From an optimization exercise on the open Yosys and OpenROAD flow, aimed at small area; shortcuts taken in it are not production practice.
At most, simulation tests tie the RTL to the original design; equivalence was not proved.
Some runs may be left out. An edit can pass the tests and still lose a function that they never use.
Only the layout flow was run in runs 2 to 8 and 10; the RTL was not checked for function there.
Power is estimated from default activity; no workload was simulated.

==> design/flow/design.v <==
`timescale 1ns / 1ps
module ROBA(
    input [15:0] x,
    input [15:0] y,
    output [31:0] p
    );
wire [15:0] x_abs;
wire [15:0] y_abs;
wire x_sign;
wire y_sign;
assign x_sign = x[15];
assign y_sign = y[15];
sec_complement_w16 abs_X
        (
         .data_in(x),
         .sign(x[15]),
         .data_out(x_abs)
         );
sec_complement_w16 abs_Y
        (
         .data_in(y),
         .sign(y[15]),
         .data_out(y_abs)
         ); 
wire [15:0] x_round;
rounding_mod RoundX(x_abs,x_round);
wire [15:0] y_round;
rounding_mod RoundY(y_abs,y_round);
wire [3:0] x_enc;
PriorityEncoder_16 EncX(x_round,x_enc);
wire [3:0] y_enc;
PriorityEncoder_16 EncY(y_round,y_enc);
wire [31:0] xr_Y;
Barrel32L XRtimesY( y_abs, x_enc, xr_Y);
wire [31:0] yr_X;
Barrel32L YRtimesX( x_abs, y_enc, yr_X);
wire [31:0] yr_yx;
Barrel32L YRtimesXR( x_round, y_enc, yr_yx);
wire [31:0] P;
assign P = xr_Y + yr_X;
wire [31:0] prod_abs;
wire [31:0] Z;
assign Z = yr_yx;
wire [31:0] tmp;
wire [31:0] tmp1;
wire [31:0] tmp2;
assign tmp = (P ^ Z);
assign tmp1 = (P << 1);
assign tmp2 = ( P & Z) << 1;
wire zero_op;
assign zero_op = ~(|x) | ~(|y);
assign prod_abs = zero_op ? 32'd0 : (P - Z);
wire prod_sign;
assign prod_sign = x_sign ^ y_sign;
sec_complement_w32 sign_P
        (
         .data_in(prod_abs),
         .sign(prod_sign),
         .data_out(p)
         );
endmodule
module rounding_mod(
    input [15:0] data_in,
    output [15:0] data_out
);
    wire [15:0] tmp;
    genvar i;
    generate
    for (i=3; i<14; i=i+1) 
      begin
        assign tmp[i] = &(~data_in[15:i+1]);
        assign data_out[i] = ((~(data_in[i]) & data_in[i-1] & data_in[i-2]) | (data_in[i] & ~data_in[i-1])) & tmp[i];
      end
    endgenerate
    assign data_out[15] = (~data_in[15] & data_in[14] & data_in[13]) | (data_in[15] & ~data_in[14]);
    assign data_out[14] = ((~data_in[14] & data_in[13] & data_in[12]) | (data_in[14] & ~data_in[13])) & ~data_in[15];
    assign data_out[2] = data_in[2] & ~data_in[1] & (&(~data_in[15:3]));
    assign data_out[1] = data_in[1] & (&(~data_in[15:2]));
    assign data_out[0] = data_in[0] & (&(~data_in[15:1]));
endmodule
module PriorityEncoder_16(
    input [15:0] data_i,
    output reg [3:0] code_o
    );
	always @*
		case (data_i)
	     16'b0000000000000001 : code_o = 4'b0000;
         16'b0000000000000010 : code_o = 4'b0001;
         16'b0000000000000100 : code_o = 4'b0010;
         16'b0000000000001000 : code_o = 4'b0011;
         16'b0000000000010000 : code_o = 4'b0100;
         16'b0000000000100000 : code_o = 4'b0101;
         16'b0000000001000000 : code_o = 4'b0110;
         16'b0000000010000000 : code_o = 4'b0111;
		 16'b0000000100000000 : code_o = 4'b1000;
         16'b0000001000000000 : code_o = 4'b1001;
         16'b0000010000000000 : code_o = 4'b1010;
         16'b0000100000000000 : code_o = 4'b1011;
         16'b0001000000000000 : code_o = 4'b1100;
         16'b0010000000000000 : code_o = 4'b1101;
         16'b0100000000000000 : code_o = 4'b1110;
         16'b1000000000000000 : code_o = 4'b1111;
			default     : code_o = 4'b0000;
		endcase
endmodule
module Barrel32L(
    input [15:0] data_i,
    input [3:0] shift_i,
    output reg [31:0] data_o
    );
   always @*
      case (shift_i)
         4'b0000: data_o = data_i;
         4'b0001: data_o = data_i << 1;
         4'b0010: data_o = data_i << 2;
         4'b0011: data_o = data_i << 3;
         4'b0100: data_o = data_i << 4;
         4'b0101: data_o = data_i << 5;
         4'b0110: data_o = data_i << 6;
         4'b0111: data_o = data_i << 7;
         4'b1000: data_o = data_i << 8;
         4'b1001: data_o = data_i << 9;
         4'b1010: data_o = data_i << 10;
         4'b1011: data_o = data_i << 11;
         4'b1100: data_o = data_i << 12;
         4'b1101: data_o = data_i << 13;
         4'b1110: data_o = data_i << 14;
         default: data_o = data_i << 15;
      endcase
endmodule
module sec_complement_w16
  (
   input [15:0] data_in,
   input sign,
   output [15:0] data_out
   );
  wire [15:0]     w_C;
  genvar  ii;
  generate
    for (ii=1; ii<16; ii=ii+1) 
      begin: pc
         assign data_out[ii] = data_in[ii] ^ (sign & w_C[ii-1]);
      end
  endgenerate
 genvar jj;
  generate
    for (jj=1; jj<16; jj=jj+1) 
      begin: kk
        assign w_C[jj] = (data_in[jj] | w_C[jj-1]);
      end
  endgenerate
  assign w_C[0] =  data_in[0];  
  assign data_out[0] = data_in[0];    
endmodule  
module sec_complement_w32
  (
   input [31:0] data_in,
   input sign,
   output [31:0] data_out
   );
  wire [31:0]     w_C;
  genvar  ii;
  generate
    for (ii=1; ii<32; ii=ii+1) 
      begin: pc
         assign data_out[ii] = data_in[ii] ^ (sign & w_C[ii-1]);
      end
  endgenerate
 genvar jj;
  generate
    for (jj=1; jj<32; jj=jj+1) 
      begin: kk
        assign w_C[jj] = (data_in[jj] | w_C[jj-1]);
      end
  endgenerate
  assign w_C[0] =  data_in[0];  
  assign data_out[0] = data_in[0];    
endmodule  
`timescale 1ns / 1ps
module mult_top(
    input clk,
    input  [15:0] x,
    input  [15:0] y,
    output reg [31:0] p_out
    );
    wire [31:0] P_vec;
    reg [15:0] X_vec;
    reg [15:0] Y_vec;
    ROBA mult(X_vec,Y_vec,P_vec); 
    always @(posedge clk) 
    begin
        p_out <= P_vec;
        X_vec <= x;
        Y_vec <= y;
    end
endmodule 
==> design/flow/run.sh <==
#!/bin/bash
# synth_recipe.tcl (not shown) runs the flow's synth.tcl, then flattens the netlist and writes it again
# the make line also repeats each setting of config.mk as NAME=value (left out here)
make -C /OpenROAD-flow-scripts/flow DESIGN_CONFIG=/design/flow/config.mk WORK_HOME=/design/flow/orfs CLKGATE_MAP_FILE= SYNTH_SCRIPT=/design/flow/synth_recipe.tcl finish
==> design/flow/config.mk <==
export PLATFORM = sky130hd
export DESIGN_NAME = mult_top
export DESIGN_NICKNAME = mult_top
export VERILOG_FILES = /design/flow/design.v
export SDC_FILE = /design/flow/constraint.sdc
export NUM_CORES = 4
export LEC_CHECK = 0
export CAP_MARGIN = 20
export CELL_PAD_IN_SITES_DETAIL_PLACEMENT = 1
export CELL_PAD_IN_SITES_GLOBAL_PLACEMENT = 2
export CORE_MARGIN = 2
export CORE_UTILIZATION = 30
export SLEW_MARGIN = 20
==> design/flow/constraint.sdc <==
create_clock -name core_clock -period 10.0 [get_ports {clk}]
set_input_delay 2.0000 -clock core_clock [delete_from_list [all_inputs] [get_ports {clk}]]
set_output_delay 2.0000 -clock core_clock [all_outputs]
set_load 0.01 [all_outputs]
==> run_1/pdn.png <==
Pins as bars on the die edge.
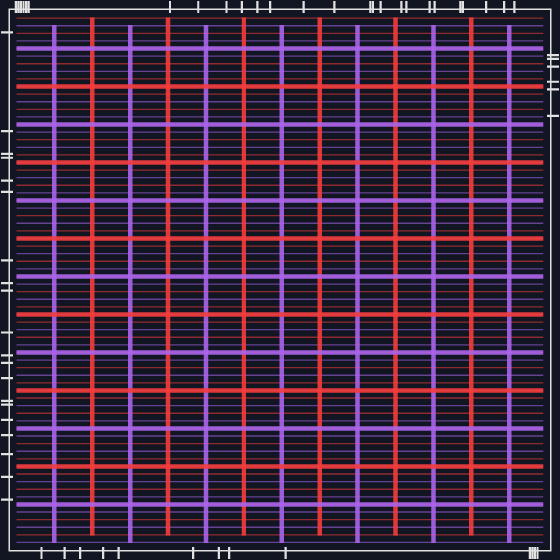
[VDD] red
[VSS] purple
rows: 69
met5 straps: 13
met1 rails: 70
signal pins: 65

==> run_1/cell_classes.png <==
Bar = 50 um. Fill, decap, tap and diode cells in grey.
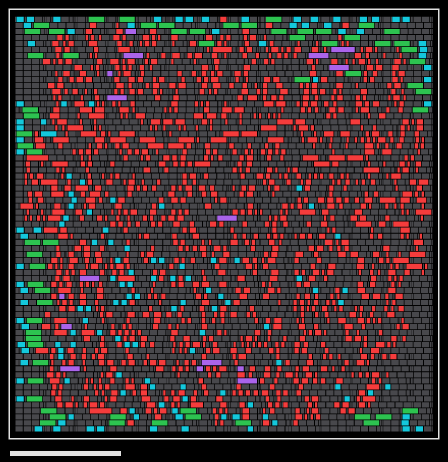
[other buffers and delay cells] cyan | cells: 151 | share of their area: 11%
[all other logic] red | cells: 1295 | share of their area: 75%
[clock drivers and dummy loads] purple | cells: 16 | share of their area: 2.7%
[flip-flops] green | cells: 64 | share of their area: 11%

==> impl_metrics.tcl, run 1 <==
set metrics [dict create \
    outcome "finished clean" \
    post_cts_buffers 0 \
    synth_mux_area_share_pct 0.756 \
    num_rows 69 \
    seq_share_pct 10.4 \
    antenna_cells 0 \
    nonClkBufAreaFrac_pct 10.6 \
    largest_class "multi-input combinational cells" \
    root_buffer "clkbuf_16" \
    final_cell_mix "153 x o22ai_1, 135 x nor2_1, 96 x o21ai_0" \
    critPathLaunch "Y_vec[0]" \
    pin_count 65 \
    grt.total_usage_pct 28.1 \
    die_h_um 193 \
    antenna_found_initial 0 \
    h-tree-depth 3 \
    vias 13000 \
    p_seq_w 0.000347 \
    synth.most_common_cell "o22ai_1" \
    power.density_nw_per_um2 163 \
    slew_viol_final 0 \
    crit_arrival_ns 8.98 \
    cts_resized 0 \
    grt_pass1_vias 13200 \
    tightest_slew_ns 1.07 \
    start_util_pct 30.4 \
    path_max_fanout 15 \
    p_sw_w 0.000949 \
    whs_ns 1.14 \
    dieArea_um2 37400 \
    postSynthCellCount 1523 \
    r2r_setup_slack_ns 1.29 \
    cp-start-kind "flip-flop" \
    mostFrequentLayoutCell "o22ai_1" \
    antenna_left 0 \
    crit_path_end "p_out[31]" \
    multi_input_area_share_pct 69.6 \
    hpwlAfterDp_um 37700 \
    buffers 151 \
    synthSimpleGateAreaFrac_pct 19.6 \
    seqPwrFrac_pct 17.2 \
    synthXorXnorAreaFrac_pct 8.44 \
    wire_per_inst_um 26.7 \
    place_congestion 0.864 \
    netlist_area_um2 10800 \
    taps 461 \
    drt_iter0_drc 1283 \
    gr-total-overflow 0 \
    synth_seq_area_share_pct 11.9 \
    dp_cells 1971 \
    switching_share_pct 47.2 \
    ys.flop_type "dfxtp_1" \
    critical_path_class "reg -> reg" \
    synth_edf_count 0 \
    multi_input_area_um2 8620 \
    ys_top_cells_by_count "154 x o22ai_1, 135 x nor2_1, 127 x clkbuf_1, 99 x o21ai_0, 88 x nand2_1" \
    relSlewSlack_pct 28.8 \
    clkTransAtPathRegs_ns 0.06 \
    async_flop_share_pct 0 \
    synth_nets 1619 \
    cts_tree "done" \
    fin_nets 1617 \
    clock-sinks 64 \
    max_freq_mhz 115 \
    ir_drop_v 0.000142 \
    cp_data_required_time_ns 10.27 \
    fin_cells 1987 \
    hp-class "reg -> reg" \
    min_period_ns 8.71 \
    synth-compound-area-share_pct 41.0 \
    synth_top_area_share_pct 11.9 \
    cp_slowest_cell "or4_1" \
    seq_cells 64 \
    comb.multi_input.count 1220 \
    yosys_warnings 3 \
    maxCapViolCount 0 \
    worst_setup_path_end_kind "flip-flop" \
    leakage_nw 4.62 \
    rsz0062_at_grt "false" \
    ys_ff_latch 64 \
    portBuffers 64 \
    r2r_start "Y_vec[0]" \
    clk_latency_ns 0.37 \
    clkPwrFrac_pct 17.3 \
    crit_chain "or4_1 -> o41a_1 -> xor2_1 -> nor2_2 -> and4_1 -> nand3_1 -> or3_1 -> o22ai_1 -> a221o_1 -> or4_1 -> fa_1 -> inv_1 -> ha_1 -> a21o_1 -> a21oi_1 -> o21ai_0 -> or2_2 -> o211a_1 -> o41a_1 -> a311o_1 -> xor2_1 -> o21ai_0 -> or3_1 -> a32o_1" \
    synth_top_family_by_area "compound AO/OA/AOI/OAI gates" \
    hold_viol 0 \
    via_per_inst 6.56 \
    cts_buffers 9 \
    p_comb_w 0.00132 \
    powerClk_w 0.000349 \
    worst_path_largest_cell_delay_ns 0.81 \
    clk_share_pct 2.55 \
    hold_start "X_vec[15]" \
    ff_latch_area_um2 1280 \
    pwr-share-comb_pct 65.4 \
    fillers 4391 \
    grt_pass1_wl_um 82200 \
    intPower_w 0.00106 \
    n_all_inverters 75 \
    r2r_end "p_out[31]" \
    reg2regPathDepth 24 \
    die_w_um 193 \
    synth_fa_ha_area_share_pct 9.50 \
    firstDrtPassIters 6 \
    finalWirelength_um 53100 \
    core_um2 35400 \
    syn_avg_cell_area_um2 7.06 \
    yosysUniqueCellTypes 94 \
    finalCritPeriodShare_pct 87.1 \
    critical-path-top-delay-family "simple AND/OR/NAND/NOR gates" \
    clockBufferDepth 2 \
    clkbuf_count 11 \
    yosysTopAreaCell "dfxtp_1" \
    synth_area_leaders "dfxtp_1 12%, o22ai_1 9.0%, fa_1 5.8%" \
    cp_num_cells 24 \
    cts_hold_buf 0 \
    drcViolationCount 0 \
    setup_viol_count_final 0 \
    grt_max_degree 36 \
    final_area_um2 12400 \
    drive_above_1_share_pct 10.9 \
    path_buf_inv 1 \
    place_area_um2 12100 \
    power.group.top "combinational logic" \
    finalSetupTns_ns 0 \
    area_delta_synth_final_pct 15.1 \
    finalClockSkew_ns 0.00519 \
]
==> run_1/clock_map.png <==
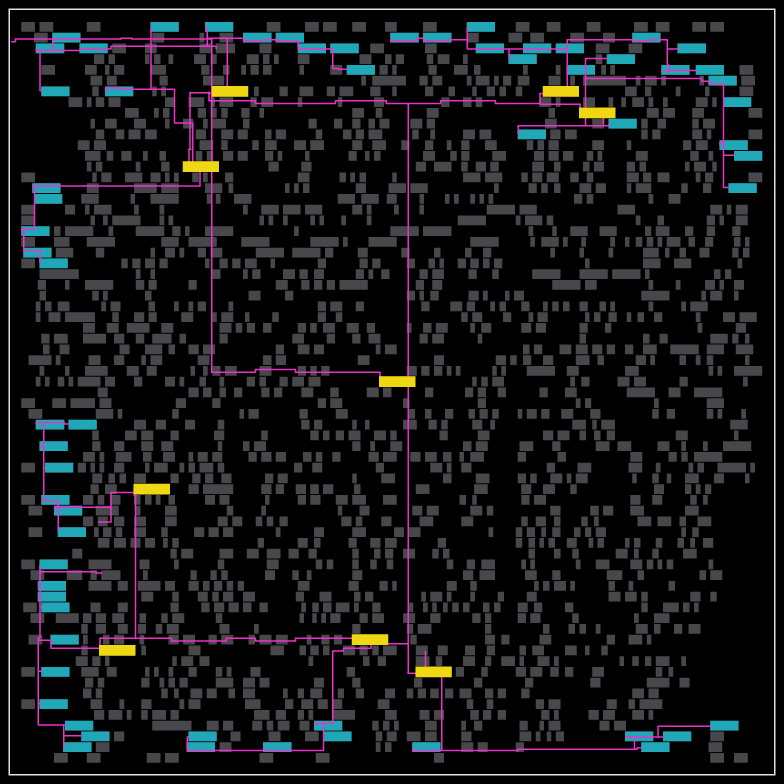
[flip-flops] cyan | count: 64
[clock wires] magenta | length: 1460 um
[cells driving clock nets] yellow | count: 9
flops lie: widely spread
routed clock nets: 10

run 1: layer usage:
| metal | track usage [%] | vias to the layer above | wire [um] |
|---|---|---|---|
| li1 | - | 5813 | - |
| met1 | 37.3 | 6486 | 22900 |
| met2 | 43.4 | 626 | 23300 |
| met3 | 4.79 | 116 | 4010 |
| met4 | 15.4 | 0 | 2940 |
| met5 | 0 | - | 0 |
run 1: worst min-delay path by stage:
stage                     end  slack [ns]  cells after the start
floorplan           p_out[24]        0.95                      4
global placement    p_out[17]        1.13                      5
detailed placement  p_out[27]        1.13                      5
CTS                 p_out[27]        1.16                      5
global route        p_out[27]        1.21                      5
finish              p_out[27]        1.14                      5
run 1: through the flow:
| stage | util (%) | power (W) | setup slack [ns] |
|---|---|---|---|
| finish | 35.0 | 0.00201 | 1.29 |
| global route | 35.0 | 0.00219 | 0.773 |
| CTS | 35.0 | 0.00202 | 1.34 |
| detailed placement | 34.1 | 0.00166 | 1.36 |
| global placement | 34.1 | 0.00165 | 1.55 |
| floorplan | - | 0.00124 | 2.81 |
run 1: sequential cells by signal (all words and copies together), names as in the netlist:
register  flops
p_out        32
X_vec        16
Y_vec        16
==> run_1/final_congestion.png <==
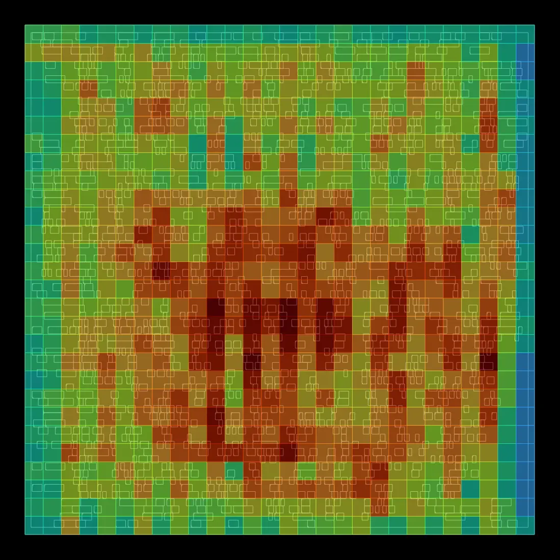

==> inputs of run 2 (changes only) <==
==> design/flow/design.v (replaced) <==
`timescale 1ns / 1ps
module ROBA(
    input [15:0] x,
    input [15:0] y,
    output [31:0] p
    );
wire [15:0] a = x[15] ? -x : x;
wire [15:0] b = y[15] ? -y : y;
function [4:0] rexp;   
    input [15:0] v;
    integer i;
    reg [3:0] e;
    reg up;
    begin
        e = 4'd0; up = 1'b0;
        for (i = 1; i < 16; i = i + 1)
            if (v[i]) begin
                e = i;
                up = (i >= 2) ? v[i-1] : 1'b0;
            end
        rexp = {up, e + up};
    end
endfunction
wire [4:0] ra = rexp(a);
wire [4:0] rb = rexp(b);
wire [3:0] ea = ra[3:0];
wire [3:0] eb = rb[3:0];
wire [16:0] d;
genvar i;
generate
    for (i = 0; i < 15; i = i + 1) begin : g_d
        assign d[i] = (|b[15:i+1]) ? b[i] : rb[4];
    end
endgenerate
assign d[15] = rb[4];
assign d[16] = rb[4];
wire nza = |x;
wire nzb = |y;
wire [31:0] t1 = {16'd0, a & {16{nzb}}} << eb;
wire [16:0] dm = d & {17{nza}};
wire [31:0] t2 = {{15{dm[16]}}, dm} << ea;
wire [31:0] pa = t1 + t2;
assign p = (x[15] ^ y[15]) ? -pa : pa;
endmodule
`timescale 1ns / 1ps
module mult_top(
    input clk,
    input  [15:0] x,
    input  [15:0] y,
    output reg [31:0] p_out
    );
    wire [31:0] P_vec;
    reg [15:0] X_vec;
    reg [15:0] Y_vec;
    ROBA mult(X_vec,Y_vec,P_vec);
    always @(posedge clk)
    begin
        p_out <= P_vec;
        X_vec <= x;
        Y_vec <= y;
    end
endmodule
==> design/flow/flow/run.sh (new file) <==
#!/bin/bash
# Own area-oriented synthesis (flow/synth.tcl), then the standard layout
# with single-strength port buffers. Full tool output goes to flow.log here;
# ORFS's per-step logs are under orfs/logs/.
set -euo pipefail
HERE=$(pwd)
export MY_FA=0
export MY_ABC_SCRIPT=$HERE/flow/abc_area.script
bash standard.sh SYNTH_SCRIPT=$HERE/flow/synth.tcl \
  "BUFFER_PORTS_ARGS=-buffer_cell sky130_fd_sc_hd__buf_1" finish > $HERE/flow.log 2>&1
==> design/flow/flow/abc_area.script (new file) <==
strash
dch -f
amap
topo
==> design/flow/flow/synth.tcl (new file) <==
# Area-oriented synthesis: ORFS's synth.tcl without the Kogge-Stone adder map
# and (optionally) without full-adder extraction, with an area ABC script.
proc synth {args} { yosys synth -nofsm -noshare {*}$args }
source $::env(SCRIPTS_DIR)/synth_preamble.tcl
read_checkpoint $::env(RESULTS_DIR)/1_1_yosys_canonicalize.rtlil
hierarchy -check -top $::env(DESIGN_NAME)
synth -flatten -run :fine
synth -top $::env(DESIGN_NAME) -run fine:
chformal -remove
delete t:\$print
renames -wire
opt -purge
if { [env_var_equals MY_FA 1] } {
  extract_fa
  techmap -map $::env(ADDER_MAP_FILE)
  techmap
  opt -fast -purge
}
dfflibmap {*}$lib_args {*}$lib_dont_use_args
opt
setundef -zero
set my_abc_args [list -script $::env(MY_ABC_SCRIPT) {*}$lib_args {*}$lib_dont_use_args]
abc {*}$my_abc_args
splitnets
opt_clean -purge
hilomap -singleton -hicell {*}$::env(TIEHI_CELL_AND_PORT) -locell {*}$::env(TIELO_CELL_AND_PORT)
insbuf -buf {*}$::env(MIN_BUF_CELL_AND_PORTS)
tee -o $::env(REPORTS_DIR)/synth_stat.txt stat {*}$lib_args
check -assert -mapped
# left out here: clear keep_hierarchy, flatten, clean up, hide names made inside functions, write 1_2_yosys.v
log_cmd exec cp $::env(SDC_FILE) $::env(RESULTS_DIR)/1_synth.sdc
==> design/flow/standard.sh (new file) <==
#!/bin/bash
# synth_recipe.tcl (not shown) runs the flow's synth.tcl, then flattens the netlist and writes it again
# the make line also repeats each setting of config.mk as NAME=value (left out here)
make -C /OpenROAD-flow-scripts/flow DESIGN_CONFIG=/design/flow/config.mk WORK_HOME=/design/flow/orfs CLKGATE_MAP_FILE= SYNTH_SCRIPT=/design/flow/synth_recipe.tcl "${@:-finish}"
removed: design/flow/run.sh
==> run_2/final_congestion.png <==
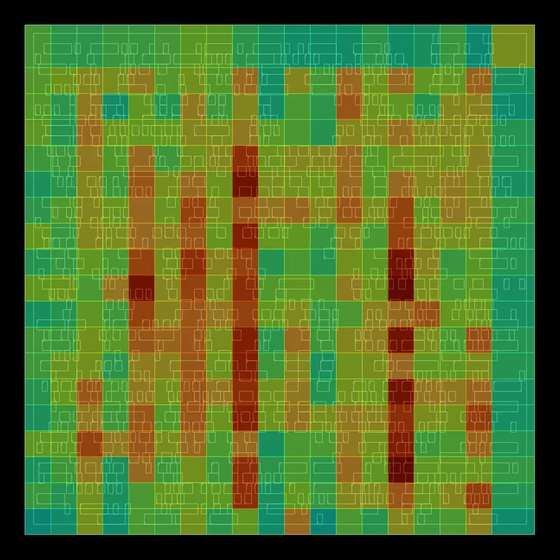
met1 Resource Use GR: 26.7%
GR Layer Usage met2: 35.0%

==> run_2/clock_map.png <==
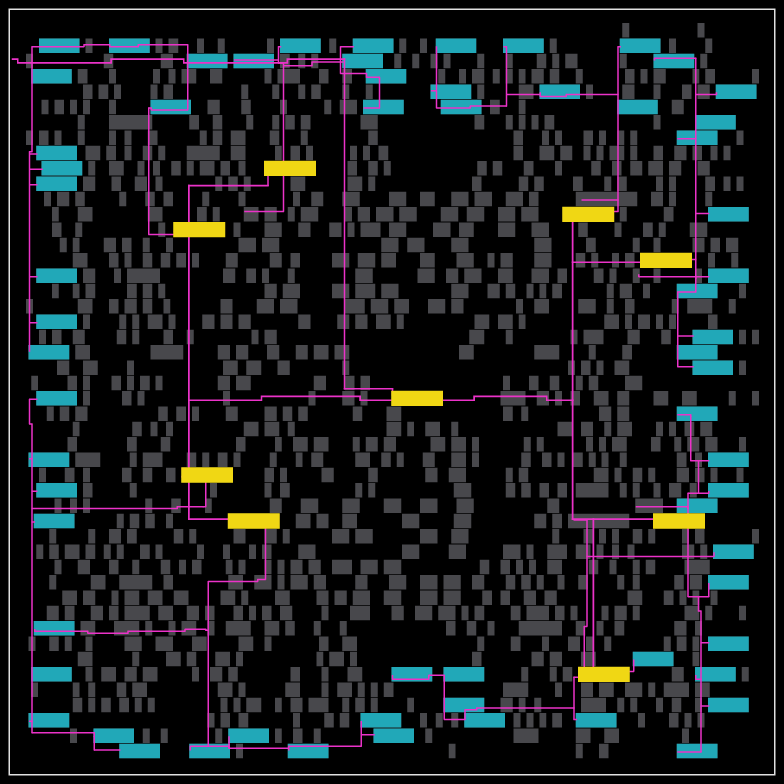
[cells driving clock nets] yellow | count: 9
[flip-flops] cyan | count: 64
[clock wires] magenta | length: 1270 um
flops lie: widely spread
routed clock nets: 10

==> run 2 against run 1 <==
Net effect: first-iteration DRC count down 71%; via count down 51%; setup slack worse by 0.56 ns; worst hold slack worse by 0.19 ns; critical path depth up 28; routed wire length down 65%; fmax down 6.0%; register-to-register slack worse by 0.56 ns.
==> impl_metrics.tcl, run 2 <==
set metrics [dict create \
    fin_util_pct 39.6 \
    synth_edf_count 0 \
    post_cts_buffers 0 \
    drive_above_1_share_pct 13.6 \
    m1WireLength_um 9010 \
    clock-sinks 64 \
    finalCritPeriodShare_pct 92.7 \
    final_cell_mix "155 x nor2_1, 97 x o21ai_0, 90 x nand2_1" \
    taps 225 \
    grt.total_usage_pct 20.4 \
    outcome "finished clean" \
    synth_nets 854 \
    clk_latency_ns 0.35 \
    via_per_inst 5.35 \
    dieArea_um2 18400 \
    num_rows 48 \
    cts_resized 3 \
    clockBufferDepth 2 \
    crit_arrival_ns 9.50 \
    synth.most_common_cell "nor2_1" \
    wire_per_inst_um 15.4 \
    yosysUniqueCellTypes 32 \
    netlist_area_um2 5190 \
    multi_input_area_um2 3880 \
    synth_area_leaders "dfxtp_1 25%, nor2_1 12%, o22a_1 11%" \
    multi_input_area_share_pct 57.3 \
    worst_setup_path_end_kind "flip-flop" \
    synth_top_family_by_area "compound AO/OA/AOI/OAI gates" \
    hold_viol 0 \
    tightest_slew_ns 0.644 \
    pin_count 65 \
    cts_hold_buf 0 \
    largest_class "multi-input combinational cells" \
    dp_cells 1168 \
    ys_ff_latch 64 \
    path_max_fanout 3 \
    use_met3_pct 2.99 \
    nonClkBufAreaFrac_pct 11.2 \
    leakage_nw 2.42 \
    synth-compound-area-share_pct 44.3 \
    finalSetupTns_ns 0 \
    die_h_um 136 \
    drt_iter0_drc 371 \
    finalWirelength_um 18400 \
    start_util_pct 30.3 \
    max_freq_mhz 108 \
    synth_top_area_share_pct 24.7 \
    power.density_nw_per_um2 192 \
    fillers 2306 \
    die_w_um 136 \
    cp_slowest_cell "or3_1" \
    top_regs "p_out (32), X_vec (16), Y_vec (16)" \
    clkbuf_count 11 \
    finalClockSkew_ns 0.00674 \
    area_delta_synth_final_pct 30.5 \
    grt_pass1_vias 6243 \
    fin_nets 998 \
    final_area_um2 6770 \
    whs_ns 0.957 \
    relSlewSlack_pct 57.1 \
    comb.multi_input.count 691 \
    largest_register_ffs 32 \
    gr-total-overflow 0 \
    antenna_left 0 \
    yosysTopAreaCell "dfxtp_1" \
    synthXorXnorAreaFrac_pct 0 \
    wl_met2_um 8730 \
    root_buffer "clkbuf_16" \
    setup_viol_count_final 0 \
    syn_avg_cell_area_um2 6.32 \
    ys.flop_type "dfxtp_1" \
    design_power_total_w 0.00130 \
    buffers 133 \
    drcViolationCount 0 \
    cts_buffers 9 \
    highest_layer "met4" \
    worst_path_largest_cell_delay_ns 0.41 \
    synthSimpleGateAreaFrac_pct 26.3 \
    route.met3.wl_um 446 \
    portBuffers 64 \
    cp-start-kind "flip-flop" \
]
==> run_2/cell_classes.png <==
Bar = 50 um. Fill, decap, tap and diode cells in grey.
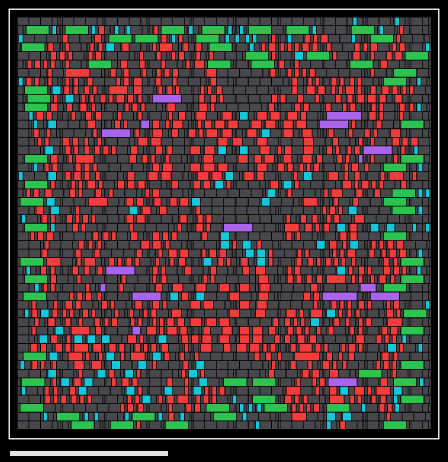
[clock drivers and dummy loads] purple | cells: 16 | share of their area: 5.0%
[other buffers and delay cells] cyan | cells: 133 | share of their area: 12%
[all other logic] red | cells: 757 | share of their area: 64%
[flip-flops] green | cells: 64 | share of their area: 20%

run 2: cell types whose count changed after synthesis, moves of 28 or more:
cell and delta:
clkbuf_1 -127, o22ai_1 -99, inv_1 -75, clkinv_1 +66, o22a_1 +63, xor2_1 -50, xnor2_1 -48, o221ai_1 -37
a222oi_1 -32, ha_1 -32, fa_1 -31, nor3_1 -29, nand3_1 -28, nor2_1 +28
run 2: worst paths after layout:
check                           startpoint        end  slack, ns  cells past startpoint
worst max-delay path              Y_vec[1]  p_out[30]       0.73                     52
worst min-delay path             X_vec[14]  p_out[30]       0.96                      3
worst max register to register    Y_vec[1]  p_out[30]       0.73                     52
worst min register to register   X_vec[14]  p_out[30]       0.96                      3
run 2: report_power, final:
part           internal [W]  switching [W]  total [W]
clock network      0.000225       0.000127   0.000352
registers          0.000304      0.0000166   0.000321
logic              0.000230       0.000396   0.000625
run 2: worst max-delay path: cells and delay by family, from the launching register on:
family	cells	cell delay [ns]
compound gates	11	1.79
simple gates	36	6.50
flops	1	0.32
buf+inv	5	0.58
run 2: cell families after synthesis:
logic type,Yosys count
and+or+nand+nor,322
DFF,64
buffers and inverters,66
AOI/OAI and AO/OA,369
==> run_2/metal_stack.png <==
Bar = 50 um.
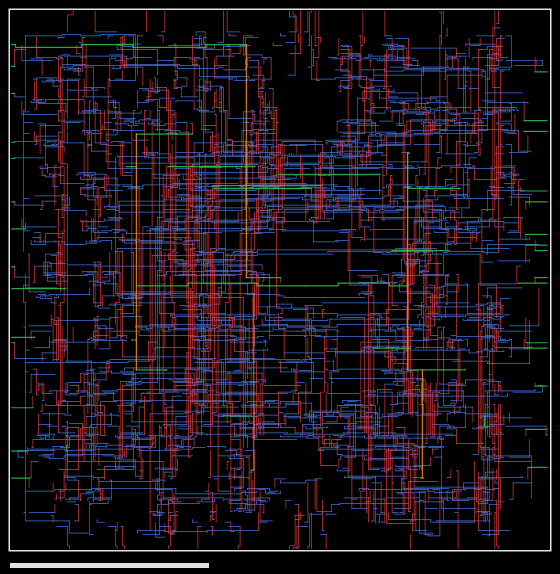

==> inputs of run 3 (changes only) <==
==> design/flow/flow/run.sh (replaced) <==
#!/bin/bash
# Own area-oriented synthesis (flow/synth.tcl), then the standard layout
# with single-strength port buffers and a small clock tree. Full tool output
# goes to flow.log here; ORFS's per-step logs are under orfs/logs/.
set -euo pipefail
HERE=$(pwd)
export MY_FA=0
export MY_ABC_SCRIPT=$HERE/flow/abc_area.script
bash standard.sh SYNTH_SCRIPT=$HERE/flow/synth.tcl \
  "BUFFER_PORTS_ARGS=-buffer_cell sky130_fd_sc_hd__buf_1" \
  "CTS_ARGS=-sink_clustering_enable -repair_clock_nets -dont_use_dummy_load -root_buf sky130_fd_sc_hd__clkbuf_8 -buf_list sky130_fd_sc_hd__clkbuf_4 -sink_clustering_size 16" \
  finish > $HERE/flow.log 2>&1
==> design/flow/config.mk (replaced) <==
export PLATFORM = sky130hd
export DESIGN_NAME = mult_top
export DESIGN_NICKNAME = mult_top
export VERILOG_FILES = /design/flow/design.v
export SDC_FILE = /design/flow/constraint.sdc
export NUM_CORES = 4
export LEC_CHECK = 0
export CAP_MARGIN = 20
export CELL_PAD_IN_SITES_DETAIL_PLACEMENT = 0
export CELL_PAD_IN_SITES_GLOBAL_PLACEMENT = 0
export CORE_MARGIN = 2
export CORE_UTILIZATION = 50
export GPL_TIMING_DRIVEN = 0
export SLEW_MARGIN = 20
==> run_3/metal_stack.png <==
Bar = 20 um.
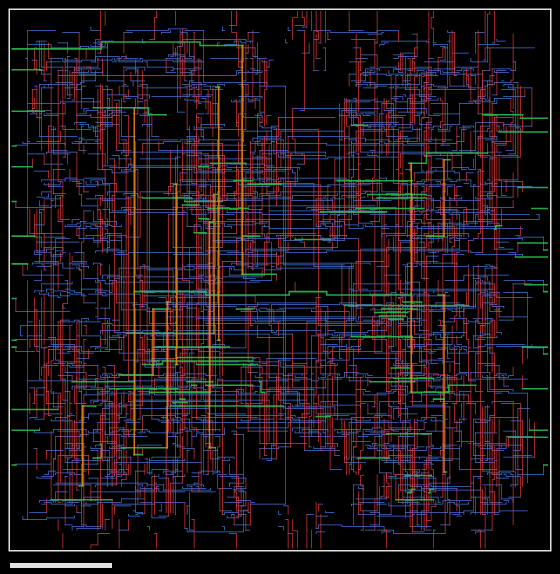
[met1] blue | wire length: 7100 um
[met4] orange | wire length: 421 um
[met3] green | wire length: 732 um
[met2] red | wire length: 7660 um

==> run_3/clock_map.png <==
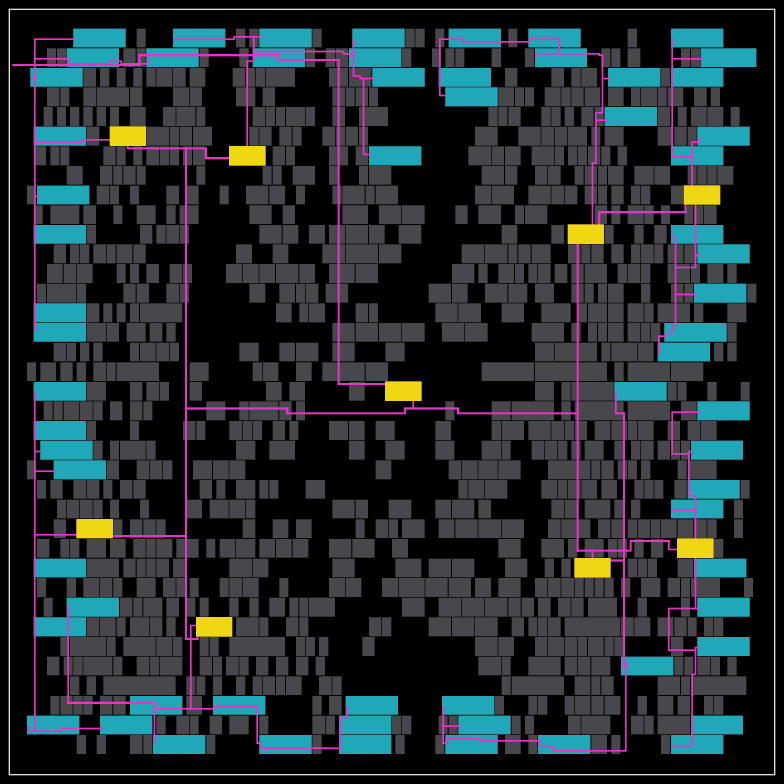
[cells driving clock nets] yellow | count: 9
[flip-flops] cyan | count: 64
[clock wires] magenta | length: 954 um
flops lie: widely spread
routed clock nets: 10

==> run 3 against run 2 <==
Net effect: setup slack worse by 0.10 ns; highest routed layer unchanged; fmax fell by 1.1%; clock-buffer cell count fell by 2; first-iteration DRC count is 16% higher; register-to-register slack lost 0.10 ns.
==> impl_metrics.tcl, run 3 <==
set metrics [dict create \
    outcome "finished clean" \
    antenna_found_initial 0 \
    drive_above_1_share_pct 11.8 \
    largest-register "p_out" \
    drcViolationCount 0 \
    grt_max_degree 25 \
    worst_setup_path_end_kind "flip-flop" \
    maxCapViolCount 0 \
    dp_cells 1024 \
    clkbuf_count 9 \
    vias 6255 \
    cts_hold_buf 0 \
    post_cts_buffers 2 \
    antenna_cells 0 \
    synth.most_common_cell "nor2_1" \
    use_met3_pct 4.76 \
    ff_latch_area_um2 1290 \
    syn_avg_cell_area_um2 6.32 \
    critical_path_class "reg -> reg" \
    fin_ws_ns 0.628 \
    whs_ns 0.932 \
    yosys_warnings 2 \
    clk_share_pct 1.95 \
    worst_path_largest_cell_delay_ns 0.40 \
    design_power_total_w 0.00110 \
    fin_nets 956 \
    top_regs "p_out (32), X_vec (16), Y_vec (16)" \
    final_area_um2 6360 \
    netlist_area_um2 5190 \
    hp-class "reg -> reg" \
    drt_iter0_drc 432 \
    mostFrequentLayoutCell "nor2_1" \
    root_buffer "clkbuf_8" \
    place_ws_ns -1.91 \
    fin_cells 1057 \
    cts_tree "done" \
    max_freq_mhz 107 \
    finalCritPeriodShare_pct 93.7 \
    n_all_inverters 67 \
    grt_pass1_wl_um 24800 \
    h-tree-depth 3 \
    largest_register_ffs 32 \
    dieArea_um2 11200 \
    start_util_pct 51.0 \
    largest_class "multi-input combinational cells" \
    async_flop_share_pct 0 \
    portBuffers 64 \
    synth_edf_count 0 \
    finalSetupTns_ns 0 \
    place_area_um2 5670 \
    synthSimpleGateAreaFrac_pct 26.3 \
    m1WireLength_um 7100 \
    die_h_um 106 \
    synth_top_area_share_pct 24.7 \
    power.density_nw_per_um2 174 \
    nonClkBufAreaFrac_pct 6.61 \
    final_cell_mix "153 x nor2_1, 93 x o21ai_0, 86 x nand2_1, 86 x a21oi_1" \
    path_max_fanout 4 \
    clockBufferDepth 2 \
    grt_pass1_vias 5410 \
    die_w_um 106 \
    synth_mux_area_share_pct 0 \
    wl_met2_um 7660 \
    multi_input_area_um2 4070 \
    pin_count 65 \
    fillers 966 \
    hold_viol 0 \
    tightest_slew_ns 0.849 \
    gr-total-overflow 0 \
    taps 136 \
    r2r_end "p_out[30]" \
    firstDrtPassIters 5 \
    cp_data_required_time_ns 10.23 \
    setup_viol_count_final 0 \
    r2r_setup_slack_ns 0.63 \
    place_congestion 0.902 \
    finalWirelength_um 15900 \
    clk_latency_ns 0.36 \
    cp_slowest_cell "or3_4" \
    hpwlAfterDp_um 11500 \
    synth_top_family_by_area "compound AO/OA/AOI/OAI gates" \
    synth-compound-area-share_pct 44.3 \
    seq_share_pct 20.2 \
    highest_layer "met4" \
    critical-path-top-delay-family "simple AND/OR/NAND/NOR gates" \
    ys_ff_latch 64 \
    crit_arrival_ns 9.60 \
    gr-max-usage-layer "met2" \
    clkTransAtPathRegs_ns 0.07 \
    worstHoldEndpoint "p_out[31]" \
    area_delta_synth_final_pct 22.5 \
    ys_top_cells_by_count "163 x nor2_1, 107 x o21ai_0, 90 x a21oi_1, 90 x nand2_1, 66 x clkinv_1" \
    buffers 87 \
    min_period_ns 9.37 \
    relSlewSlack_pct 42.8 \
    slew_viol_final 0 \
    r2r_start "Y_vec[1]" \
    multi_input_area_share_pct 64.1 \
    cp-start-kind "flip-flop" \
    antenna_left 0 \
    finalClockSkew_ns 0.00962 \
    core_um2 10200 \
    postSynthCellCount 821 \
    path_buf_inv 3 \
    yosysTopAreaCell "dfxtp_1" \
    comb.multi_input.count 694 \
    via_per_inst 5.92 \
    synth_area_leaders "dfxtp_1 25%, nor2_1 12%, o22a_1 11%" \
    crit_path_frequent_cell "nor2_1" \
    ys.flop_type "dfxtp_1" \
    synth_nets 854 \
    route.met3.wl_um 732 \
    clock-sinks 64 \
    cts_buffers 9 \
    holdPathStages 3 \
    leakage_nw 2.17 \
    synth_fa_ha_area_share_pct 0 \
    synthXorXnorAreaFrac_pct 0 \
    cts_resized 35 \
    reg2regPathDepth 51 \
    synth_seq_area_share_pct 24.7 \
    hold_start "X_vec[15]" \
    num_rows 37 \
    yosysUniqueCellTypes 32 \
    seq_cells 64 \
    ir_drop_v 0.000177 \
]
==> run_3/final_congestion.png <==
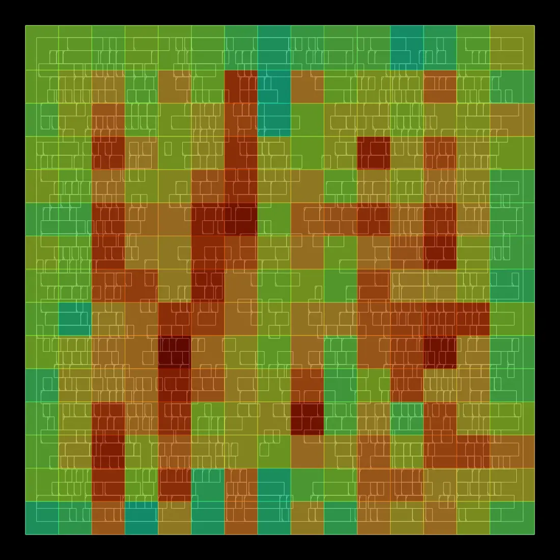
GRT Util Overall: 27.4%
final core occ: 62.4%
met1 Resource Use GR: 34.0%
per-cell routed wire length: 15.1 um
GR Layer Usage met2: 46.9%

-- run 3: cell counts after synthesis --
No cell type changed its count.
-- run 3: logic make-up (layout without fill, tap and decap cells) --
group           after synthesis  in the layout
simple gates                322            323
flops                        64             64
compound gates              369            371
buf+inv                      66            163
-- run 3: report_power, final --
part | leakage (nW) | switching [W] | internal, W
Clock | 0.0647 | 0.0000927 | 0.0000800
Sequential | 0.536 | 0.0000170 | 0.000304
Combinational | 1.57 | 0.000389 | 0.000222
-- run 3: worst max path at each step --
| stage | cells after the start | slack [ns] | to | startpoint |
|---|---|---|---|---|
| after floorplan | 53 | 0.06 | p_out[30] | Y_vec[15] |
| after global placement | 53 | -1.99 | p_out[30] | Y_vec[15] |
| after detailed placement | 54 | -1.91 | p_out[30] | Y_vec[15] |
| after CTS | 54 | 0.02 | p_out[30] | Y_vec[15] |
| after global routing | 51 | -0.19 | p_out[30] | Y_vec[0] |
| final | 51 | 0.63 | p_out[30] | Y_vec[1] |
-- run 3: worst reg2reg max path, delay by kind of cell (launching register included) --
family                 cells  cell delay [ns]
DFF                        1             0.31
and+or+nand+nor           38             7.00
buffers and inverters      3             0.30
AOI/OAI and AO/OA         10             1.60
==> run_3/cell_classes.png <==
Bar = 20 um. Fill, decap, tap and diode cells in grey.
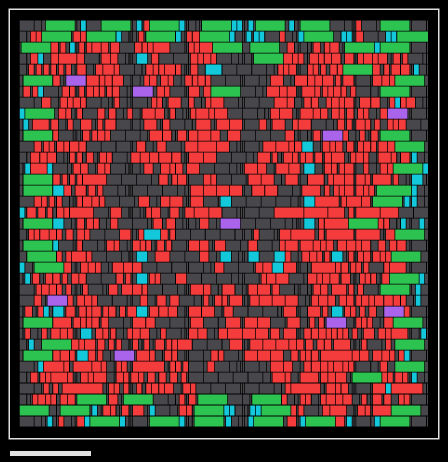

==> inputs of run 4 (changes only) <==
==> design/flow/design.v (replaced) <==
`timescale 1ns / 1ps
module ROBA(
    input [15:0] a,
    input [15:0] b,
    input        s,
    output [31:0] p
    );
function [4:0] rexp;
    input [15:0] v;
    integer i;
    reg [3:0] e;
    reg up;
    begin
        e = 4'd0; up = 1'b0;
        for (i = 1; i < 16; i = i + 1)
            if (v[i]) begin
                e = i;
                up = (i >= 2) ? v[i-1] : 1'b0;
            end
        rexp = {up, e + up};
    end
endfunction
wire [4:0] ra = rexp(a);
wire [4:0] rb = rexp(b);
wire [3:0] ea = ra[3:0];
wire [3:0] eb = rb[3:0];
wire [16:0] d;
genvar i;
generate
    for (i = 0; i < 15; i = i + 1) begin : g_d
        assign d[i] = (|b[15:i+1]) ? b[i] : rb[4];
    end
endgenerate
assign d[15] = rb[4];
assign d[16] = rb[4];
wire [15:0] am = a - s;
wire [45:0] t1w = {15'd0, am, {15{s}}} << eb;
wire [30:0] t1 = t1w[45:15];
wire [30:0] t2 = {{14{d[16]}}, d} << ea;
assign p = {s, {31{s}} ^ (t1 + t2)};
endmodule
`timescale 1ns / 1ps
module mult_top(
    input clk,
    input  [15:0] x,
    input  [15:0] y,
    output reg [31:0] p_out
    );
    reg [15:0] X_abs;
    reg [15:0] Y_abs;
    reg        P_sign;
    wire [31:0] P_vec;
    wire nz = (|x) & (|y);
    wire [15:0] xa = x[15] ? -x : x;
    wire [15:0] ya = y[15] ? -y : y;
    ROBA mult(X_abs, Y_abs, P_sign, P_vec);
    always @(posedge clk)
    begin
        p_out  <= P_vec;
        X_abs  <= xa & {16{nz}};
        Y_abs  <= ya & {16{nz}};
        P_sign <= (x[15] ^ y[15]) & nz;
    end
endmodule
--- a/design/flow/flow/run.sh
+++ b/design/flow/flow/run.sh
@@ -8,5 +8,5 @@
 export MY_ABC_SCRIPT=$HERE/flow/abc_area.script
 bash standard.sh SYNTH_SCRIPT=$HERE/flow/synth.tcl \
   "BUFFER_PORTS_ARGS=-buffer_cell sky130_fd_sc_hd__buf_1" \
-  "CTS_ARGS=-sink_clustering_enable -repair_clock_nets -dont_use_dummy_load -root_buf sky130_fd_sc_hd__clkbuf_8 -buf_list sky130_fd_sc_hd__clkbuf_4 -sink_clustering_size 16" \
+  "CTS_ARGS=-sink_clustering_enable -repair_clock_nets -dont_use_dummy_load -root_buf sky130_fd_sc_hd__clkbuf_8 -buf_list sky130_fd_sc_hd__clkbuf_8 -sink_clustering_size 32" \
   finish > $HERE/flow.log 2>&1
==> design/flow/flow/abc_area.script (replaced) <==
strash
dch -f
amap
topo
stime -c
upsize -c -D 8000
dnsize -c -D 8000
--- a/design/flow/flow/synth.tcl
+++ b/design/flow/flow/synth.tcl
@@ -20,6 +20,9 @@
 opt
 setundef -zero
 set my_abc_args [list -script $::env(MY_ABC_SCRIPT) {*}$lib_args {*}$lib_dont_use_args]
+if { [env_var_exists_and_non_empty MY_ABC_D] } {
+  lappend my_abc_args -D $::env(MY_ABC_D) -constr $::env(OBJECTS_DIR)/abc.constr
+}
 abc {*}$my_abc_args
 splitnets
 opt_clean -purge
--- a/design/flow/config.mk
+++ b/design/flow/config.mk
@@ -5,10 +5,10 @@
 export SDC_FILE = /design/flow/constraint.sdc
 export NUM_CORES = 4
 export LEC_CHECK = 0
-export CAP_MARGIN = 20
+export CAP_MARGIN = 0
 export CELL_PAD_IN_SITES_DETAIL_PLACEMENT = 0
 export CELL_PAD_IN_SITES_GLOBAL_PLACEMENT = 0
 export CORE_MARGIN = 2
 export CORE_UTILIZATION = 50
 export GPL_TIMING_DRIVEN = 0
-export SLEW_MARGIN = 20
+export SLEW_MARGIN = 0
==> run_4/cell_classes.png <==
Bar = 20 um. Fill, decap, tap and diode cells in grey.
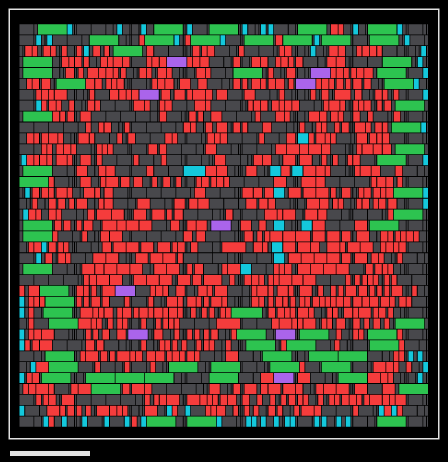
fraction of area in registers: 21.9%
CORE AREA: 10300 um^2
# rows: 37
Final Cell Area: 5940 um^2
final core occ: 57.8%

==> run_4/final_congestion.png <==
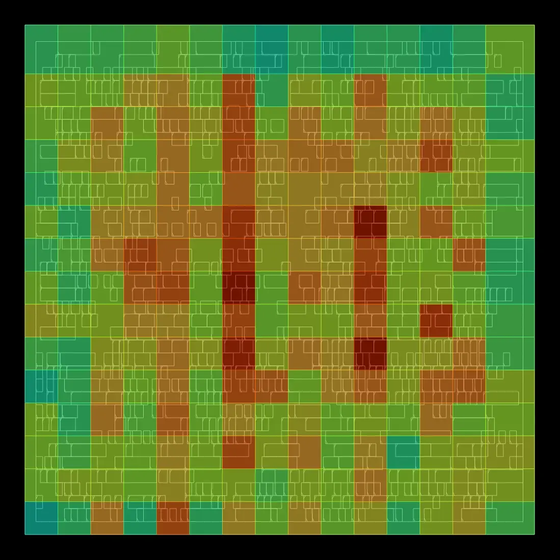
global route hottest layer: met2
met3 global-route usage: 4.44%
per-cell routed wire length: 13.6 um
met1 Resource Use GR: 33.1%
GRT Util Overall: 25.3%

==> run 4 against run 3 <==
Net effect: still clean; combinational power fell by 6.1%; clock skew rose by 0.0012 ns; setup slack improved by 0.54 ns; die area rose by 1.8%; global-route usage fell by 2.1 points; sequential share of layout area rose by 1.7 points; final area fell by 6.6%; clock power fell by 3%; final cell count fell by 2.2%; worst hold slack got worse by 0.22 ns; synthesized area rose by 1.9%.
==> impl_metrics.tcl, run 4 <==
set metrics [dict create \
    outcome "finished clean" \
    drcViolationCount 0 \
    cp_num_cells 53 \
    critical_path_class "reg -> reg" \
    powerClk_w 0.000167 \
    syn_avg_cell_area_um2 6.49 \
    hold_viol 0 \
    grt_max_degree 41 \
    r2r_end "p_out[28]" \
    cts_tree "done" \
    firstDrtPassIters 5 \
    clkTransAtPathRegs_ns 0.06 \
    design_power_total_w 0.00108 \
    synth_seq_area_share_pct 24.6 \
    min_period_ns 8.83 \
    cts_resized 0 \
    clkPwrFrac_pct 15.4 \
    power.density_nw_per_um2 183 \
    synth_top_area_share_pct 24.6 \
    critPathLaunch "Y_abs[3]" \
    largest_register_ffs 32 \
    root_buffer "clkbuf_8" \
    met2_usage_pct 42.6 \
    worst_path_largest_cell_delay_ns 0.75 \
    cts_buffers 9 \
    clock-sinks 65 \
    ff_latch_area_um2 1300 \
    finalCritPeriodShare_pct 88.3 \
    seqPwrFrac_pct 31.7 \
    ys_top_cells_by_count "134 x nor2_1, 103 x nand2_1, 94 x o21ai_0, 91 x clkinv_1, 68 x o22a_1" \
    power.group.top "combinational logic" \
    reg2regPathDepth 53 \
    p_sw_w 0.000472 \
    crit_arrival_ns 9.02 \
    worstHoldEndpoint "p_out[31]" \
    post_cts_buffers 0 \
    yosys_warnings 2 \
    worst_setup_path_end_kind "flip-flop" \
    p_seq_w 0.000344 \
    die_w_um 107 \
    cp-start-kind "flip-flop" \
    portBuffers 64 \
    synth_nets 848 \
    r2r_start "Y_abs[3]" \
    r2r_setup_slack_ns 1.17 \
    antenna_found_initial 0 \
    critical-path-top-delay-family "compound AO/OA/AOI/OAI gates" \
    final_cell_mix "134 x nor2_1, 103 x nand2_1, 92 x o21ai_0" \
    fin_nets 933 \
    die_h_um 107 \
    route.met3.wl_um 674 \
    postSynthCellCount 815 \
    cp_data_required_time_ns 10.19 \
    crit_path_end "p_out[28]" \
    setup_viol_count_final 0 \
    synth_area_leaders "dfxtp_1 25%, o22a_1 11%, nor2_1 9.5%" \
    cts_hold_buf 0 \
    p_comb_w 0.000574 \
    ys_ff_latch 65 \
    dieArea_um2 11400 \
    ys.flop_type "dfxtp_1" \
    wl_met2_um 6500 \
    yosysUniqueCellTypes 31 \
    place_congestion 0.941 \
    intPower_w 0.000613 \
    max_freq_mhz 113 \
    h-tree-depth 3 \
    clockBufferDepth 2 \
    hold_start "P_sign" \
    path_max_fanout 24 \
    leakage_nw 2.02 \
    hp-class "reg -> reg" \
    yosysTopAreaCell "dfxtp_1" \
    place_area_um2 5730 \
    m1WireLength_um 6740 \
    drt_iter0_drc 401 \
    ir_drop_v 0.000110 \
    switching_share_pct 43.5 \
    top_regs "p_out (32), X_abs (16), Y_abs (16)" \
    clk_latency_ns 0.34 \
    via_per_inst 5.87 \
    grt_pass1_vias 5271 \
    finalClockSkew_ns 0.0108 \
    synth_edf_count 0 \
    antenna_cells 0 \
    async_flop_share_pct 0 \
    maxCapViolCount 0 \
    slew_viol_final 0 \
    holdPathStages 0 \
    fillers 1086 \
    largest-register "p_out" \
    antenna_left 0 \
    pwr-share-comb_pct 52.9 \
]
==> run_4/metal_stack.png <==
Bar = 20 um.
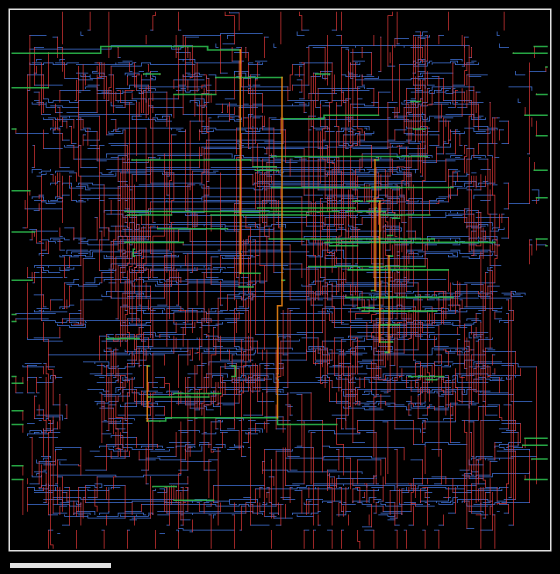
routed vias: 6073
total wire length: 14100 um

[run 4: cell type report]
cell class                      count  share of cell area [%]
Sequential cell                    65                    21.9
Timing Repair Buffer               74                    5.43
Inverter                           92                    5.88
Tap cell                          136                    2.86
Clock buffer                        9                    2.09
Multi-Input combinational cell    658                    61.8
[run 4: through the flow]
| stage | hold WS, ns | utilization, % | worst slack, ns | TNS [ns] | instances |
|---|---|---|---|---|---|
| 2_1_floorplan | 0.756 | - | 2.10 | 0 | 815 |
| 3_3_place_gp | 1.07 | 55.4 | 0.521 | 0 | 1015 |
| 3_5_place_dp | 1.06 | 55.7 | 0.471 | 0 | 1017 |
| 4_1_cts | 1.06 | 56.9 | 0.422 | 0 | 1026 |
| 5_1_grt | 0.778 | 57.8 | -0.00505 | -0.00505 | 1034 |
| 6_report | 0.711 | 57.8 | 1.17 | 0 | 1034 |
[run 4: cell families after synthesis]
group | share of synthesized area [%]
compound gates | 48.2
buf+inv | 6.53
flops | 24.6
simple gates | 20.7
[run 4: worst register-to-register path: cells and delay by family, from the launching register on]
kind / cells / cell delay [ns]
AOI/OAI and AO/OA: 26 / 4.77
and+or+nand+nor: 21 / 2.51
DFF: 1 / 0.40
buffers and inverters: 6 / 1.03
==> run_4/clock_map.png <==
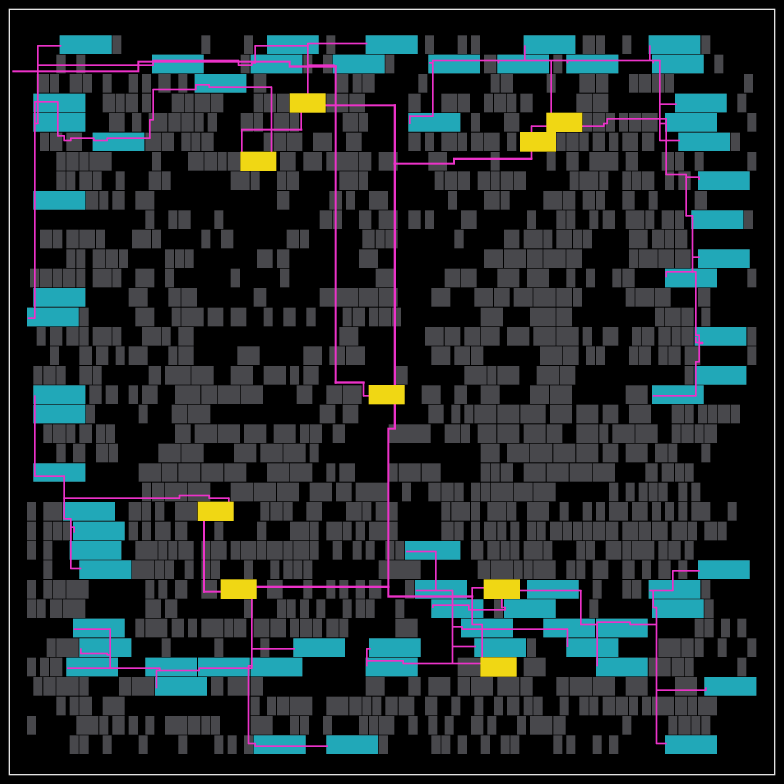

==> inputs of run 5 (changes only) <==
--- a/design/flow/flow/run.sh
+++ b/design/flow/flow/run.sh
@@ -8,5 +8,5 @@
 export MY_ABC_SCRIPT=$HERE/flow/abc_area.script
 bash standard.sh SYNTH_SCRIPT=$HERE/flow/synth.tcl \
   "BUFFER_PORTS_ARGS=-buffer_cell sky130_fd_sc_hd__buf_1" \
-  "CTS_ARGS=-sink_clustering_enable -repair_clock_nets -dont_use_dummy_load -root_buf sky130_fd_sc_hd__clkbuf_8 -buf_list sky130_fd_sc_hd__clkbuf_8 -sink_clustering_size 32" \
+  "CTS_ARGS=-sink_clustering_enable -repair_clock_nets -dont_use_dummy_load -root_buf sky130_fd_sc_hd__clkbuf_16 -buf_list sky130_fd_sc_hd__clkbuf_16 -sink_clustering_size 64" \
   finish > $HERE/flow.log 2>&1
==> run_5/clock_map.png <==
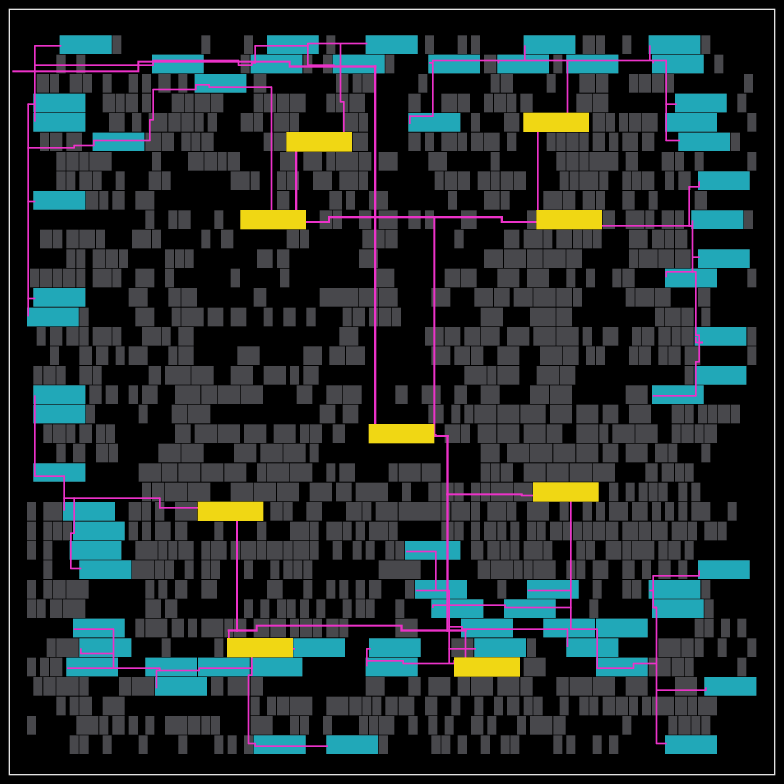
clock skew: 0.0106 ns
Clock Power Share: 21.8%
P_clk: 0.000256 W

==> run_5/cell_classes.png <==
Bar = 20 um. Fill, decap, tap and diode cells in grey.
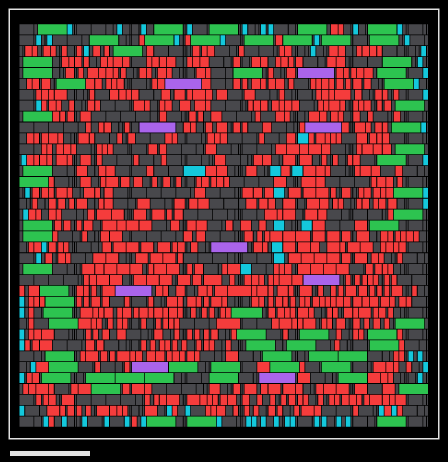
[cells driving clock nets] purple | cells: 9 | share of their area: 3.8%
[flip-flops] green | cells: 65 | share of their area: 22%
[all other logic] red | cells: 750 | share of their area: 68%
[other buffers and delay cells] cyan | cells: 74 | share of their area: 5.5%

==> run 5 against run 4 <==
Net effect: fmax is essentially flat; combinational power is essentially flat; synthesized cell count is the same; synthesized area is the same; critical path type unchanged; final cell count is the same; register-to-register slack is essentially flat; via count grew 0.28%; worst hold slack gained 0.0026 ns; clock skew is essentially flat.
==> impl_metrics.tcl, run 5 <==
set metrics [dict create \
    synth_mux_area_share_pct 0 \
    yosysTopAreaCell "dfxtp_1" \
    cts_buffers 9 \
    via_per_inst 5.89 \
    power.density_nw_per_um2 194 \
    holdPathStages 0 \
    synth_edf_count 0 \
    r2r_start "Y_abs[3]" \
    critical_path_class "reg -> reg" \
    taps 136 \
    fin_util_pct 58.8 \
    yosys_warnings 2 \
    finalSetupTns_ns 0 \
    synth_fa_ha_area_share_pct 0 \
    hp-class "reg -> reg" \
    core_um2 10300 \
    die_h_um 107 \
    final_cell_mix "134 x nor2_1, 103 x nand2_1, 92 x o21ai_0" \
    synth_top_family_by_area "compound AO/OA/AOI/OAI gates" \
    ys_ff_latch 65 \
    place_congestion 0.941 \
    top_regs "p_out (32), X_abs (16), Y_abs (16)" \
    fin_nets 933 \
    place_area_um2 5730 \
    yosysUniqueCellTypes 31 \
    antenna_left 0 \
    synth_nets 848 \
    synth-compound-area-share_pct 48.2 \
    dieArea_um2 11400 \
    intPower_w 0.000690 \
    seq_cells 65 \
    ir_drop_v 0.000113 \
    clockBufferDepth 2 \
    cp_data_required_time_ns 10.18 \
    hold_viol 0 \
    leakage_nw 2.06 \
    buffers 74 \
    syn_avg_cell_area_um2 6.49 \
    path_max_fanout 24 \
    antenna_found_initial 0 \
    largest_class "multi-input combinational cells" \
    whs_ns 0.713 \
    gr-max-usage-layer "met2" \
    n_all_inverters 92 \
    use_met3_pct 4.44 \
    comb.multi_input.count 658 \
    antenna_cells 0 \
    setup_viol_count_final 0 \
    nonClkBufAreaFrac_pct 5.34 \
    grt_pass1_vias 5262 \
    crit_arrival_ns 9.02 \
    clkTransAtPathRegs_ns 0.05 \
    clkbuf_count 9 \
    pwr-share-comb_pct 48.8 \
    cts_tree "done" \
    ys.flop_type "dfxtp_1" \
    maxCapViolCount 0 \
    hold_start "P_sign" \
    async_flop_share_pct 0 \
    synth_seq_area_share_pct 24.6 \
    seqPwrFrac_pct 29.4 \
    clk_share_pct 3.73 \
    h-tree-depth 3 \
    largest_register_ffs 32 \
    worstHoldEndpoint "p_out[31]" \
    finalCritPeriodShare_pct 88.4 \
    power.group.top "combinational logic" \
    design_power_total_w 0.00117 \
    die_w_um 107 \
    fillers 1059 \
    dp_cells 1017 \
    cp-start-kind "flip-flop" \
    clk_latency_ns 0.33 \
    worst_path_largest_cell_delay_ns 0.75 \
    r2r_end "p_out[28]" \
    drt_iter0_drc 421 \
    worst_setup_path_end_kind "flip-flop" \
    min_period_ns 8.84 \
    firstDrtPassIters 5 \
    outcome "finished clean" \
    final_area_um2 6040 \
    num_rows 37 \
]
==> run_5/metal_stack.png <==
Bar = 20 um.
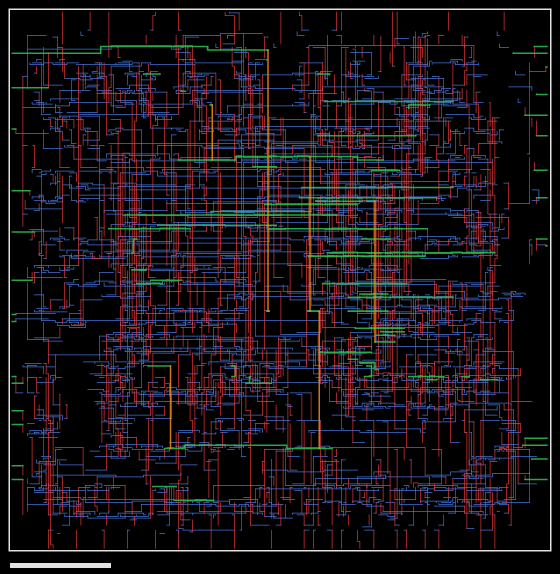
per-cell routed wire length: 13.6 um
GRT Util Overall: 25.5%
total wire length: 14100 um
routed vias: 6090

run 5: changes by cell type in the layout (fill, tap and decap cells not counted):
cell       change
clkbuf_16      +9
clkbuf_8       -9
run 5: worst max-delay path by stage:
stage	depth (start not counted)	from	slack, ns	end
finish	53	Y_abs[3]	1.16	p_out[28]
CTS	52	Y_abs[3]	0.41	p_out[28]
global placement	51	Y_abs[3]	0.52	p_out[28]
floorplan	52	Y_abs[3]	2.10	p_out[28]
detailed placement	52	Y_abs[3]	0.47	p_out[28]
global route	53	Y_abs[3]	-0.03	p_out[28]
run 5: worst reg2reg max path: cells and delay by family, from the launching register on:
| kind | cells | cell delay, ns |
|---|---|---|
| AOI/OAI and AO/OA | 26 | 4.76 |
| DFF | 1 | 0.39 |
| and+or+nand+nor | 21 | 2.50 |
| buffers and inverters | 6 | 1.02 |
run 5: repair_timing:
| item | 4_1_cts | 5_1_grt |
|---|---|---|
| setup buffers | 0 | 8 |
| endpoints found under the hold margin | 0 | 0 |
| endpoints found under the setup margin | 0 | 13 |
| resized for setup | 0 | 5 |
run 5: per-layer routing:
metal | wire length [um] | vias up
met2 | 6530 | 136
met5 | 0 | -
met1 | 6680 | 2713
met3 | 702 | 13
met4 | 164 | 0
li1 | - | 3228
==> run_5/pdn.png <==
Pins as bars on the die edge.
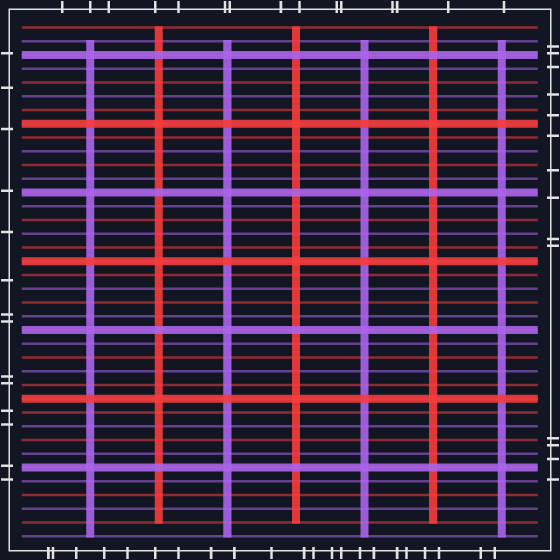

==> inputs of run 6 (changes only) <==
--- a/design/flow/flow/run.sh
+++ b/design/flow/flow/run.sh
@@ -8,5 +8,5 @@
 export MY_ABC_SCRIPT=$HERE/flow/abc_area.script
 bash standard.sh SYNTH_SCRIPT=$HERE/flow/synth.tcl \
   "BUFFER_PORTS_ARGS=-buffer_cell sky130_fd_sc_hd__buf_1" \
-  "CTS_ARGS=-sink_clustering_enable -repair_clock_nets -dont_use_dummy_load -root_buf sky130_fd_sc_hd__clkbuf_16 -buf_list sky130_fd_sc_hd__clkbuf_16 -sink_clustering_size 64" \
+  "CTS_ARGS=-sink_clustering_enable -repair_clock_nets -dont_use_dummy_load -root_buf sky130_fd_sc_hd__clkbuf_4 -buf_list sky130_fd_sc_hd__clkbuf_4" \
   finish > $HERE/flow.log 2>&1
==> design/flow/flow/abc_area.script (replaced) <==
strash
dc2
dch -f
amap
strash
dc2
dch -f
amap
topo
stime -c
upsize -c -D 9000
dnsize -c -D 9000
==> run_6/pdn.png <==
Pins as bars on the die edge.
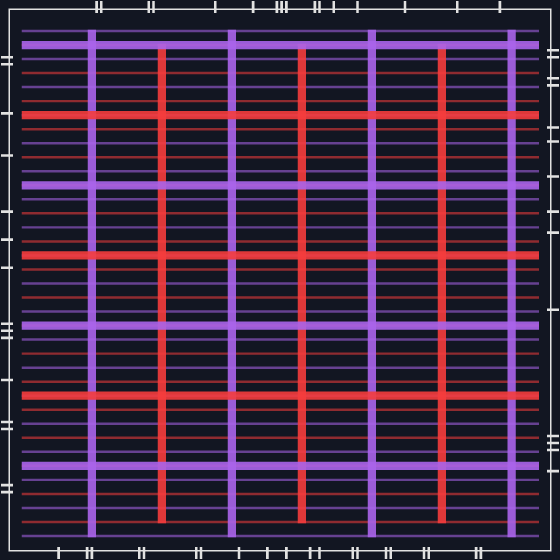
[VDD] red
[VSS] purple
met5 straps: 7
met4 straps: 7
signal pins: 65
rows: 36

==> run_6/cell_classes.png <==
Bar = 20 um. Fill, decap, tap and diode cells in grey.
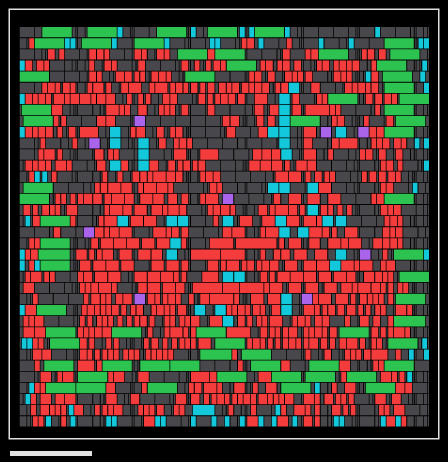
fraction of area in registers: 21.4%
CORE AREA: 9820 um^2

==> run 6 against run 5 <==
Net effect: still clean on timing, DRC and antenna; critical path depth increased by 16; fmax decreased by 0.84%; clock-buffer cell count unchanged; final cell count increased by 2.1%; core utilization increased by 3.4 points; worst hold slack got worse by 0.044 ns; combinational power increased by 16%; synthesized area decreased by 4.1%; routed wire length increased by 8.1%; non-clock buffer count increased by 30; sequential share of layout area decreased by 0.19 points; critical path type unchanged.
==> impl_metrics.tcl, run 6 <==
set metrics [dict create \
    relSlewSlack_pct 49.9 \
    die_w_um 105 \
    area_delta_synth_final_pct 20.5 \
    place_congestion 0.935 \
    fin_ws_ns 1.09 \
    wire_per_inst_um 14.4 \
    firstDrtPassIters 5 \
    leakage_nw 2.25 \
    final_cell_mix "203 x nor2_1, 98 x nand2_1, 87 x o21ai_0" \
    use_met3_pct 4.93 \
    largest_register_ffs 32 \
    worst_setup_path_end_kind "flip-flop" \
    drt_iter0_drc 409 \
    path_buf_inv 3 \
    holdPathStages 0 \
    grt_util_met1_pct 33.8 \
    antenna_found_initial 0 \
    route.met3.wl_um 1010 \
    via_per_inst 5.73 \
    critical-path-top-delay-family "compound AO/OA/AOI/OAI gates" \
    synth_edf_count 0 \
    yosysTopAreaCell "dfxtp_1" \
    cts_buffers 9 \
    cp_num_cells 69 \
    postSynthCellCount 806 \
    reg2regPathDepth 69 \
    path_max_fanout 10 \
    wl_met2_um 7050 \
    grt.total_usage_pct 26.3 \
    ys_top_cells_by_count "207 x nor2_1, 100 x nand2_1, 94 x o21ai_0, 71 x o22a_1, 69 x a21oi_1" \
    synth.most_common_cell "nor2_1" \
    maxCapViolCount 0 \
    hold_viol 0 \
    fin_nets 958 \
    fin_util_pct 62.2 \
    power.density_nw_per_um2 186 \
    drcViolationCount 0 \
    finalClockSkew_ns 0.0331 \
    whs_ns 0.669 \
    portBuffers 64 \
    fillers 993 \
    cp_slowest_cell "dfxtp_1" \
    crit_arrival_ns 9.27 \
    max_freq_mhz 112 \
    synth_seq_area_share_pct 25.7 \
    vias 6055 \
    outcome "finished clean" \
    root_buffer "clkbuf_4" \
    clockBufferDepth 2 \
    finalCritPeriodShare_pct 89.1 \
    hp-class "reg -> reg" \
    yosys_warnings 2 \
    place_area_um2 5510 \
    clk_latency_ns 0.46 \
    cp-start-kind "flip-flop" \
    critical_path_class "reg -> reg" \
    hpwlAfterDp_um 11000 \
    grt_pass1_wl_um 23600 \
    die_h_um 105 \
    tightest_slew_ns 0.748 \
    setup_viol_count_final 0 \
    top_regs "p_out (32), X_abs (16), Y_abs (16)" \
    pin_count 65 \
    drive_above_1_share_pct 10.1 \
    ys.flop_type "dfxtp_1" \
    dp_cells 1005 \
    met2_usage_pct 44.9 \
    num_rows 36 \
    clock-sinks 65 \
    synth_nets 839 \
    antenna_cells 0 \
    grt_max_degree 40 \
    fin_cells 1056 \
    gr-max-usage-layer "met2" \
    start_util_pct 51.6 \
    clkTransAtPathRegs_ns 0.11 \
    crit_path_frequent_cell "nor2_1" \
    finalSetupTns_ns 0 \
    cts_tree "done" \
    ys_ff_latch 65 \
    min_period_ns 8.91 \
    syn_avg_cell_area_um2 6.29 \
    synth_top_area_share_pct 25.7 \
    final_area_um2 6110 \
    dieArea_um2 11000 \
    cp_data_required_time_ns 10.36 \
    h-tree-depth 3 \
    grt_pass1_vias 5221 \
    mostFrequentLayoutCell "nor2_1" \
    yosysUniqueCellTypes 27 \
    worst_path_largest_cell_delay_ns 0.35 \
    place_ws_ns -1.01 \
    async_flop_share_pct 0 \
    finalWirelength_um 15200 \
    m1WireLength_um 6910 \
    netlist_area_um2 5070 \
    ir_drop_v 0.000122 \
    highest_layer "met4" \
    synth_area_leaders "dfxtp_1 26%, nor2_1 15%, o22a_1 12%" \
    design_power_total_w 0.00114 \
    antenna_left 0 \
]
==> run_6/metal_stack.png <==
Bar = 20 um.
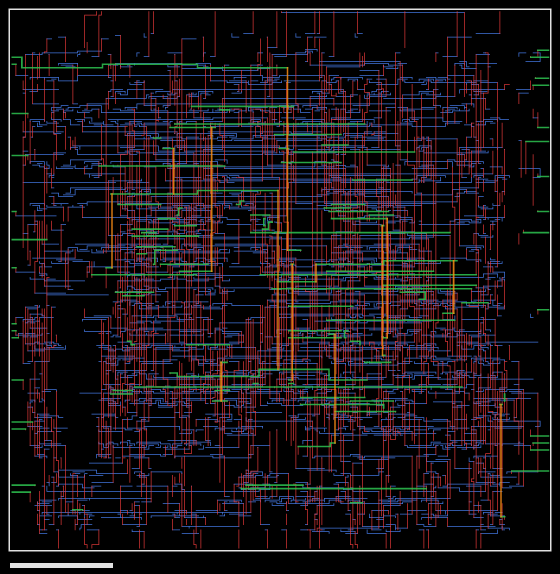
[met4] orange | wire length: 256 um
[met2] red | wire length: 7050 um
[met3] green | wire length: 1010 um
[met1] blue | wire length: 6910 um

[run 6: path summary, 6_finish.rpt]
check / from / to / slack (ns)
worst max-delay path: Y_abs[5] / p_out[30] / 1.09
worst min-delay path: P_sign / p_out[31] / 0.67
worst max register to register: Y_abs[5] / p_out[30] / 1.09
worst min register to register: P_sign / p_out[31] / 0.67
[run 6: timing repair]
item	CTS	global route
gates resized for setup	16	45
pin swaps	0	9
setup endpoints to repair	7	7
buffers inserted	0	38
gates cloned	0	4
[run 6: power breakdown]
group          internal [W]  switching (W)
sequential         0.000322      0.0000248
combinational      0.000256       0.000409
clock             0.0000416      0.0000858
total              0.000619       0.000519
[run 6: final cells by class]
type                       instances  area (um^2)  share of cell area, %
clock buffer                       9         67.6                   1.11
timing repair inverter             2         13.8                  0.225
tap                              133          166                   2.72
inverter                          53          240                   3.93
timing repair buffer             104          548                   8.97
multi-input combinational        690         3770                   61.7
sequential                        65         1310                   21.4
[run 6: logic make-up after synthesis]
family,count (synthesis),share of synthesized area (%)
flip-flops,65,25.7
buffers and inverters,53,3.92
AO/OA/AOI/OAI,345,43.4
XOR/XNOR,1,0.173
AND/OR/NAND/NOR,342,26.8
==> run_6/final_congestion.png <==
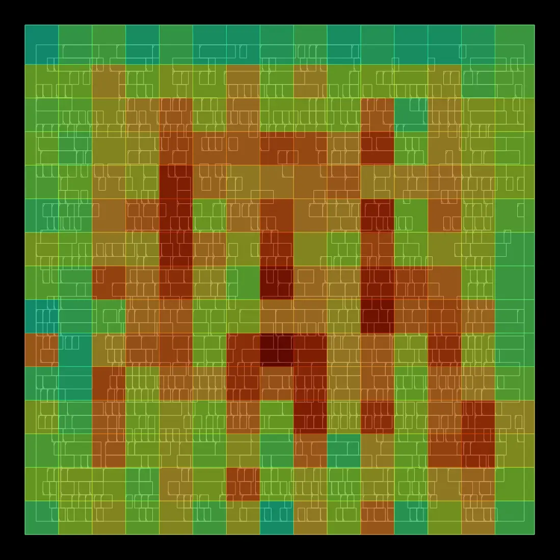

==> inputs of run 7 (changes only) <==
==> design/flow/flow/abc_area.script (replaced) <==
strash
dc2
dch -f
amap
strash
dc2
dch -f
amap
topo
stime -c
upsize -c -D 8000
dnsize -c -D 8000
--- a/design/flow/config.mk
+++ b/design/flow/config.mk
@@ -9,6 +9,7 @@
 export CELL_PAD_IN_SITES_DETAIL_PLACEMENT = 0
 export CELL_PAD_IN_SITES_GLOBAL_PLACEMENT = 0
 export CORE_MARGIN = 2
-export CORE_UTILIZATION = 50
+export CORE_UTILIZATION = 70
 export GPL_TIMING_DRIVEN = 0
+export PLACE_DENSITY = 0.75
 export SLEW_MARGIN = 0
==> run_7/final_congestion.png <==
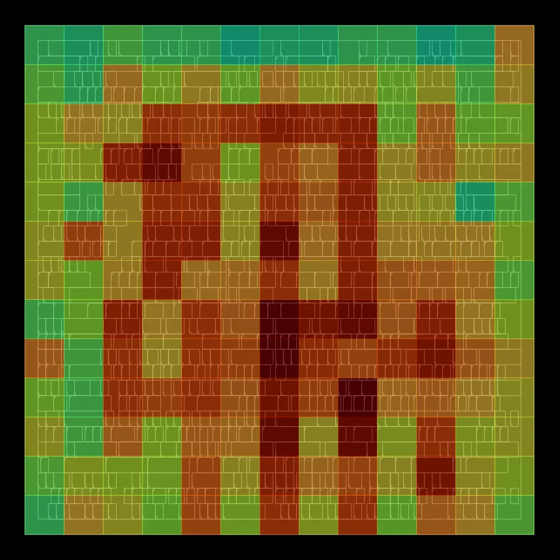
GR Layer Usage met2: 60.7%
GRT Util Overall: 34.1%

==> run_7/clock_map.png <==
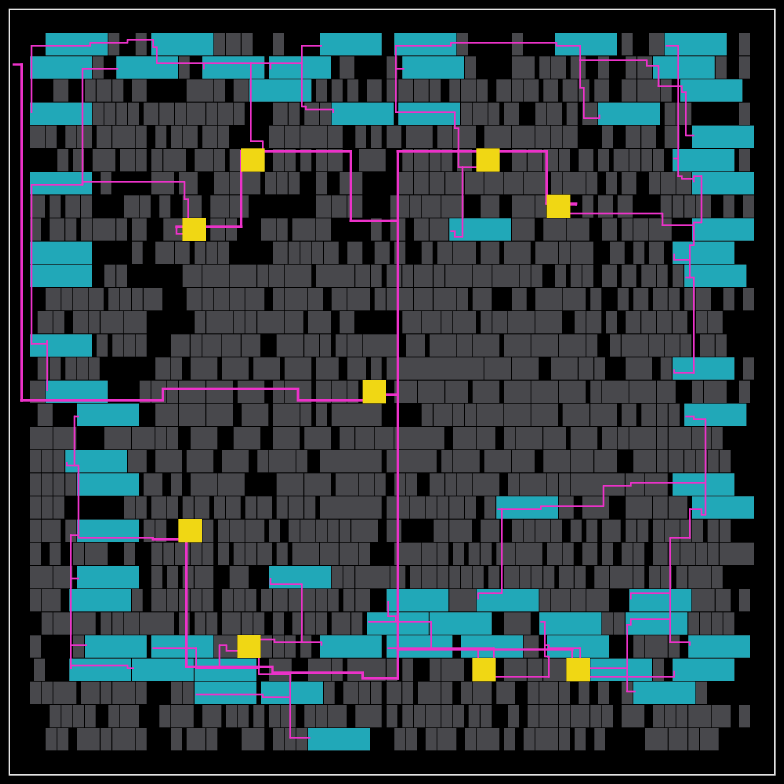
[cells driving clock nets] yellow | count: 9
[flip-flops] cyan | count: 65
[clock wires] magenta | length: 886 um
flops lie: widely spread
routed clock nets: 10

==> run_7/pdn.png <==
Pins as bars on the die edge.
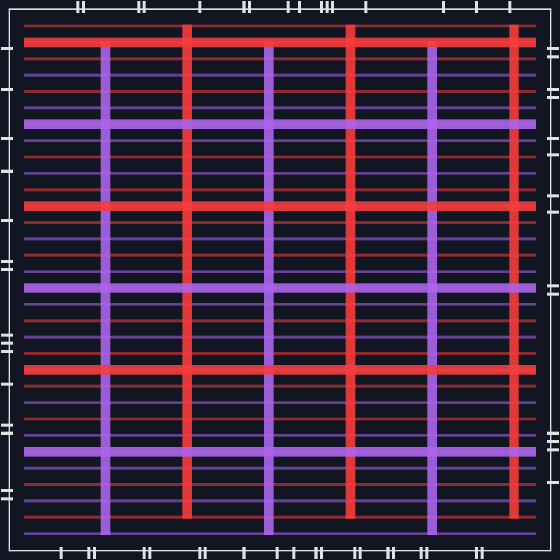
Die W: 89.7 um
Die Y: 89.7 um
CORE AREA: 7180 um^2
Max IR drop VDD: 0.000125 V

==> run 7 against run 6 <==
Net effect: highest routed layer unchanged; largest cell class unchanged; die area down 27%; still clean on timing, DRC and antenna; first-iteration DRC count is 73% higher; setup slack got worse by 0.18 ns; final cell count decreased by 4.7%; synthesized cell count is the same; clock skew down 0.0024 ns; critical path type unchanged; clock power about the same.
==> impl_metrics.tcl, run 7 <==
set metrics [dict create \
    outcome "finished clean" \
    place_ws_ns 0.264 \
    path_buf_inv 3 \
    synth_top_family_by_area "compound AO/OA/AOI/OAI gates" \
    netlist_area_um2 5140 \
    cp_slowest_cell "dfxtp_1" \
    yosys_warnings 2 \
    finalSetupTns_ns 0 \
    grt_util_met1_pct 40.9 \
    relSlewSlack_pct 48.6 \
    power.density_nw_per_um2 191 \
    clk_latency_ns 0.45 \
    drt_iter0_drc 707 \
    path_max_fanout 10 \
    ys_top_cells_by_count "207 x nor2_1, 100 x nand2_1, 82 x o21ai_0, 71 x o22a_1, 68 x a21oi_1" \
    dieArea_um2 8050 \
    taps 99 \
    comb.multi_input.count 689 \
    r2r_end "p_out[30]" \
    fillers 513 \
    ys_ff_latch 65 \
    fin_cells 1006 \
    yosysUniqueCellTypes 33 \
    hold_viol 0 \
    root_buffer "clkbuf_4" \
    seq_share_pct 22.2 \
    cp-start-kind "flip-flop" \
    multi_input_area_share_pct 63.2 \
    pin_count 65 \
    max_freq_mhz 110 \
    wire_per_inst_um 14.9 \
    grt_max_degree 40 \
    ys.flop_type "dfxtp_1" \
    synth_seq_area_share_pct 25.3 \
    setup_viol_count_final 0 \
    grt_pass1_vias 5360 \
    fin_util_pct 81.8 \
    use_met3_pct 6.45 \
    finalWirelength_um 15000 \
    drive_above_1_share_pct 7.39 \
    drcViolationCount 0 \
    synth.most_common_cell "nor2_1" \
    min_period_ns 9.09 \
    synth_mux_area_share_pct 0 \
    synthSimpleGateAreaFrac_pct 26.4 \
    leakage_nw 2.15 \
    finalClockSkew_ns 0.0307 \
    synth_edf_count 0 \
    crit_arrival_ns 9.46 \
    r2r_setup_slack_ns 0.91 \
    clock-sinks 65 \
    clkbuf_count 9 \
    n_all_inverters 57 \
    maxCapViolCount 0 \
    start_util_pct 71.6 \
    cp_data_required_time_ns 10.37 \
    place_area_um2 5540 \
    yosysTopAreaCell "dfxtp_1" \
    portBuffers 64 \
    synth_nets 839 \
    worstHoldEndpoint "p_out[31]" \
    wl_met2_um 6990 \
    largest_class "multi-input combinational cells" \
    synth-compound-area-share_pct 44.0 \
]
==> run 7: cell count changes after synthesis, moves of 2 or more <==
cell	change
o21ai_0	-12
o21ai_2	+7
clkinv_1	-6
inv_2	+5
o21ai_1	+5
o22ai_1	-3
o22ai_2	+2
==> run 7: power breakdown <==
part	total, W	internal (W)	switching (W)
Clock	0.000129	0.0000416	0.0000876
Combinational	0.000643	0.000241	0.000402
Sequential	0.000347	0.000322	0.0000254
==> run 7: worst max path at each step <==
stage               slack [ns]  cells after the start        end
floorplan                 1.98                     69  p_out[30]
global placement          0.72                     69  p_out[30]
detailed placement        0.26                     57  p_out[30]
CTS                       0.23                     57  p_out[30]
global route             -0.03                     70  p_out[30]
finish                    0.91                     73  p_out[30]
==> run 7: cell families (layout without fill, tap and decap cells) <==
group	Yosys count	in the layout
AOI/OAI and AO/OA	345	346
and+or+nand+nor	342	342
DFF	65	65
buffers and inverters	53	153
xor gates and xnor gates	1	1
==> run 7: timing repair <==
item                                    4_1_cts  5_1_grt
gates resized for setup                       0       18
hold endpoints to repair                      0        0
endpoints found under the setup margin        0        7
buffers inserted                              0       20
==> run_7/metal_stack.png <==
Bar = 20 um.
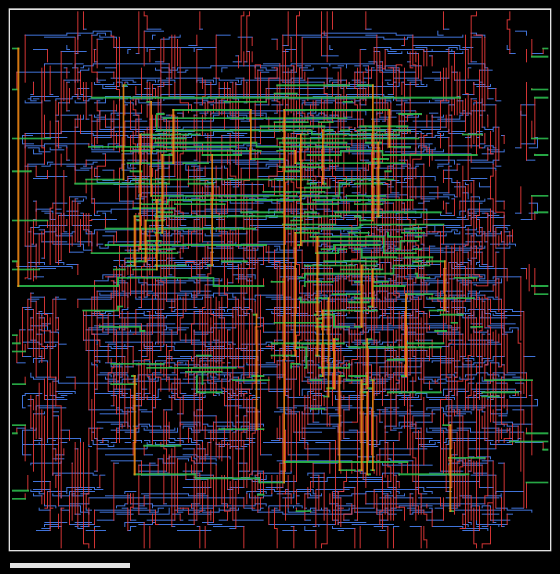

==> inputs of run 8 (changes only) <==
==> design/flow/flow/abc_area.script (replaced) <==
strash
dch -f
amap
topo
stime -c
upsize -c -D 8000
dnsize -c -D 8000
==> run_8/metal_stack.png <==
Bar = 20 um.
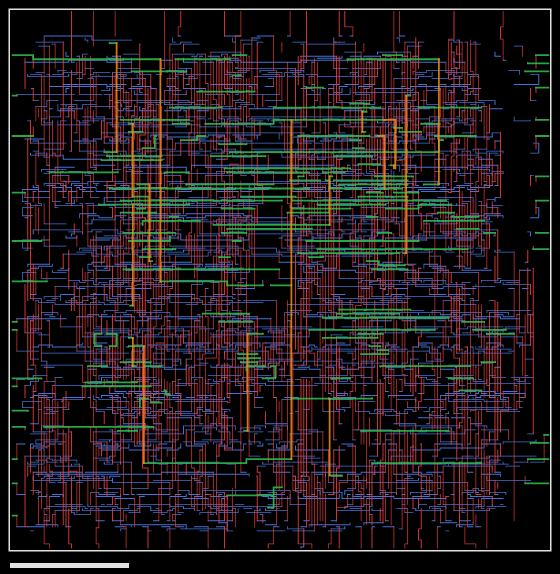
[met1] blue | wire length: 6020 um
[met4] orange | wire length: 288 um
[met2] red | wire length: 7020 um
[met3] green | wire length: 1210 um

==> run_8/final_congestion.png <==
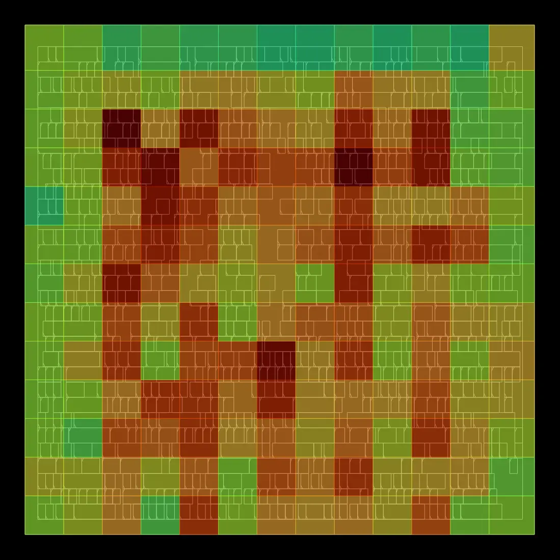
GR Layer Usage met2: 62.1%
per-cell routed wire length: 14.7 um
met3 global-route usage: 6.93%

==> run 8 against run 7 <==
Net effect: power decreased by 5.7%; via count increased by 0.79%; critical path depth decreased by 23; core utilization decreased by 2.0 points; global-route usage increased by 0.87 points; combinational power decreased by 9.5%; sequential power decreased by 1%; critical path type unchanged; critical endpoint is now p_out[28]; largest power group unchanged; highest routed layer unchanged.
==> impl_metrics.tcl, run 8 <==
set metrics [dict create \
    outcome "finished clean" \
    ys_top_cells_by_count "134 x nor2_1, 103 x nand2_1, 94 x o21ai_0, 91 x clkinv_1, 68 x o22a_1" \
    via_per_inst 6.48 \
    yosysTopAreaCell "dfxtp_1" \
    worst_setup_path_end_kind "flip-flop" \
    intPower_w 0.000569 \
    cts_buffers 9 \
    firstDrtPassIters 6 \
    ys.flop_type "dfxtp_1" \
    maxCapViolCount 0 \
    grt_max_degree 41 \
    drive_above_1_share_pct 2.36 \
    power.group.top "combinational logic" \
    worst_path_largest_cell_delay_ns 0.65 \
    hold_viol 0 \
    synth_edf_count 0 \
    fin_cells 990 \
    cp_slowest_cell "o21ai_2" \
    ys_ff_latch 65 \
    antenna_found_initial 0 \
    mostFrequentLayoutCell "nor2_1" \
    syn_avg_cell_area_um2 6.49 \
    route.met3.wl_um 1210 \
    clock-sinks 65 \
    place_ws_ns 0.562 \
    antenna_cells 0 \
    slew_viol_final 0 \
    dp_cells 980 \
    path_max_fanout 20 \
    finalSetupTns_ns 0 \
    h-tree-depth 3 \
    rsz0062_at_grt "false" \
    fin_ws_ns 1.08 \
    clk_latency_ns 0.44 \
    path_buf_inv 4 \
    pwr-share-comb_pct 55.1 \
    grt.total_usage_pct 35.0 \
    critical_path_class "reg -> reg" \
    synth_top_area_share_pct 24.6 \
    m1WireLength_um 6020 \
    final_cell_mix "134 x nor2_1, 103 x nand2_1, 92 x o21ai_0" \
    fin_nets 926 \
    gr-total-overflow 0 \
    final_area_um2 5820 \
    hpwlAfterDp_um 10700 \
    largest_register_ffs 32 \
    area_delta_synth_final_pct 10.1 \
    clockBufferDepth 2 \
    design_power_total_w 0.00106 \
    cp-start-kind "flip-flop" \
    grt_pass1_wl_um 24200 \
    drt_iter0_drc 495 \
    portBuffers 64 \
    setup_viol_count_final 0 \
    netlist_area_um2 5290 \
    place_area_um2 5680 \
    wl_met2_um 7020 \
    finalWirelength_um 14500 \
    largest-register "p_out" \
    tightest_slew_ns 1.28 \
    clkTransAtPathRegs_ns 0.10 \
    yosysUniqueCellTypes 31 \
    drcViolationCount 0 \
    fin_util_pct 79.8 \
    fillers 557 \
    critical-path-top-delay-family "compound AO/OA/AOI/OAI gates" \
    yosys_warnings 2 \
    vias 6418 \
    synth_nets 848 \
    grt_util_met1_pct 42.0 \
    root_buffer "clkbuf_4" \
    gr-max-usage-layer "met2" \
    post_cts_buffers 0 \
    num_rows 31 \
    relSlewSlack_pct 14.3 \
    p_seq_w 0.000343 \
    antenna_left 0 \
    synth.most_common_cell "nor2_1" \
    highest_layer "met4" \
    cts_tree "done" \
    power.density_nw_per_um2 181 \
    dieArea_um2 8260 \
    powerClk_w 0.000131 \
    synth_seq_area_share_pct 24.6 \
    hp-class "reg -> reg" \
    clkPwrFrac_pct 12.4 \
    top_regs "p_out (32), X_abs (16), Y_abs (16)" \
    p_sw_w 0.000487 \
    min_period_ns 8.92 \
    grt_pass1_vias 5588 \
    finalCritPeriodShare_pct 89.2 \
    cts_hold_buf 0 \
    cp_data_required_time_ns 10.26 \
    place_congestion 0.983 \
    async_flop_share_pct 0 \
    finalClockSkew_ns 0.0218 \
    synth_area_leaders "dfxtp_1 25%, o22a_1 11%, nor2_1 9.5%" \
    switching_share_pct 46.1 \
    crit_arrival_ns 9.18 \
    postSynthCellCount 815 \
    cts_resized 0 \
    pin_count 65 \
    max_freq_mhz 112 \
    seqPwrFrac_pct 32.5 \
    whs_ns 1.00 \
    leakage_nw 1.97 \
    p_comb_w 0.000582 \
    start_util_pct 72.5 \
]
==> run_8/pdn.png <==
Pins as bars on the die edge.
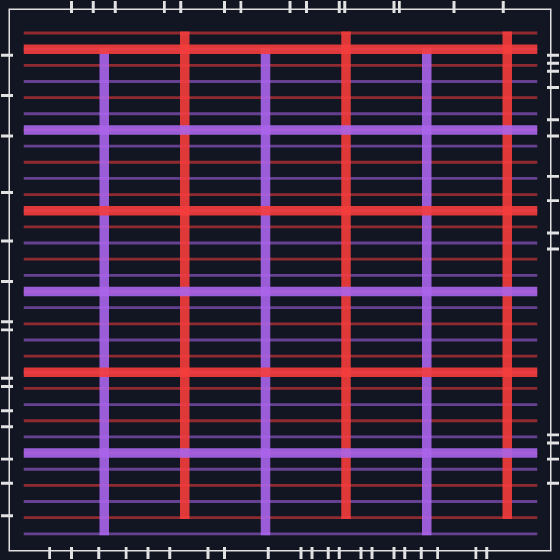
Max IR drop VDD: 0.0000948 V
CORE AREA: 7290 um^2
Die W: 90.9 um
Die Y: 90.9 um

[run 8: worst reg2reg max path: cells and delay by family, from the launching register on]
kind	cells	cell delay (ns)
DFF	1	0.42
AOI/OAI and AO/OA	27	5.07
and+or+nand+nor	19	2.29
buffers and inverters	4	0.99
[run 8: cells by family (layout without fill, tap and decap cells)]
family          Yosys count  count (layout)  synth area share [%]
compound gates          386             386                  48.2
simple gates            272             272                  20.7
buf+inv                  92             168                  6.53
flops                    65              65                  24.6
[run 8: final timing paths]
path	start	end	slack, ns	cells past startpoint
worst max-delay path	Y_abs[3]	p_out[28]	1.08	50
worst min-delay path	P_sign	p_out[31]	1.00	0
worst max register to register	Y_abs[3]	p_out[28]	1.08	50
worst min register to register	P_sign	p_out[31]	1.00	0
[run 8: final cells by class]
cell class / count / area (um^2) / share of cell area [%]
well taps: 99 / 124 / 2.13
repair buffers: 67 / 290 / 4.99
multi-input cells: 658 / 3680 / 63.2
flip-flops and latches: 65 / 1300 / 22.4
inverters: 92 / 357 / 6.13
clock buffers: 9 / 67.6 / 1.16
==> run_8/cell_classes.png <==
Bar = 20 um. Fill, decap, tap and diode cells in grey.
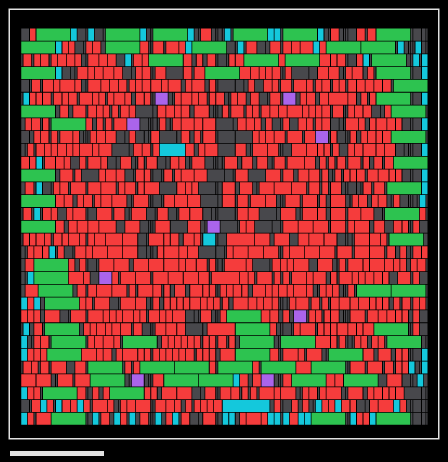

==> inputs of run 9 (changes only) <==
--- a/design/flow/design.v
+++ b/design/flow/design.v
@@ -24,6 +24,9 @@
 wire [4:0] rb = rexp(b);
 wire [3:0] ea = ra[3:0];
 wire [3:0] eb = rb[3:0];
+wire nza = |a;
+wire nzb = |b;
+wire se = s & nza & nzb;
 wire [16:0] d;
 genvar i;
 generate
@@ -33,11 +36,12 @@
 endgenerate
 assign d[15] = rb[4];
 assign d[16] = rb[4];
-wire [15:0] am = a - s;
-wire [45:0] t1w = {15'd0, am, {15{s}}} << eb;
-wire [30:0] t1 = t1w[45:15];
-wire [30:0] t2 = {{14{d[16]}}, d} << ea;
-assign p = {s, {31{s}} ^ (t1 + t2)};
+wire [16:0] dm = d & {17{nza}};
+wire [15:0] am = (a - se) & {16{nzb}};
+wire [46:0] t1w = {16'd0, am, {15{se}}} << eb;
+wire [31:0] t1 = t1w[46:15];
+wire [31:0] t2 = {{15{dm[16]}}, dm} << ea;
+assign p = {32{se}} ^ (t1 + t2);
 endmodule
 `timescale 1ns / 1ps
 module mult_top(
@@ -50,15 +54,12 @@
     reg [15:0] Y_abs;
     reg        P_sign;
     wire [31:0] P_vec;
-    wire nz = (|x) & (|y);
-    wire [15:0] xa = x[15] ? -x : x;
-    wire [15:0] ya = y[15] ? -y : y;
     ROBA mult(X_abs, Y_abs, P_sign, P_vec);
     always @(posedge clk)
     begin
         p_out  <= P_vec;
-        X_abs  <= xa & {16{nz}};
-        Y_abs  <= ya & {16{nz}};
-        P_sign <= (x[15] ^ y[15]) & nz;
+        X_abs  <= x[15] ? -x : x;
+        Y_abs  <= y[15] ? -y : y;
+        P_sign <= x[15] ^ y[15];
     end
 endmodule
--- a/design/flow/flow/run.sh
+++ b/design/flow/flow/run.sh
@@ -8,5 +8,5 @@
 export MY_ABC_SCRIPT=$HERE/flow/abc_area.script
 bash standard.sh SYNTH_SCRIPT=$HERE/flow/synth.tcl \
   "BUFFER_PORTS_ARGS=-buffer_cell sky130_fd_sc_hd__buf_1" \
-  "CTS_ARGS=-sink_clustering_enable -repair_clock_nets -dont_use_dummy_load -root_buf sky130_fd_sc_hd__clkbuf_4 -buf_list sky130_fd_sc_hd__clkbuf_4" \
+  "CTS_ARGS=-sink_clustering_enable -repair_clock_nets -dont_use_dummy_load -root_buf sky130_fd_sc_hd__clkbuf_8 -buf_list sky130_fd_sc_hd__clkbuf_4 -sink_clustering_size 16" \
   finish > $HERE/flow.log 2>&1
==> design/flow/config.mk (replaced) <==
export PLATFORM = sky130hd
export DESIGN_NAME = mult_top
export DESIGN_NICKNAME = mult_top
export VERILOG_FILES = /design/flow/design.v
export SDC_FILE = /design/flow/constraint.sdc
export NUM_CORES = 4
export LEC_CHECK = 0
export CAP_MARGIN = 20
export CELL_PAD_IN_SITES_DETAIL_PLACEMENT = 0
export CELL_PAD_IN_SITES_GLOBAL_PLACEMENT = 0
export CORE_MARGIN = 2
export CORE_UTILIZATION = 50
export GPL_TIMING_DRIVEN = 0
export SLEW_MARGIN = 20
==> run_9/cell_classes.png <==
Bar = 20 um. Fill, decap, tap and diode cells in grey.
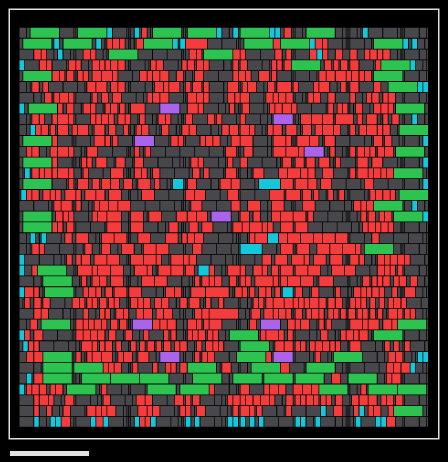
[cells driving clock nets] purple | cells: 9 | share of their area: 2.1%
[flip-flops] green | cells: 65 | share of their area: 22%
[all other logic] red | cells: 784 | share of their area: 71%
[other buffers and delay cells] cyan | cells: 70 | share of their area: 5.1%

==> run_9/metal_stack.png <==
Bar = 20 um.
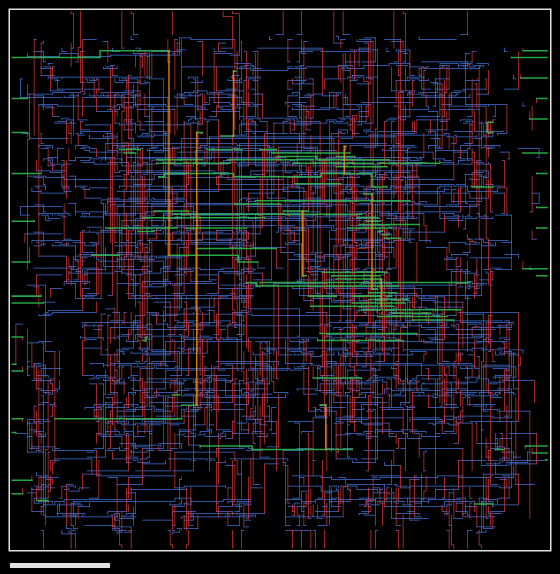
[met2] red | wire length: 6760 um
[met1] blue | wire length: 6970 um
[met4] orange | wire length: 160 um
[met3] green | wire length: 881 um

==> run 9 against run 8 <==
Net effect: highest routed layer unchanged; clock power up 34%; final cell count up 7.5%; critical endpoint is now p_out[31]; critical path type unchanged; first-iteration DRC count down 8.5%; sequential cell count unchanged; worst hold slack worse by 0.34 ns; still clean on timing, DRC and antenna; critical path depth down 3; non-clock buffer count up 3; clock skew down 0.0099 ns; final area up 4.0%; core utilization down 21 points; synthesized area up 1.8%; power up 5.7%.
==> impl_metrics.tcl, run 9 <==
set metrics [dict create \
    clkbuf_count 9 \
    hold_viol 0 \
    start_util_pct 51.9 \
    power.density_nw_per_um2 184 \
    cts_tree "done" \
    cts_hold_buf 0 \
    relSlewSlack_pct 34.3 \
    pin_count 65 \
    syn_avg_cell_area_um2 6.35 \
    cp-start-kind "flip-flop" \
    gr-total-overflow 0 \
    buffers 70 \
    multi_input_area_share_pct 64.2 \
    critical-path-top-delay-family "simple AND/OR/NAND/NOR gates" \
    netlist_area_um2 5380 \
    yosys_warnings 2 \
    fin_util_pct 58.4 \
    design_power_total_w 0.00112 \
    max_freq_mhz 113 \
    mostFrequentLayoutCell "nor2_1" \
    antenna_left 0 \
    synth_seq_area_share_pct 24.2 \
    num_rows 37 \
    ir_drop_v 0.0000898 \
    grt_pass1_vias 5437 \
    finalSetupTns_ns 0 \
    setup_viol_count_final 0 \
    portBuffers 64 \
    drt_iter0_drc 453 \
    worst_setup_path_end_kind "flip-flop" \
    crit_path_frequent_cell "nand2_1" \
    crit_arrival_ns 9.06 \
    largest_register_ffs 32 \
    h-tree-depth 3 \
    fin_cells 1064 \
    multi_input_area_um2 3880 \
    wire_per_inst_um 13.9 \
    synth_nets 880 \
    whs_ns 0.666 \
    seq_cells 65 \
    yosysTopAreaCell "dfxtp_1" \
    root_buffer "clkbuf_8" \
    clk_share_pct 2.05 \
    postSynthCellCount 847 \
    final_area_um2 6050 \
    drive_above_1_share_pct 3.99 \
    cp_data_required_time_ns 10.22 \
    path_max_fanout 48 \
    antenna_found_initial 0 \
    synth_top_family_by_area "compound AO/OA/AOI/OAI gates" \
    die_h_um 108 \
    final_cell_mix "157 x nor2_1, 114 x o21ai_0, 99 x nand2_1" \
    drcViolationCount 0 \
    core_um2 10400 \
    synth_mux_area_share_pct 0 \
    clock-sinks 65 \
    place_ws_ns 0.675 \
    critical_path_class "reg -> reg" \
    synthSimpleGateAreaFrac_pct 25.8 \
    nonClkBufAreaFrac_pct 4.96 \
    clkTransAtPathRegs_ns 0.07 \
    finalWirelength_um 14800 \
    synth_fa_ha_area_share_pct 0 \
    async_flop_share_pct 0 \
    hpwlAfterDp_um 11200 \
    min_period_ns 8.84 \
    die_w_um 108 \
    clk_latency_ns 0.35 \
    antenna_cells 0 \
    synth_top_area_share_pct 24.2 \
    cp_slowest_cell "a2111oi_2" \
    worst_path_largest_cell_delay_ns 0.42 \
    cts_buffers 9 \
    grt_pass1_wl_um 24500 \
    fin_nets 963 \
    vias 6257 \
    clockBufferDepth 2 \
    dp_cells 1053 \
    synth_area_leaders "dfxtp_1 24%, nor2_1 11%, o21ai_0 11%" \
    ff_latch_area_um2 1300 \
    via_per_inst 5.88 \
    synth.most_common_cell "nor2_1" \
    finalCritPeriodShare_pct 88.4 \
    largest_class "multi-input combinational cells" \
    yosysUniqueCellTypes 31 \
    hp-class "reg -> reg" \
    synth_edf_count 0 \
    fin_ws_ns 1.16 \
    ys_ff_latch 65 \
    grt_max_degree 49 \
    taps 136 \
    grt.total_usage_pct 25.9 \
    largest-register "p_out" \
    synth-compound-area-share_pct 45.5 \
    outcome "finished clean" \
    ys.flop_type "dfxtp_1" \
    firstDrtPassIters 5 \
    fillers 1050 \
    n_all_inverters 67 \
    place_area_um2 5880 \
    maxCapViolCount 0 \
    slew_viol_final 0 \
    path_buf_inv 4 \
    dieArea_um2 11600 \
    leakage_nw 2.08 \
    tightest_slew_ns 0.980 \
    comb.multi_input.count 717 \
    synthXorXnorAreaFrac_pct 0 \
    place_congestion 0.980 \
    area_delta_synth_final_pct 12.5 \
    finalClockSkew_ns 0.0119 \
    seq_share_pct 21.5 \
    top_regs "p_out (32), X_abs (16), Y_abs (16)" \
    ys_top_cells_by_count "158 x nor2_1, 118 x o21ai_0, 99 x nand2_1, 87 x a21oi_1, 66 x o22a_1" \
]
==> run_9/pdn.png <==
Pins as bars on the die edge.
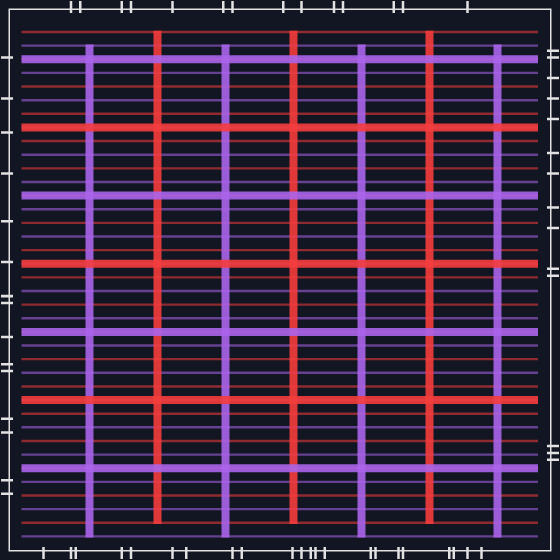
[VDD] red
[VSS] purple
signal pins: 65
met4 straps: 7
met1 rails: 38
rows: 37
met5 straps: 7

## run 9: path summary, 6_finish.rpt
check,slack [ns],cells past startpoint,startpoint,endpoint
worst max-delay path,1.16,47,Y_abs[15],p_out[31]
worst min-delay path,0.67,4,P_sign,p_out[30]
worst max register to register,1.16,47,Y_abs[15],p_out[31]
worst min register to register,0.67,4,P_sign,p_out[30]
## run 9: power breakdown
part	leakage, nW	switching (W)	internal [W]
combinational	1.47	0.000378	0.000223
sequential	0.547	0.0000210	0.000319
clock	0.0647	0.0000952	0.0000802
total	2.08	0.000494	0.000622
## run 9: worst register-to-register path, delay by kind of cell (launching register included)
family          cells  cell delay [ns]
buf+inv             4             0.78
flops               1             0.34
simple gates       30             4.83
compound gates     13             2.74
## run 9: routing by layer
layer | track usage [%] | vias to the layer above | share of wire [%]
li1 | - | 3289 | -
met1 | 33.4 | 2782 | 47
met2 | 44.6 | 168 | 46
met3 | 4.90 | 18 | 6.0
met4 | 6.23 | 0 | 1.1
met5 | 0 | - | 0
## run 9: repair_timing
action                     in CTS  in global routing
buffers inserted                0                  0
setup endpoints to repair       0                  5
resized for setup               0                 11
==> run_9/clock_map.png <==
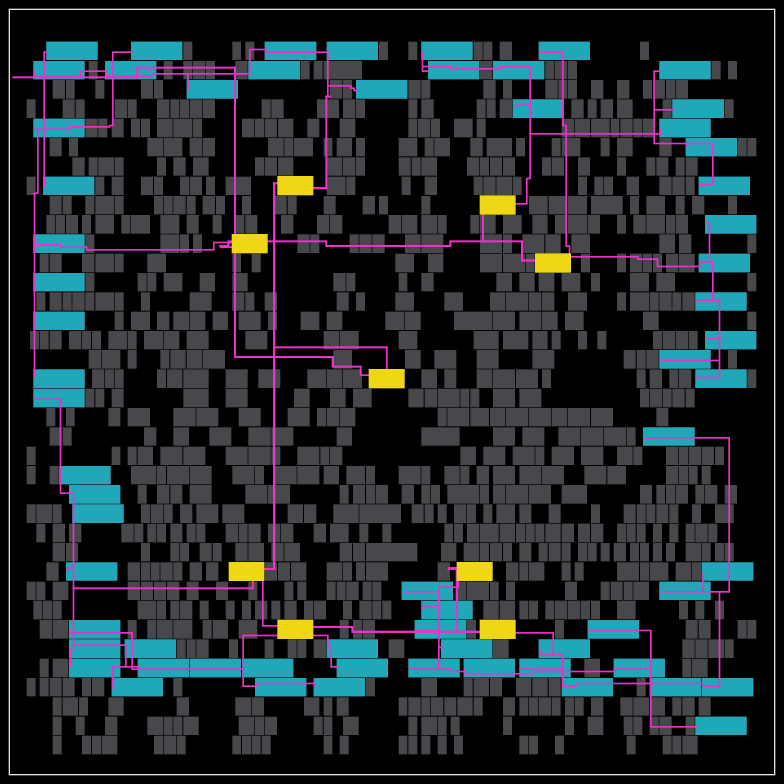

==> run 10: a larger rewrite; changed files in full <==
==> design/flow/design.v <==
`timescale 1ns / 1ps
module MAGS(
    input [15:0] x,
    input [15:0] y,
    output [15:0] a,
    output [15:0] b,
    output s
    );
wire nz = (|x) & (|y);
assign a = (x[15] ? -x : x) & {16{nz}};
assign b = (y[15] ? -y : y) & {16{nz}};
assign s = (x[15] ^ y[15]) & nz;
endmodule
module ROBA(
    input [15:0] a,
    input [15:0] b,
    input        s,
    output [31:0] p
    );
function [4:0] rexp;
    input [15:0] v;
    integer i;
    reg [3:0] e;
    reg up;
    begin
        e = 4'd0; up = 1'b0;
        for (i = 1; i < 16; i = i + 1)
            if (v[i]) begin
                e = i;
                up = (i >= 2) ? v[i-1] : 1'b0;
            end
        rexp = {up, e + up};
    end
endfunction
wire [4:0] ra = rexp(a);
wire [4:0] rb = rexp(b);
wire [3:0] ea = ra[3:0];
wire [3:0] eb = rb[3:0];
wire [16:0] d;
genvar i;
generate
    for (i = 0; i < 15; i = i + 1) begin : g_d
        assign d[i] = (|b[15:i+1]) ? b[i] : rb[4];
    end
endgenerate
assign d[15] = rb[4];
assign d[16] = rb[4];
wire [15:0] am = a - s;
wire [45:0] t1w = {15'd0, am, {15{s}}} << eb;
wire [30:0] t1 = t1w[45:15];
wire [30:0] t2 = {{14{d[16]}}, d} << ea;
SUMX sum(t1, t2, s, p);
endmodule
module SUMX(
    input [30:0] t1,
    input [30:0] t2,
    input        s,
    output [31:0] p
    );
assign p = {s, {31{s}} ^ (t1 + t2)};
endmodule
`timescale 1ns / 1ps
module mult_top(
    input clk,
    input  [15:0] x,
    input  [15:0] y,
    output reg [31:0] p_out
    );
    reg [15:0] X_abs;
    reg [15:0] Y_abs;
    reg        P_sign;
    wire [15:0] xa;
    wire [15:0] ya;
    wire        s;
    wire [31:0] P_vec;
    MAGS mags(x, y, xa, ya, s);
    ROBA mult(X_abs, Y_abs, P_sign, P_vec);
    always @(posedge clk)
    begin
        p_out  <= P_vec;
        X_abs  <= xa;
        Y_abs  <= ya;
        P_sign <= s;
    end
endmodule
==> design/flow/flow/run.sh <==
#!/bin/bash
# Own area-oriented synthesis (flow/synth.tcl), then the standard layout
# with single-strength port buffers and a small clock tree. Full tool output
# goes to flow.log here; ORFS's per-step logs are under orfs/logs/.
# The adder module keeps the structure Yosys gives it (one mapping pass);
# the rest gets a heavier area script.
set -euo pipefail
HERE=$(pwd)
export MY_ABC_SCRIPTS="MAGS:$HERE/flow/abc_area.script ROBA:$HERE/flow/abc_area.script SUMX:$HERE/flow/abc_keep.script mult_top:$HERE/flow/abc_keep.script"
bash standard.sh SYNTH_SCRIPT=$HERE/flow/synth.tcl \
  "BUFFER_PORTS_ARGS=-buffer_cell sky130_fd_sc_hd__buf_1" \
  "CTS_ARGS=-sink_clustering_enable -repair_clock_nets -dont_use_dummy_load -root_buf sky130_fd_sc_hd__clkbuf_4 -buf_list sky130_fd_sc_hd__clkbuf_4" \
  finish > $HERE/flow.log 2>&1
==> design/flow/flow/abc_area.script <==
strash
dc2
dch -f
amap
strash
dc2
dch -f
amap
topo
==> design/flow/flow/abc_keep.script <==
strash
dch -f
amap
topo
==> design/flow/flow/synth.tcl <==
# Area-oriented synthesis: ORFS's synth.tcl without the Kogge-Stone adder map
# and full-adder extraction. The hierarchy is kept through technology mapping
# so that each module gets its own ABC script (MY_ABC_SCRIPTS holds
# module:script pairs), then the design is flattened as the standard
# synthesis does.
proc synth {args} { yosys synth -nofsm -noshare {*}$args }
source $::env(SCRIPTS_DIR)/synth_preamble.tcl
read_checkpoint $::env(RESULTS_DIR)/1_1_yosys_canonicalize.rtlil
hierarchy -check -top $::env(DESIGN_NAME)
synth -run :fine
synth -top $::env(DESIGN_NAME) -run fine:
chformal -remove
delete t:\$print
renames -wire
opt -purge
dfflibmap {*}$lib_args {*}$lib_dont_use_args
opt
setundef -zero
foreach ms $::env(MY_ABC_SCRIPTS) {
  set m [lindex [split $ms :] 0]
  set s [lindex [split $ms :] 1]
  abc -script $s {*}$lib_args {*}$lib_dont_use_args $m
}
# left out here: clear keep_hierarchy, flatten
splitnets
opt_clean -purge
hilomap -singleton -hicell {*}$::env(TIEHI_CELL_AND_PORT) -locell {*}$::env(TIELO_CELL_AND_PORT)
insbuf -buf {*}$::env(MIN_BUF_CELL_AND_PORTS)
tee -o $::env(REPORTS_DIR)/synth_stat.txt stat {*}$lib_args
check -assert -mapped
# left out here: clean up, hide names made inside functions, write 1_2_yosys.v
log_cmd exec cp $::env(SDC_FILE) $::env(RESULTS_DIR)/1_synth.sdc
==> design/flow/config.mk <==
export PLATFORM = sky130hd
export DESIGN_NAME = mult_top
export DESIGN_NICKNAME = mult_top
export VERILOG_FILES = /design/flow/design.v
export SDC_FILE = /design/flow/constraint.sdc
export NUM_CORES = 4
export LEC_CHECK = 0
export CAP_MARGIN = 0
export CELL_PAD_IN_SITES_DETAIL_PLACEMENT = 0
export CELL_PAD_IN_SITES_GLOBAL_PLACEMENT = 0
export CORE_MARGIN = 2
export CORE_UTILIZATION = 70
export GPL_TIMING_DRIVEN = 0
export PLACE_DENSITY = 0.75
export SLEW_MARGIN = 0
==> run_10/clock_map.png <==
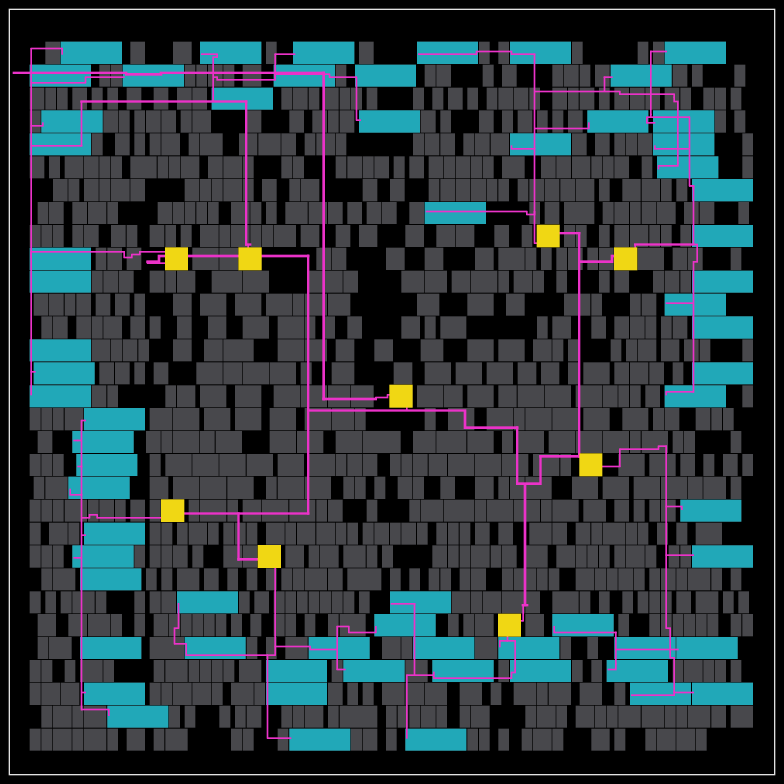
[clock wires] magenta | length: 837 um
[cells driving clock nets] yellow | count: 9
[flip-flops] cyan | count: 65
flops lie: widely spread
routed clock nets: 10

==> run_10/metal_stack.png <==
Bar = 20 um.
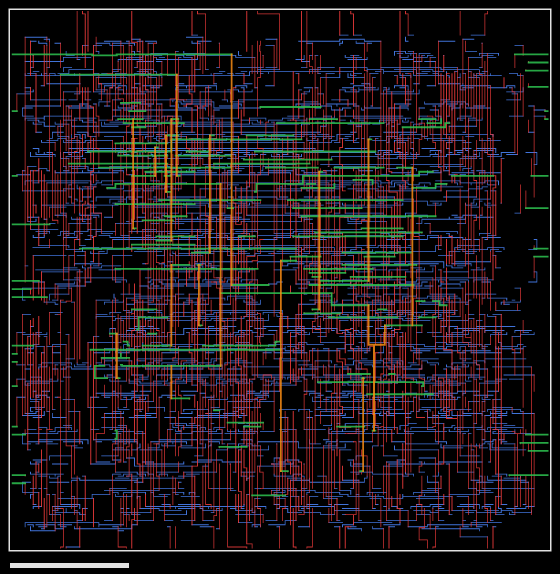
[met1] blue | wire length: 6090 um
[met3] green | wire length: 1030 um
[met4] orange | wire length: 347 um
[met2] red | wire length: 6870 um

==> run 10 against run 9 <==
Net effect: synthesized area fell by 2.1%; die area fell by 29%; first-iteration DRC count rose by 7.3%; register-to-register slack improved by 0.32 ns; sequential share of layout area rose by 1.1 points; critical path depth fell by 11; setup slack improved by 0.32 ns; critical path type unchanged; critical endpoint is now p_out[30]; largest cell class unchanged.
==> impl_metrics.tcl, run 10 <==
set metrics [dict create \
    fin_nets 932 \
    antenna_cells 0 \
    finalWirelength_um 14300 \
    synth_fa_ha_area_share_pct 0 \
    route.met3.wl_um 1030 \
    largest_register_ffs 32 \
    r2r_end "p_out[30]" \
    cts_resized 0 \
    r2r_start "Y_abs[4]" \
    yosys_warnings 2 \
    ys_ff_latch 65 \
    fin_ws_ns 1.48 \
    async_flop_share_pct 0 \
    slew_viol_final 0 \
    crit_arrival_ns 8.86 \
    cts_hold_buf 0 \
    crit_path_frequent_cell "nor2_1" \
    antenna_left 0 \
    die_h_um 90.8 \
    via_per_inst 6.24 \
    worst_setup_path_end_kind "flip-flop" \
    worst_path_largest_cell_delay_ns 1.02 \
    finalCritPeriodShare_pct 85.2 \
    postSynthCellCount 820 \
    area_delta_synth_final_pct 9.14 \
    cp_num_cells 36 \
    yosysTopAreaCell "dfxtp_1" \
    synth-compound-area-share_pct 45.0 \
    synth.most_common_cell "nor2_1" \
    place_ws_ns 1.49 \
    largest-register "p_out" \
    synth_mux_area_share_pct 0 \
    top_regs "p_out (32), X_abs (16), Y_abs (16)" \
    pin_count 65 \
    wl_met2_um 6870 \
    synthXorXnorAreaFrac_pct 0.166 \
    fillers 578 \
    m1WireLength_um 6090 \
    num_rows 31 \
    critPathLaunch "Y_abs[4]" \
    hpwlAfterDp_um 11000 \
    h-tree-depth 3 \
    syn_avg_cell_area_um2 6.43 \
    r2r_setup_slack_ns 1.48 \
    use_met3_pct 6.84 \
    synth_seq_area_share_pct 24.7 \
    hp-class "reg -> reg" \
    met2_usage_pct 64.0 \
    finalClockSkew_ns 0.0250 \
    finalSetupTns_ns 0 \
    gr-total-overflow 0 \
    grt_pass1_wl_um 24400 \
    cts_buffers 9 \
    min_period_ns 8.52 \
    vias 6211 \
    drcViolationCount 0 \
    final_cell_mix "187 x nor2_1, 104 x o21ai_0, 84 x nand2_1" \
    gr-max-usage-layer "met2" \
    setup_viol_count_final 0 \
    cp_slowest_cell "a21oi_1" \
    clkTransAtPathRegs_ns 0.10 \
    synth_nets 853 \
    path_buf_inv 5 \
    fin_cells 996 \
    max_freq_mhz 117 \
    outcome "finished clean" \
    clock-sinks 65 \
    synth_edf_count 0 \
    drive_above_1_share_pct 1.78 \
    mostFrequentLayoutCell "nor2_1" \
    core_um2 7250 \
    place_congestion 1.07 \
    grt_pass1_vias 5712 \
    ys.flop_type "dfxtp_1" \
    grt_util_met1_pct 40.9 \
    critical_path_class "reg -> reg" \
    rsz0062_at_grt "false" \
    ys_top_cells_by_count "187 x nor2_1, 108 x o21ai_0, 84 x nand2_1, 77 x o22a_1" \
    die_w_um 90.8 \
    crit_path_end "p_out[30]" \
    worstHoldEndpoint "p_out[31]" \
    grt_max_degree 39 \
    portBuffers 64 \
    start_util_pct 72.7 \
    hold_start "P_sign" \
    drt_iter0_drc 486 \
    tightest_slew_ns 1.32 \
    synth_top_family_by_area "compound AO/OA/AOI/OAI gates" \
    post_cts_buffers 0 \
    synth_area_leaders "dfxtp_1 25%, nor2_1 13%, o22a_1 13%" \
    synthSimpleGateAreaFrac_pct 25.5 \
    dieArea_um2 8240 \
    clockBufferDepth 2 \
    highest_layer "met4" \
    critical-path-top-delay-family "compound AO/OA/AOI/OAI gates" \
    dp_cells 987 \
    ir_drop_v 0.000136 \
    grt.total_usage_pct 35.2 \
    maxCapViolCount 0 \
    path_max_fanout 20 \
    cp_data_required_time_ns 10.34 \
    hold_viol 0 \
    cts_tree "done" \
    clk_latency_ns 0.42 \
    firstDrtPassIters 6 \
    relSlewSlack_pct 11.8 \
    root_buffer "clkbuf_4" \
    yosysUniqueCellTypes 33 \
    antenna_found_initial 0 \
    netlist_area_um2 5270 \
    power.density_nw_per_um2 185 \
    leakage_nw 1.93 \
    reg2regPathDepth 36 \
    holdPathStages 0 \
    cp-start-kind "flip-flop" \
    synth_top_area_share_pct 24.7 \
]
==> run_10/final_congestion.png <==
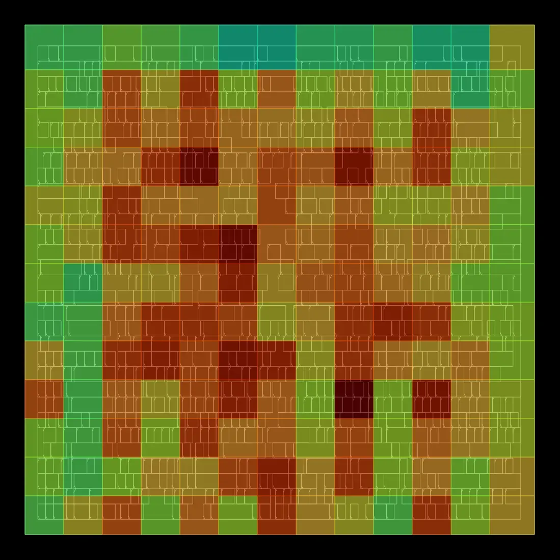
per-cell routed wire length: 14.4 um
final core occ: 79.3%

[run 10: report_power, final]
part,switching (W),total (W),leakage [nW],internal (W)
logic,0.000379,0.000591,1.34,0.000212
registers,0.0000271,0.000346,0.547,0.000319
clock network,0.0000851,0.000127,0.0414,0.0000417
total,0.000491,0.00106,1.93,0.000573
[run 10: final cells by class]
cell class / count / area (um^2) / area share, %
well taps: 99 / 124 / 2.15
clock buffers: 9 / 67.6 / 1.17
multi-input cells: 690 / 3740 / 65.0
repair buffers: 68 / 274 / 4.76
flip-flops and latches: 65 / 1300 / 22.6
inverters: 65 / 244 / 4.24
[run 10: through the flow]
| stage | total power, W | area [um^2] | hold slack, ns |
|---|---|---|---|
| 3_5_place_dp | 0.000925 | 5680 | 0.943 |
| 6_report | 0.00106 | 5750 | 0.993 |
| 4_1_cts | 0.00105 | 5750 | 0.948 |
| 3_3_place_gp | 0.000897 | 5630 | 0.921 |
| 2_1_floorplan | 0.000779 | 5270 | 0.679 |
| 5_1_grt | 0.00115 | 5750 | 1.01 |
==> run_10/pdn.png <==
Pins as bars on the die edge.
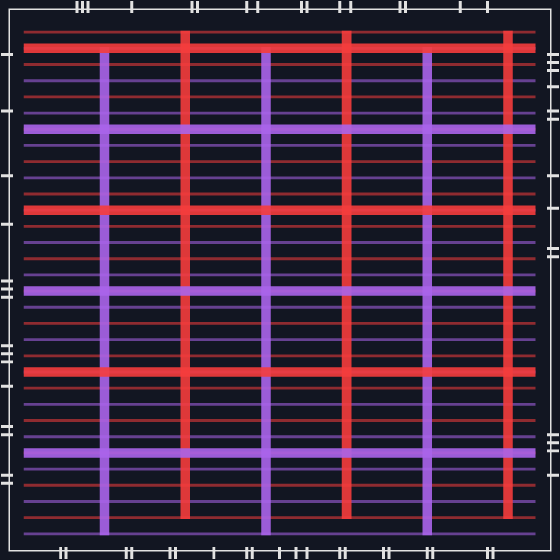

==> inputs of run 11 (changes only) <==
--- a/design/flow/design.v
+++ b/design/flow/design.v
@@ -45,19 +45,22 @@
 endgenerate
 assign d[15] = rb[4];
 assign d[16] = rb[4];
-wire [15:0] am = a - s;
-wire [45:0] t1w = {15'd0, am, {15{s}}} << eb;
-wire [30:0] t1 = t1w[45:15];
-wire [30:0] t2 = {{14{d[16]}}, d} << ea;
-SUMX sum(t1, t2, s, p);
+wire [16:0] an = s ? -{1'b0, a} : {1'b0, a};
+wire [16:0] dn = d ^ {17{s}};
+wire [29:0] t1 = {{13{an[16]}}, an} << eb;
+wire [44:0] t2w = {{13{dn[16]}}, dn, {15{s}}} << ea;
+wire [29:0] t2 = t2w[44:15];
+wire [29:0] lo;
+SUMX sum(t1, t2, s, lo);
+assign p = {s, s | (a[15] & b[15]), lo};
 endmodule
 module SUMX(
-    input [30:0] t1,
-    input [30:0] t2,
+    input [29:0] t1,
+    input [29:0] t2,
     input        s,
-    output [31:0] p
+    output [29:0] p
     );
-assign p = {s, {31{s}} ^ (t1 + t2)};
+assign p = t1 + t2 + s;
 endmodule
 `timescale 1ns / 1ps
 module mult_top(
==> run_11/pdn.png <==
Pins as bars on the die edge.
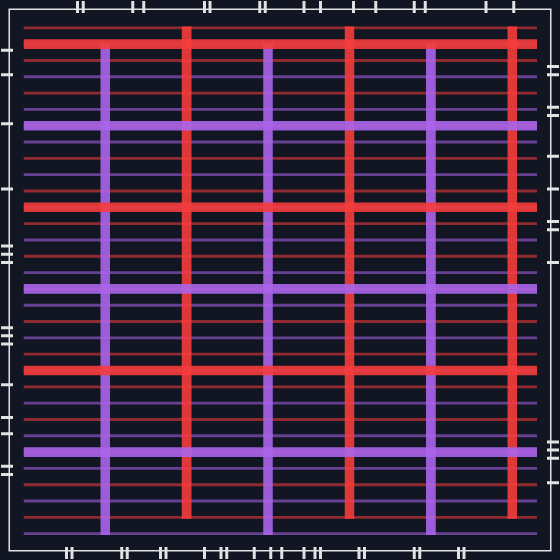
[VDD] red
[VSS] purple
met1 rails: 32
met4 straps: 6
rows: 31
signal pins: 65
met5 straps: 6

==> run_11/final_congestion.png <==
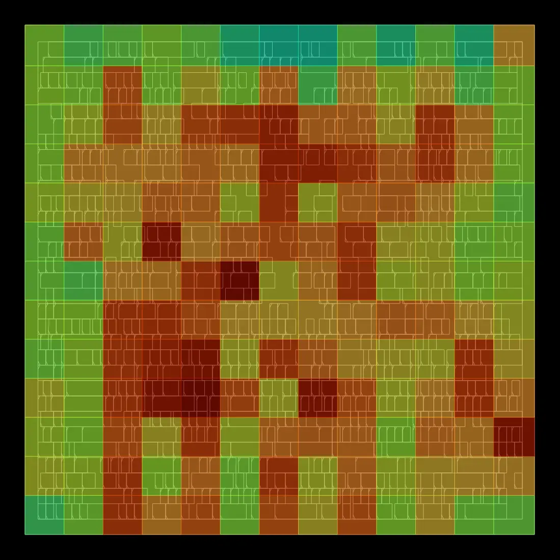
met3 global-route usage: 6.20%
met1 Resource Use GR: 43.7%
GR Layer Usage met2: 62.0%

==> run 11 against run 10 <==
Net effect: synthesized area shrank 1.7%; still clean; clock skew grew 0.0092 ns; synthesized cell count shrank 1.8%; largest cell class unchanged; non-clock buffer count is the same; setup slack gained 0.54 ns; clock power grew 3%; final area shrank 1.6%; highest routed layer unchanged; worst hold slack lost 0.45 ns; first-iteration DRC count shrank 4.7%; final cell count shrank 1.5%; sequential share of layout area grew 0.37 points.
==> impl_metrics.tcl, run 11 <==
set metrics [dict create \
    outcome "finished clean" \
    seq_share_pct 23.0 \
    wl_met2_um 6780 \
    antenna_left 0 \
    hold_viol 0 \
    maxCapViolCount 0 \
    place_area_um2 5580 \
    cts_resized 0 \
    synth.most_common_cell "nor2_1" \
    cp_data_required_time_ns 10.30 \
    crit_path_frequent_cell "nor2_1" \
    finalWirelength_um 14400 \
    route.met3.wl_um 1140 \
    ir_drop_v 0.000119 \
    dieArea_um2 8100 \
    taps 99 \
    mostFrequentLayoutCell "nor2_1" \
    hp-class "reg -> reg" \
    comb.multi_input.count 686 \
    finalCritPeriodShare_pct 79.8 \
    drt_iter0_drc 463 \
    holdPathStages 2 \
    cp_slowest_cell "a21oi_2" \
    cp-start-kind "flip-flop" \
    worst_setup_path_end_kind "flip-flop" \
    cts_tree "done" \
    ys.flop_type "dfxtp_1" \
    worstHoldEndpoint "p_out[30]" \
    r2r_end "p_out[29]" \
    path_max_fanout 20 \
    r2r_start "Y_abs[3]" \
    top_regs "p_out (32), X_abs (16), Y_abs (16)" \
    wire_per_inst_um 14.6 \
    netlist_area_um2 5180 \
    synth_area_leaders "dfxtp_1 25%, nor2_1 14%, o22a_1 13%" \
    leakage_nw 1.87 \
    highest_layer "met4" \
    ys_top_cells_by_count "191 x nor2_1, 120 x o21ai_0, 76 x nand2_1, 76 x o22a_1, 65 x dfxtp_1" \
    largest_class "multi-input combinational cells" \
    vias 6292 \
    cts_buffers 9 \
    yosys_warnings 2 \
    critical_path_class "reg -> reg" \
    path_buf_inv 5 \
    core_um2 7210 \
    grt_pass1_wl_um 24300 \
    drcViolationCount 0 \
    multi_input_area_share_pct 65.2 \
    nonClkBufAreaFrac_pct 4.84 \
    finalClockSkew_ns 0.0341 \
    synth_seq_area_share_pct 25.1 \
    synth_top_area_share_pct 25.1 \
    clk_share_pct 1.19 \
    root_buffer "clkbuf_4" \
    drive_above_1_share_pct 1.81 \
    max_freq_mhz 125 \
    start_util_pct 71.8 \
    largest_register_ffs 32 \
    gr-max-usage-layer "met2" \
    crit_arrival_ns 8.29 \
    multi_input_area_um2 3690 \
    post_cts_buffers 0 \
    antenna_cells 0 \
    postSynthCellCount 805 \
    die_w_um 90.0 \
    r2r_setup_slack_ns 2.02 \
    final_area_um2 5660 \
    min_period_ns 7.98 \
    buffers 68 \
    dp_cells 971 \
    power.density_nw_per_um2 185 \
    design_power_total_w 0.00105 \
    clock-sinks 65 \
    ys_ff_latch 65 \
    worst_path_largest_cell_delay_ns 0.68 \
    reg2regPathDepth 35 \
    antenna_found_initial 0 \
    hpwlAfterDp_um 10900 \
    tightest_slew_ns 1.14 \
    grt.total_usage_pct 35.5 \
    grt_max_degree 35 \
    synth_nets 838 \
    via_per_inst 6.41 \
    critical-path-top-delay-family "compound AO/OA/AOI/OAI gates" \
    relSlewSlack_pct 24.1 \
    synth_edf_count 0 \
    fin_ws_ns 2.02 \
    place_ws_ns 1.77 \
    firstDrtPassIters 5 \
    cts_hold_buf 0 \
    clkbuf_count 9 \
    m1WireLength_um 6010 \
    clockBufferDepth 2 \
]
==> run_11/cell_classes.png <==
Bar = 20 um. Fill, decap, tap and diode cells in grey.
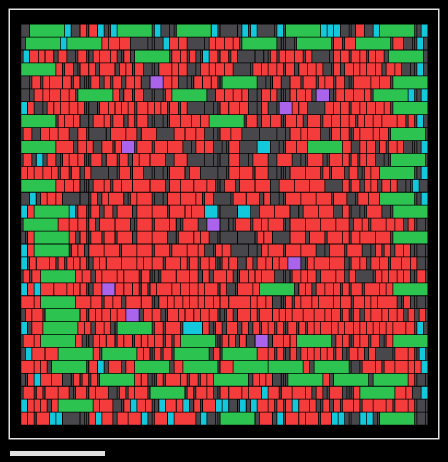
[all other logic] red | cells: 740 | share of their area: 70%
[flip-flops] green | cells: 65 | share of their area: 24%
[other buffers and delay cells] cyan | cells: 68 | share of their area: 4.9%
[cells driving clock nets] purple | cells: 9 | share of their area: 1.2%

run 11: cell types whose count changed in the layout (fill, tap and decap cells not counted), moves of 3 or more:
cell	delta
a21oi_1	+3
a31oi_1	-5
clkinv_1	-11
nand2_1	-8
nor2_1	+4
nor3_1	+3
o21ai_0	+12
o32a_1	-3
or2_0	-6
or3_1	-3
run 11: where the power goes:
part           internal (W)  switching, W
Clock             0.0000418     0.0000890
Combinational      0.000205      0.000367
Sequential         0.000319     0.0000270
run 11: kinds of logic (layout without fill, tap and decap cells):
| family | count (synthesis) | after routing | share of synthesized area [%] |
|---|---|---|---|
| simple gates | 314 | 314 | 24.7 |
| compound gates | 372 | 372 | 46.3 |
| flops | 65 | 65 | 25.1 |
| buf+inv | 54 | 131 | 3.91 |
run 11: worst max path at each step:
stage                         from   endpoint  slack [ns]  cells after the start
after floorplan           Y_abs[3]  p_out[29]        3.50                     34
after global placement    Y_abs[3]  p_out[29]        2.23                     35
after detailed placement  Y_abs[3]  p_out[29]        1.77                     35
after CTS                 Y_abs[3]  p_out[29]        1.71                     35
after global routing      Y_abs[3]  p_out[29]        1.19                     35
final                     Y_abs[3]  p_out[29]        2.02                     35

[re-timing with driven ports]
The results above use ideal ports. As a check the final layouts listed here were re-extracted and re-timed, cells and wires unchanged.
Step 1 sets driving cells, clkbuf_16 on the clock port and buf_2 on the other inputs (assumed; they add their load-dependent delay and slew).
Step 2 adds t to the input delays and takes it off the output delays; t is the mean of the earliest and latest rising clock arrival at the registers after step 1. Input paths then give back, and output paths get back, about the clock's delay inside the block.
Three values: ideal, step 1, step 2; two values: the first two.
| run | t, ns | slack for setup (ns) | clock arrival spread, ns | slew at the worst register clock pin (ns) | pins driven straight from the clock port |
|---|---|---|---|---|---|
| run 1 | 0.425 | 1.286 / 1.286 / 1.286 | 0.005 / 0.005 | 0.06 / 0.06 | 1 |
| run 2 | 0.392 | 0.728 / 0.728 / 0.728 | 0.007 / 0.006 | 0.06 / 0.06 | 1 |
| run 3 | 0.396 | 0.628 / 0.628 / 0.628 | 0.010 / 0.010 | 0.07 / 0.07 | 1 |
| run 4 | 0.370 | 1.165 / 1.165 / 1.165 | 0.011 / 0.011 | 0.07 / 0.07 | 1 |
| run 5 | 0.369 | 1.164 / 1.164 / 1.164 | 0.011 / 0.010 | 0.05 / 0.05 | 1 |
| run 6 | 0.472 | 1.089 / 1.089 / 1.089 | 0.033 / 0.034 | 0.11 / 0.11 | 1 |
| run 7 | 0.466 | 0.912 / 0.912 / 0.912 | 0.031 / 0.031 | 0.12 / 0.12 | 1 |
| run 8 | 0.458 | 1.077 / 1.077 / 1.077 | 0.022 / 0.022 | 0.11 / 0.11 | 1 |
| run 9 | 0.381 | 1.164 / 1.164 / 1.164 | 0.013 / 0.013 | 0.07 / 0.07 | 1 |
| run 10 | 0.440 | 1.480 / 1.480 / 1.480 | 0.025 / 0.025 | 0.10 / 0.10 | 1 |
| run 11 | 0.454 | 2.015 / 2.015 / 2.015 | 0.034 / 0.034 | 0.12 / 0.12 | 1 |
After both steps every run listed still meets setup and hold.
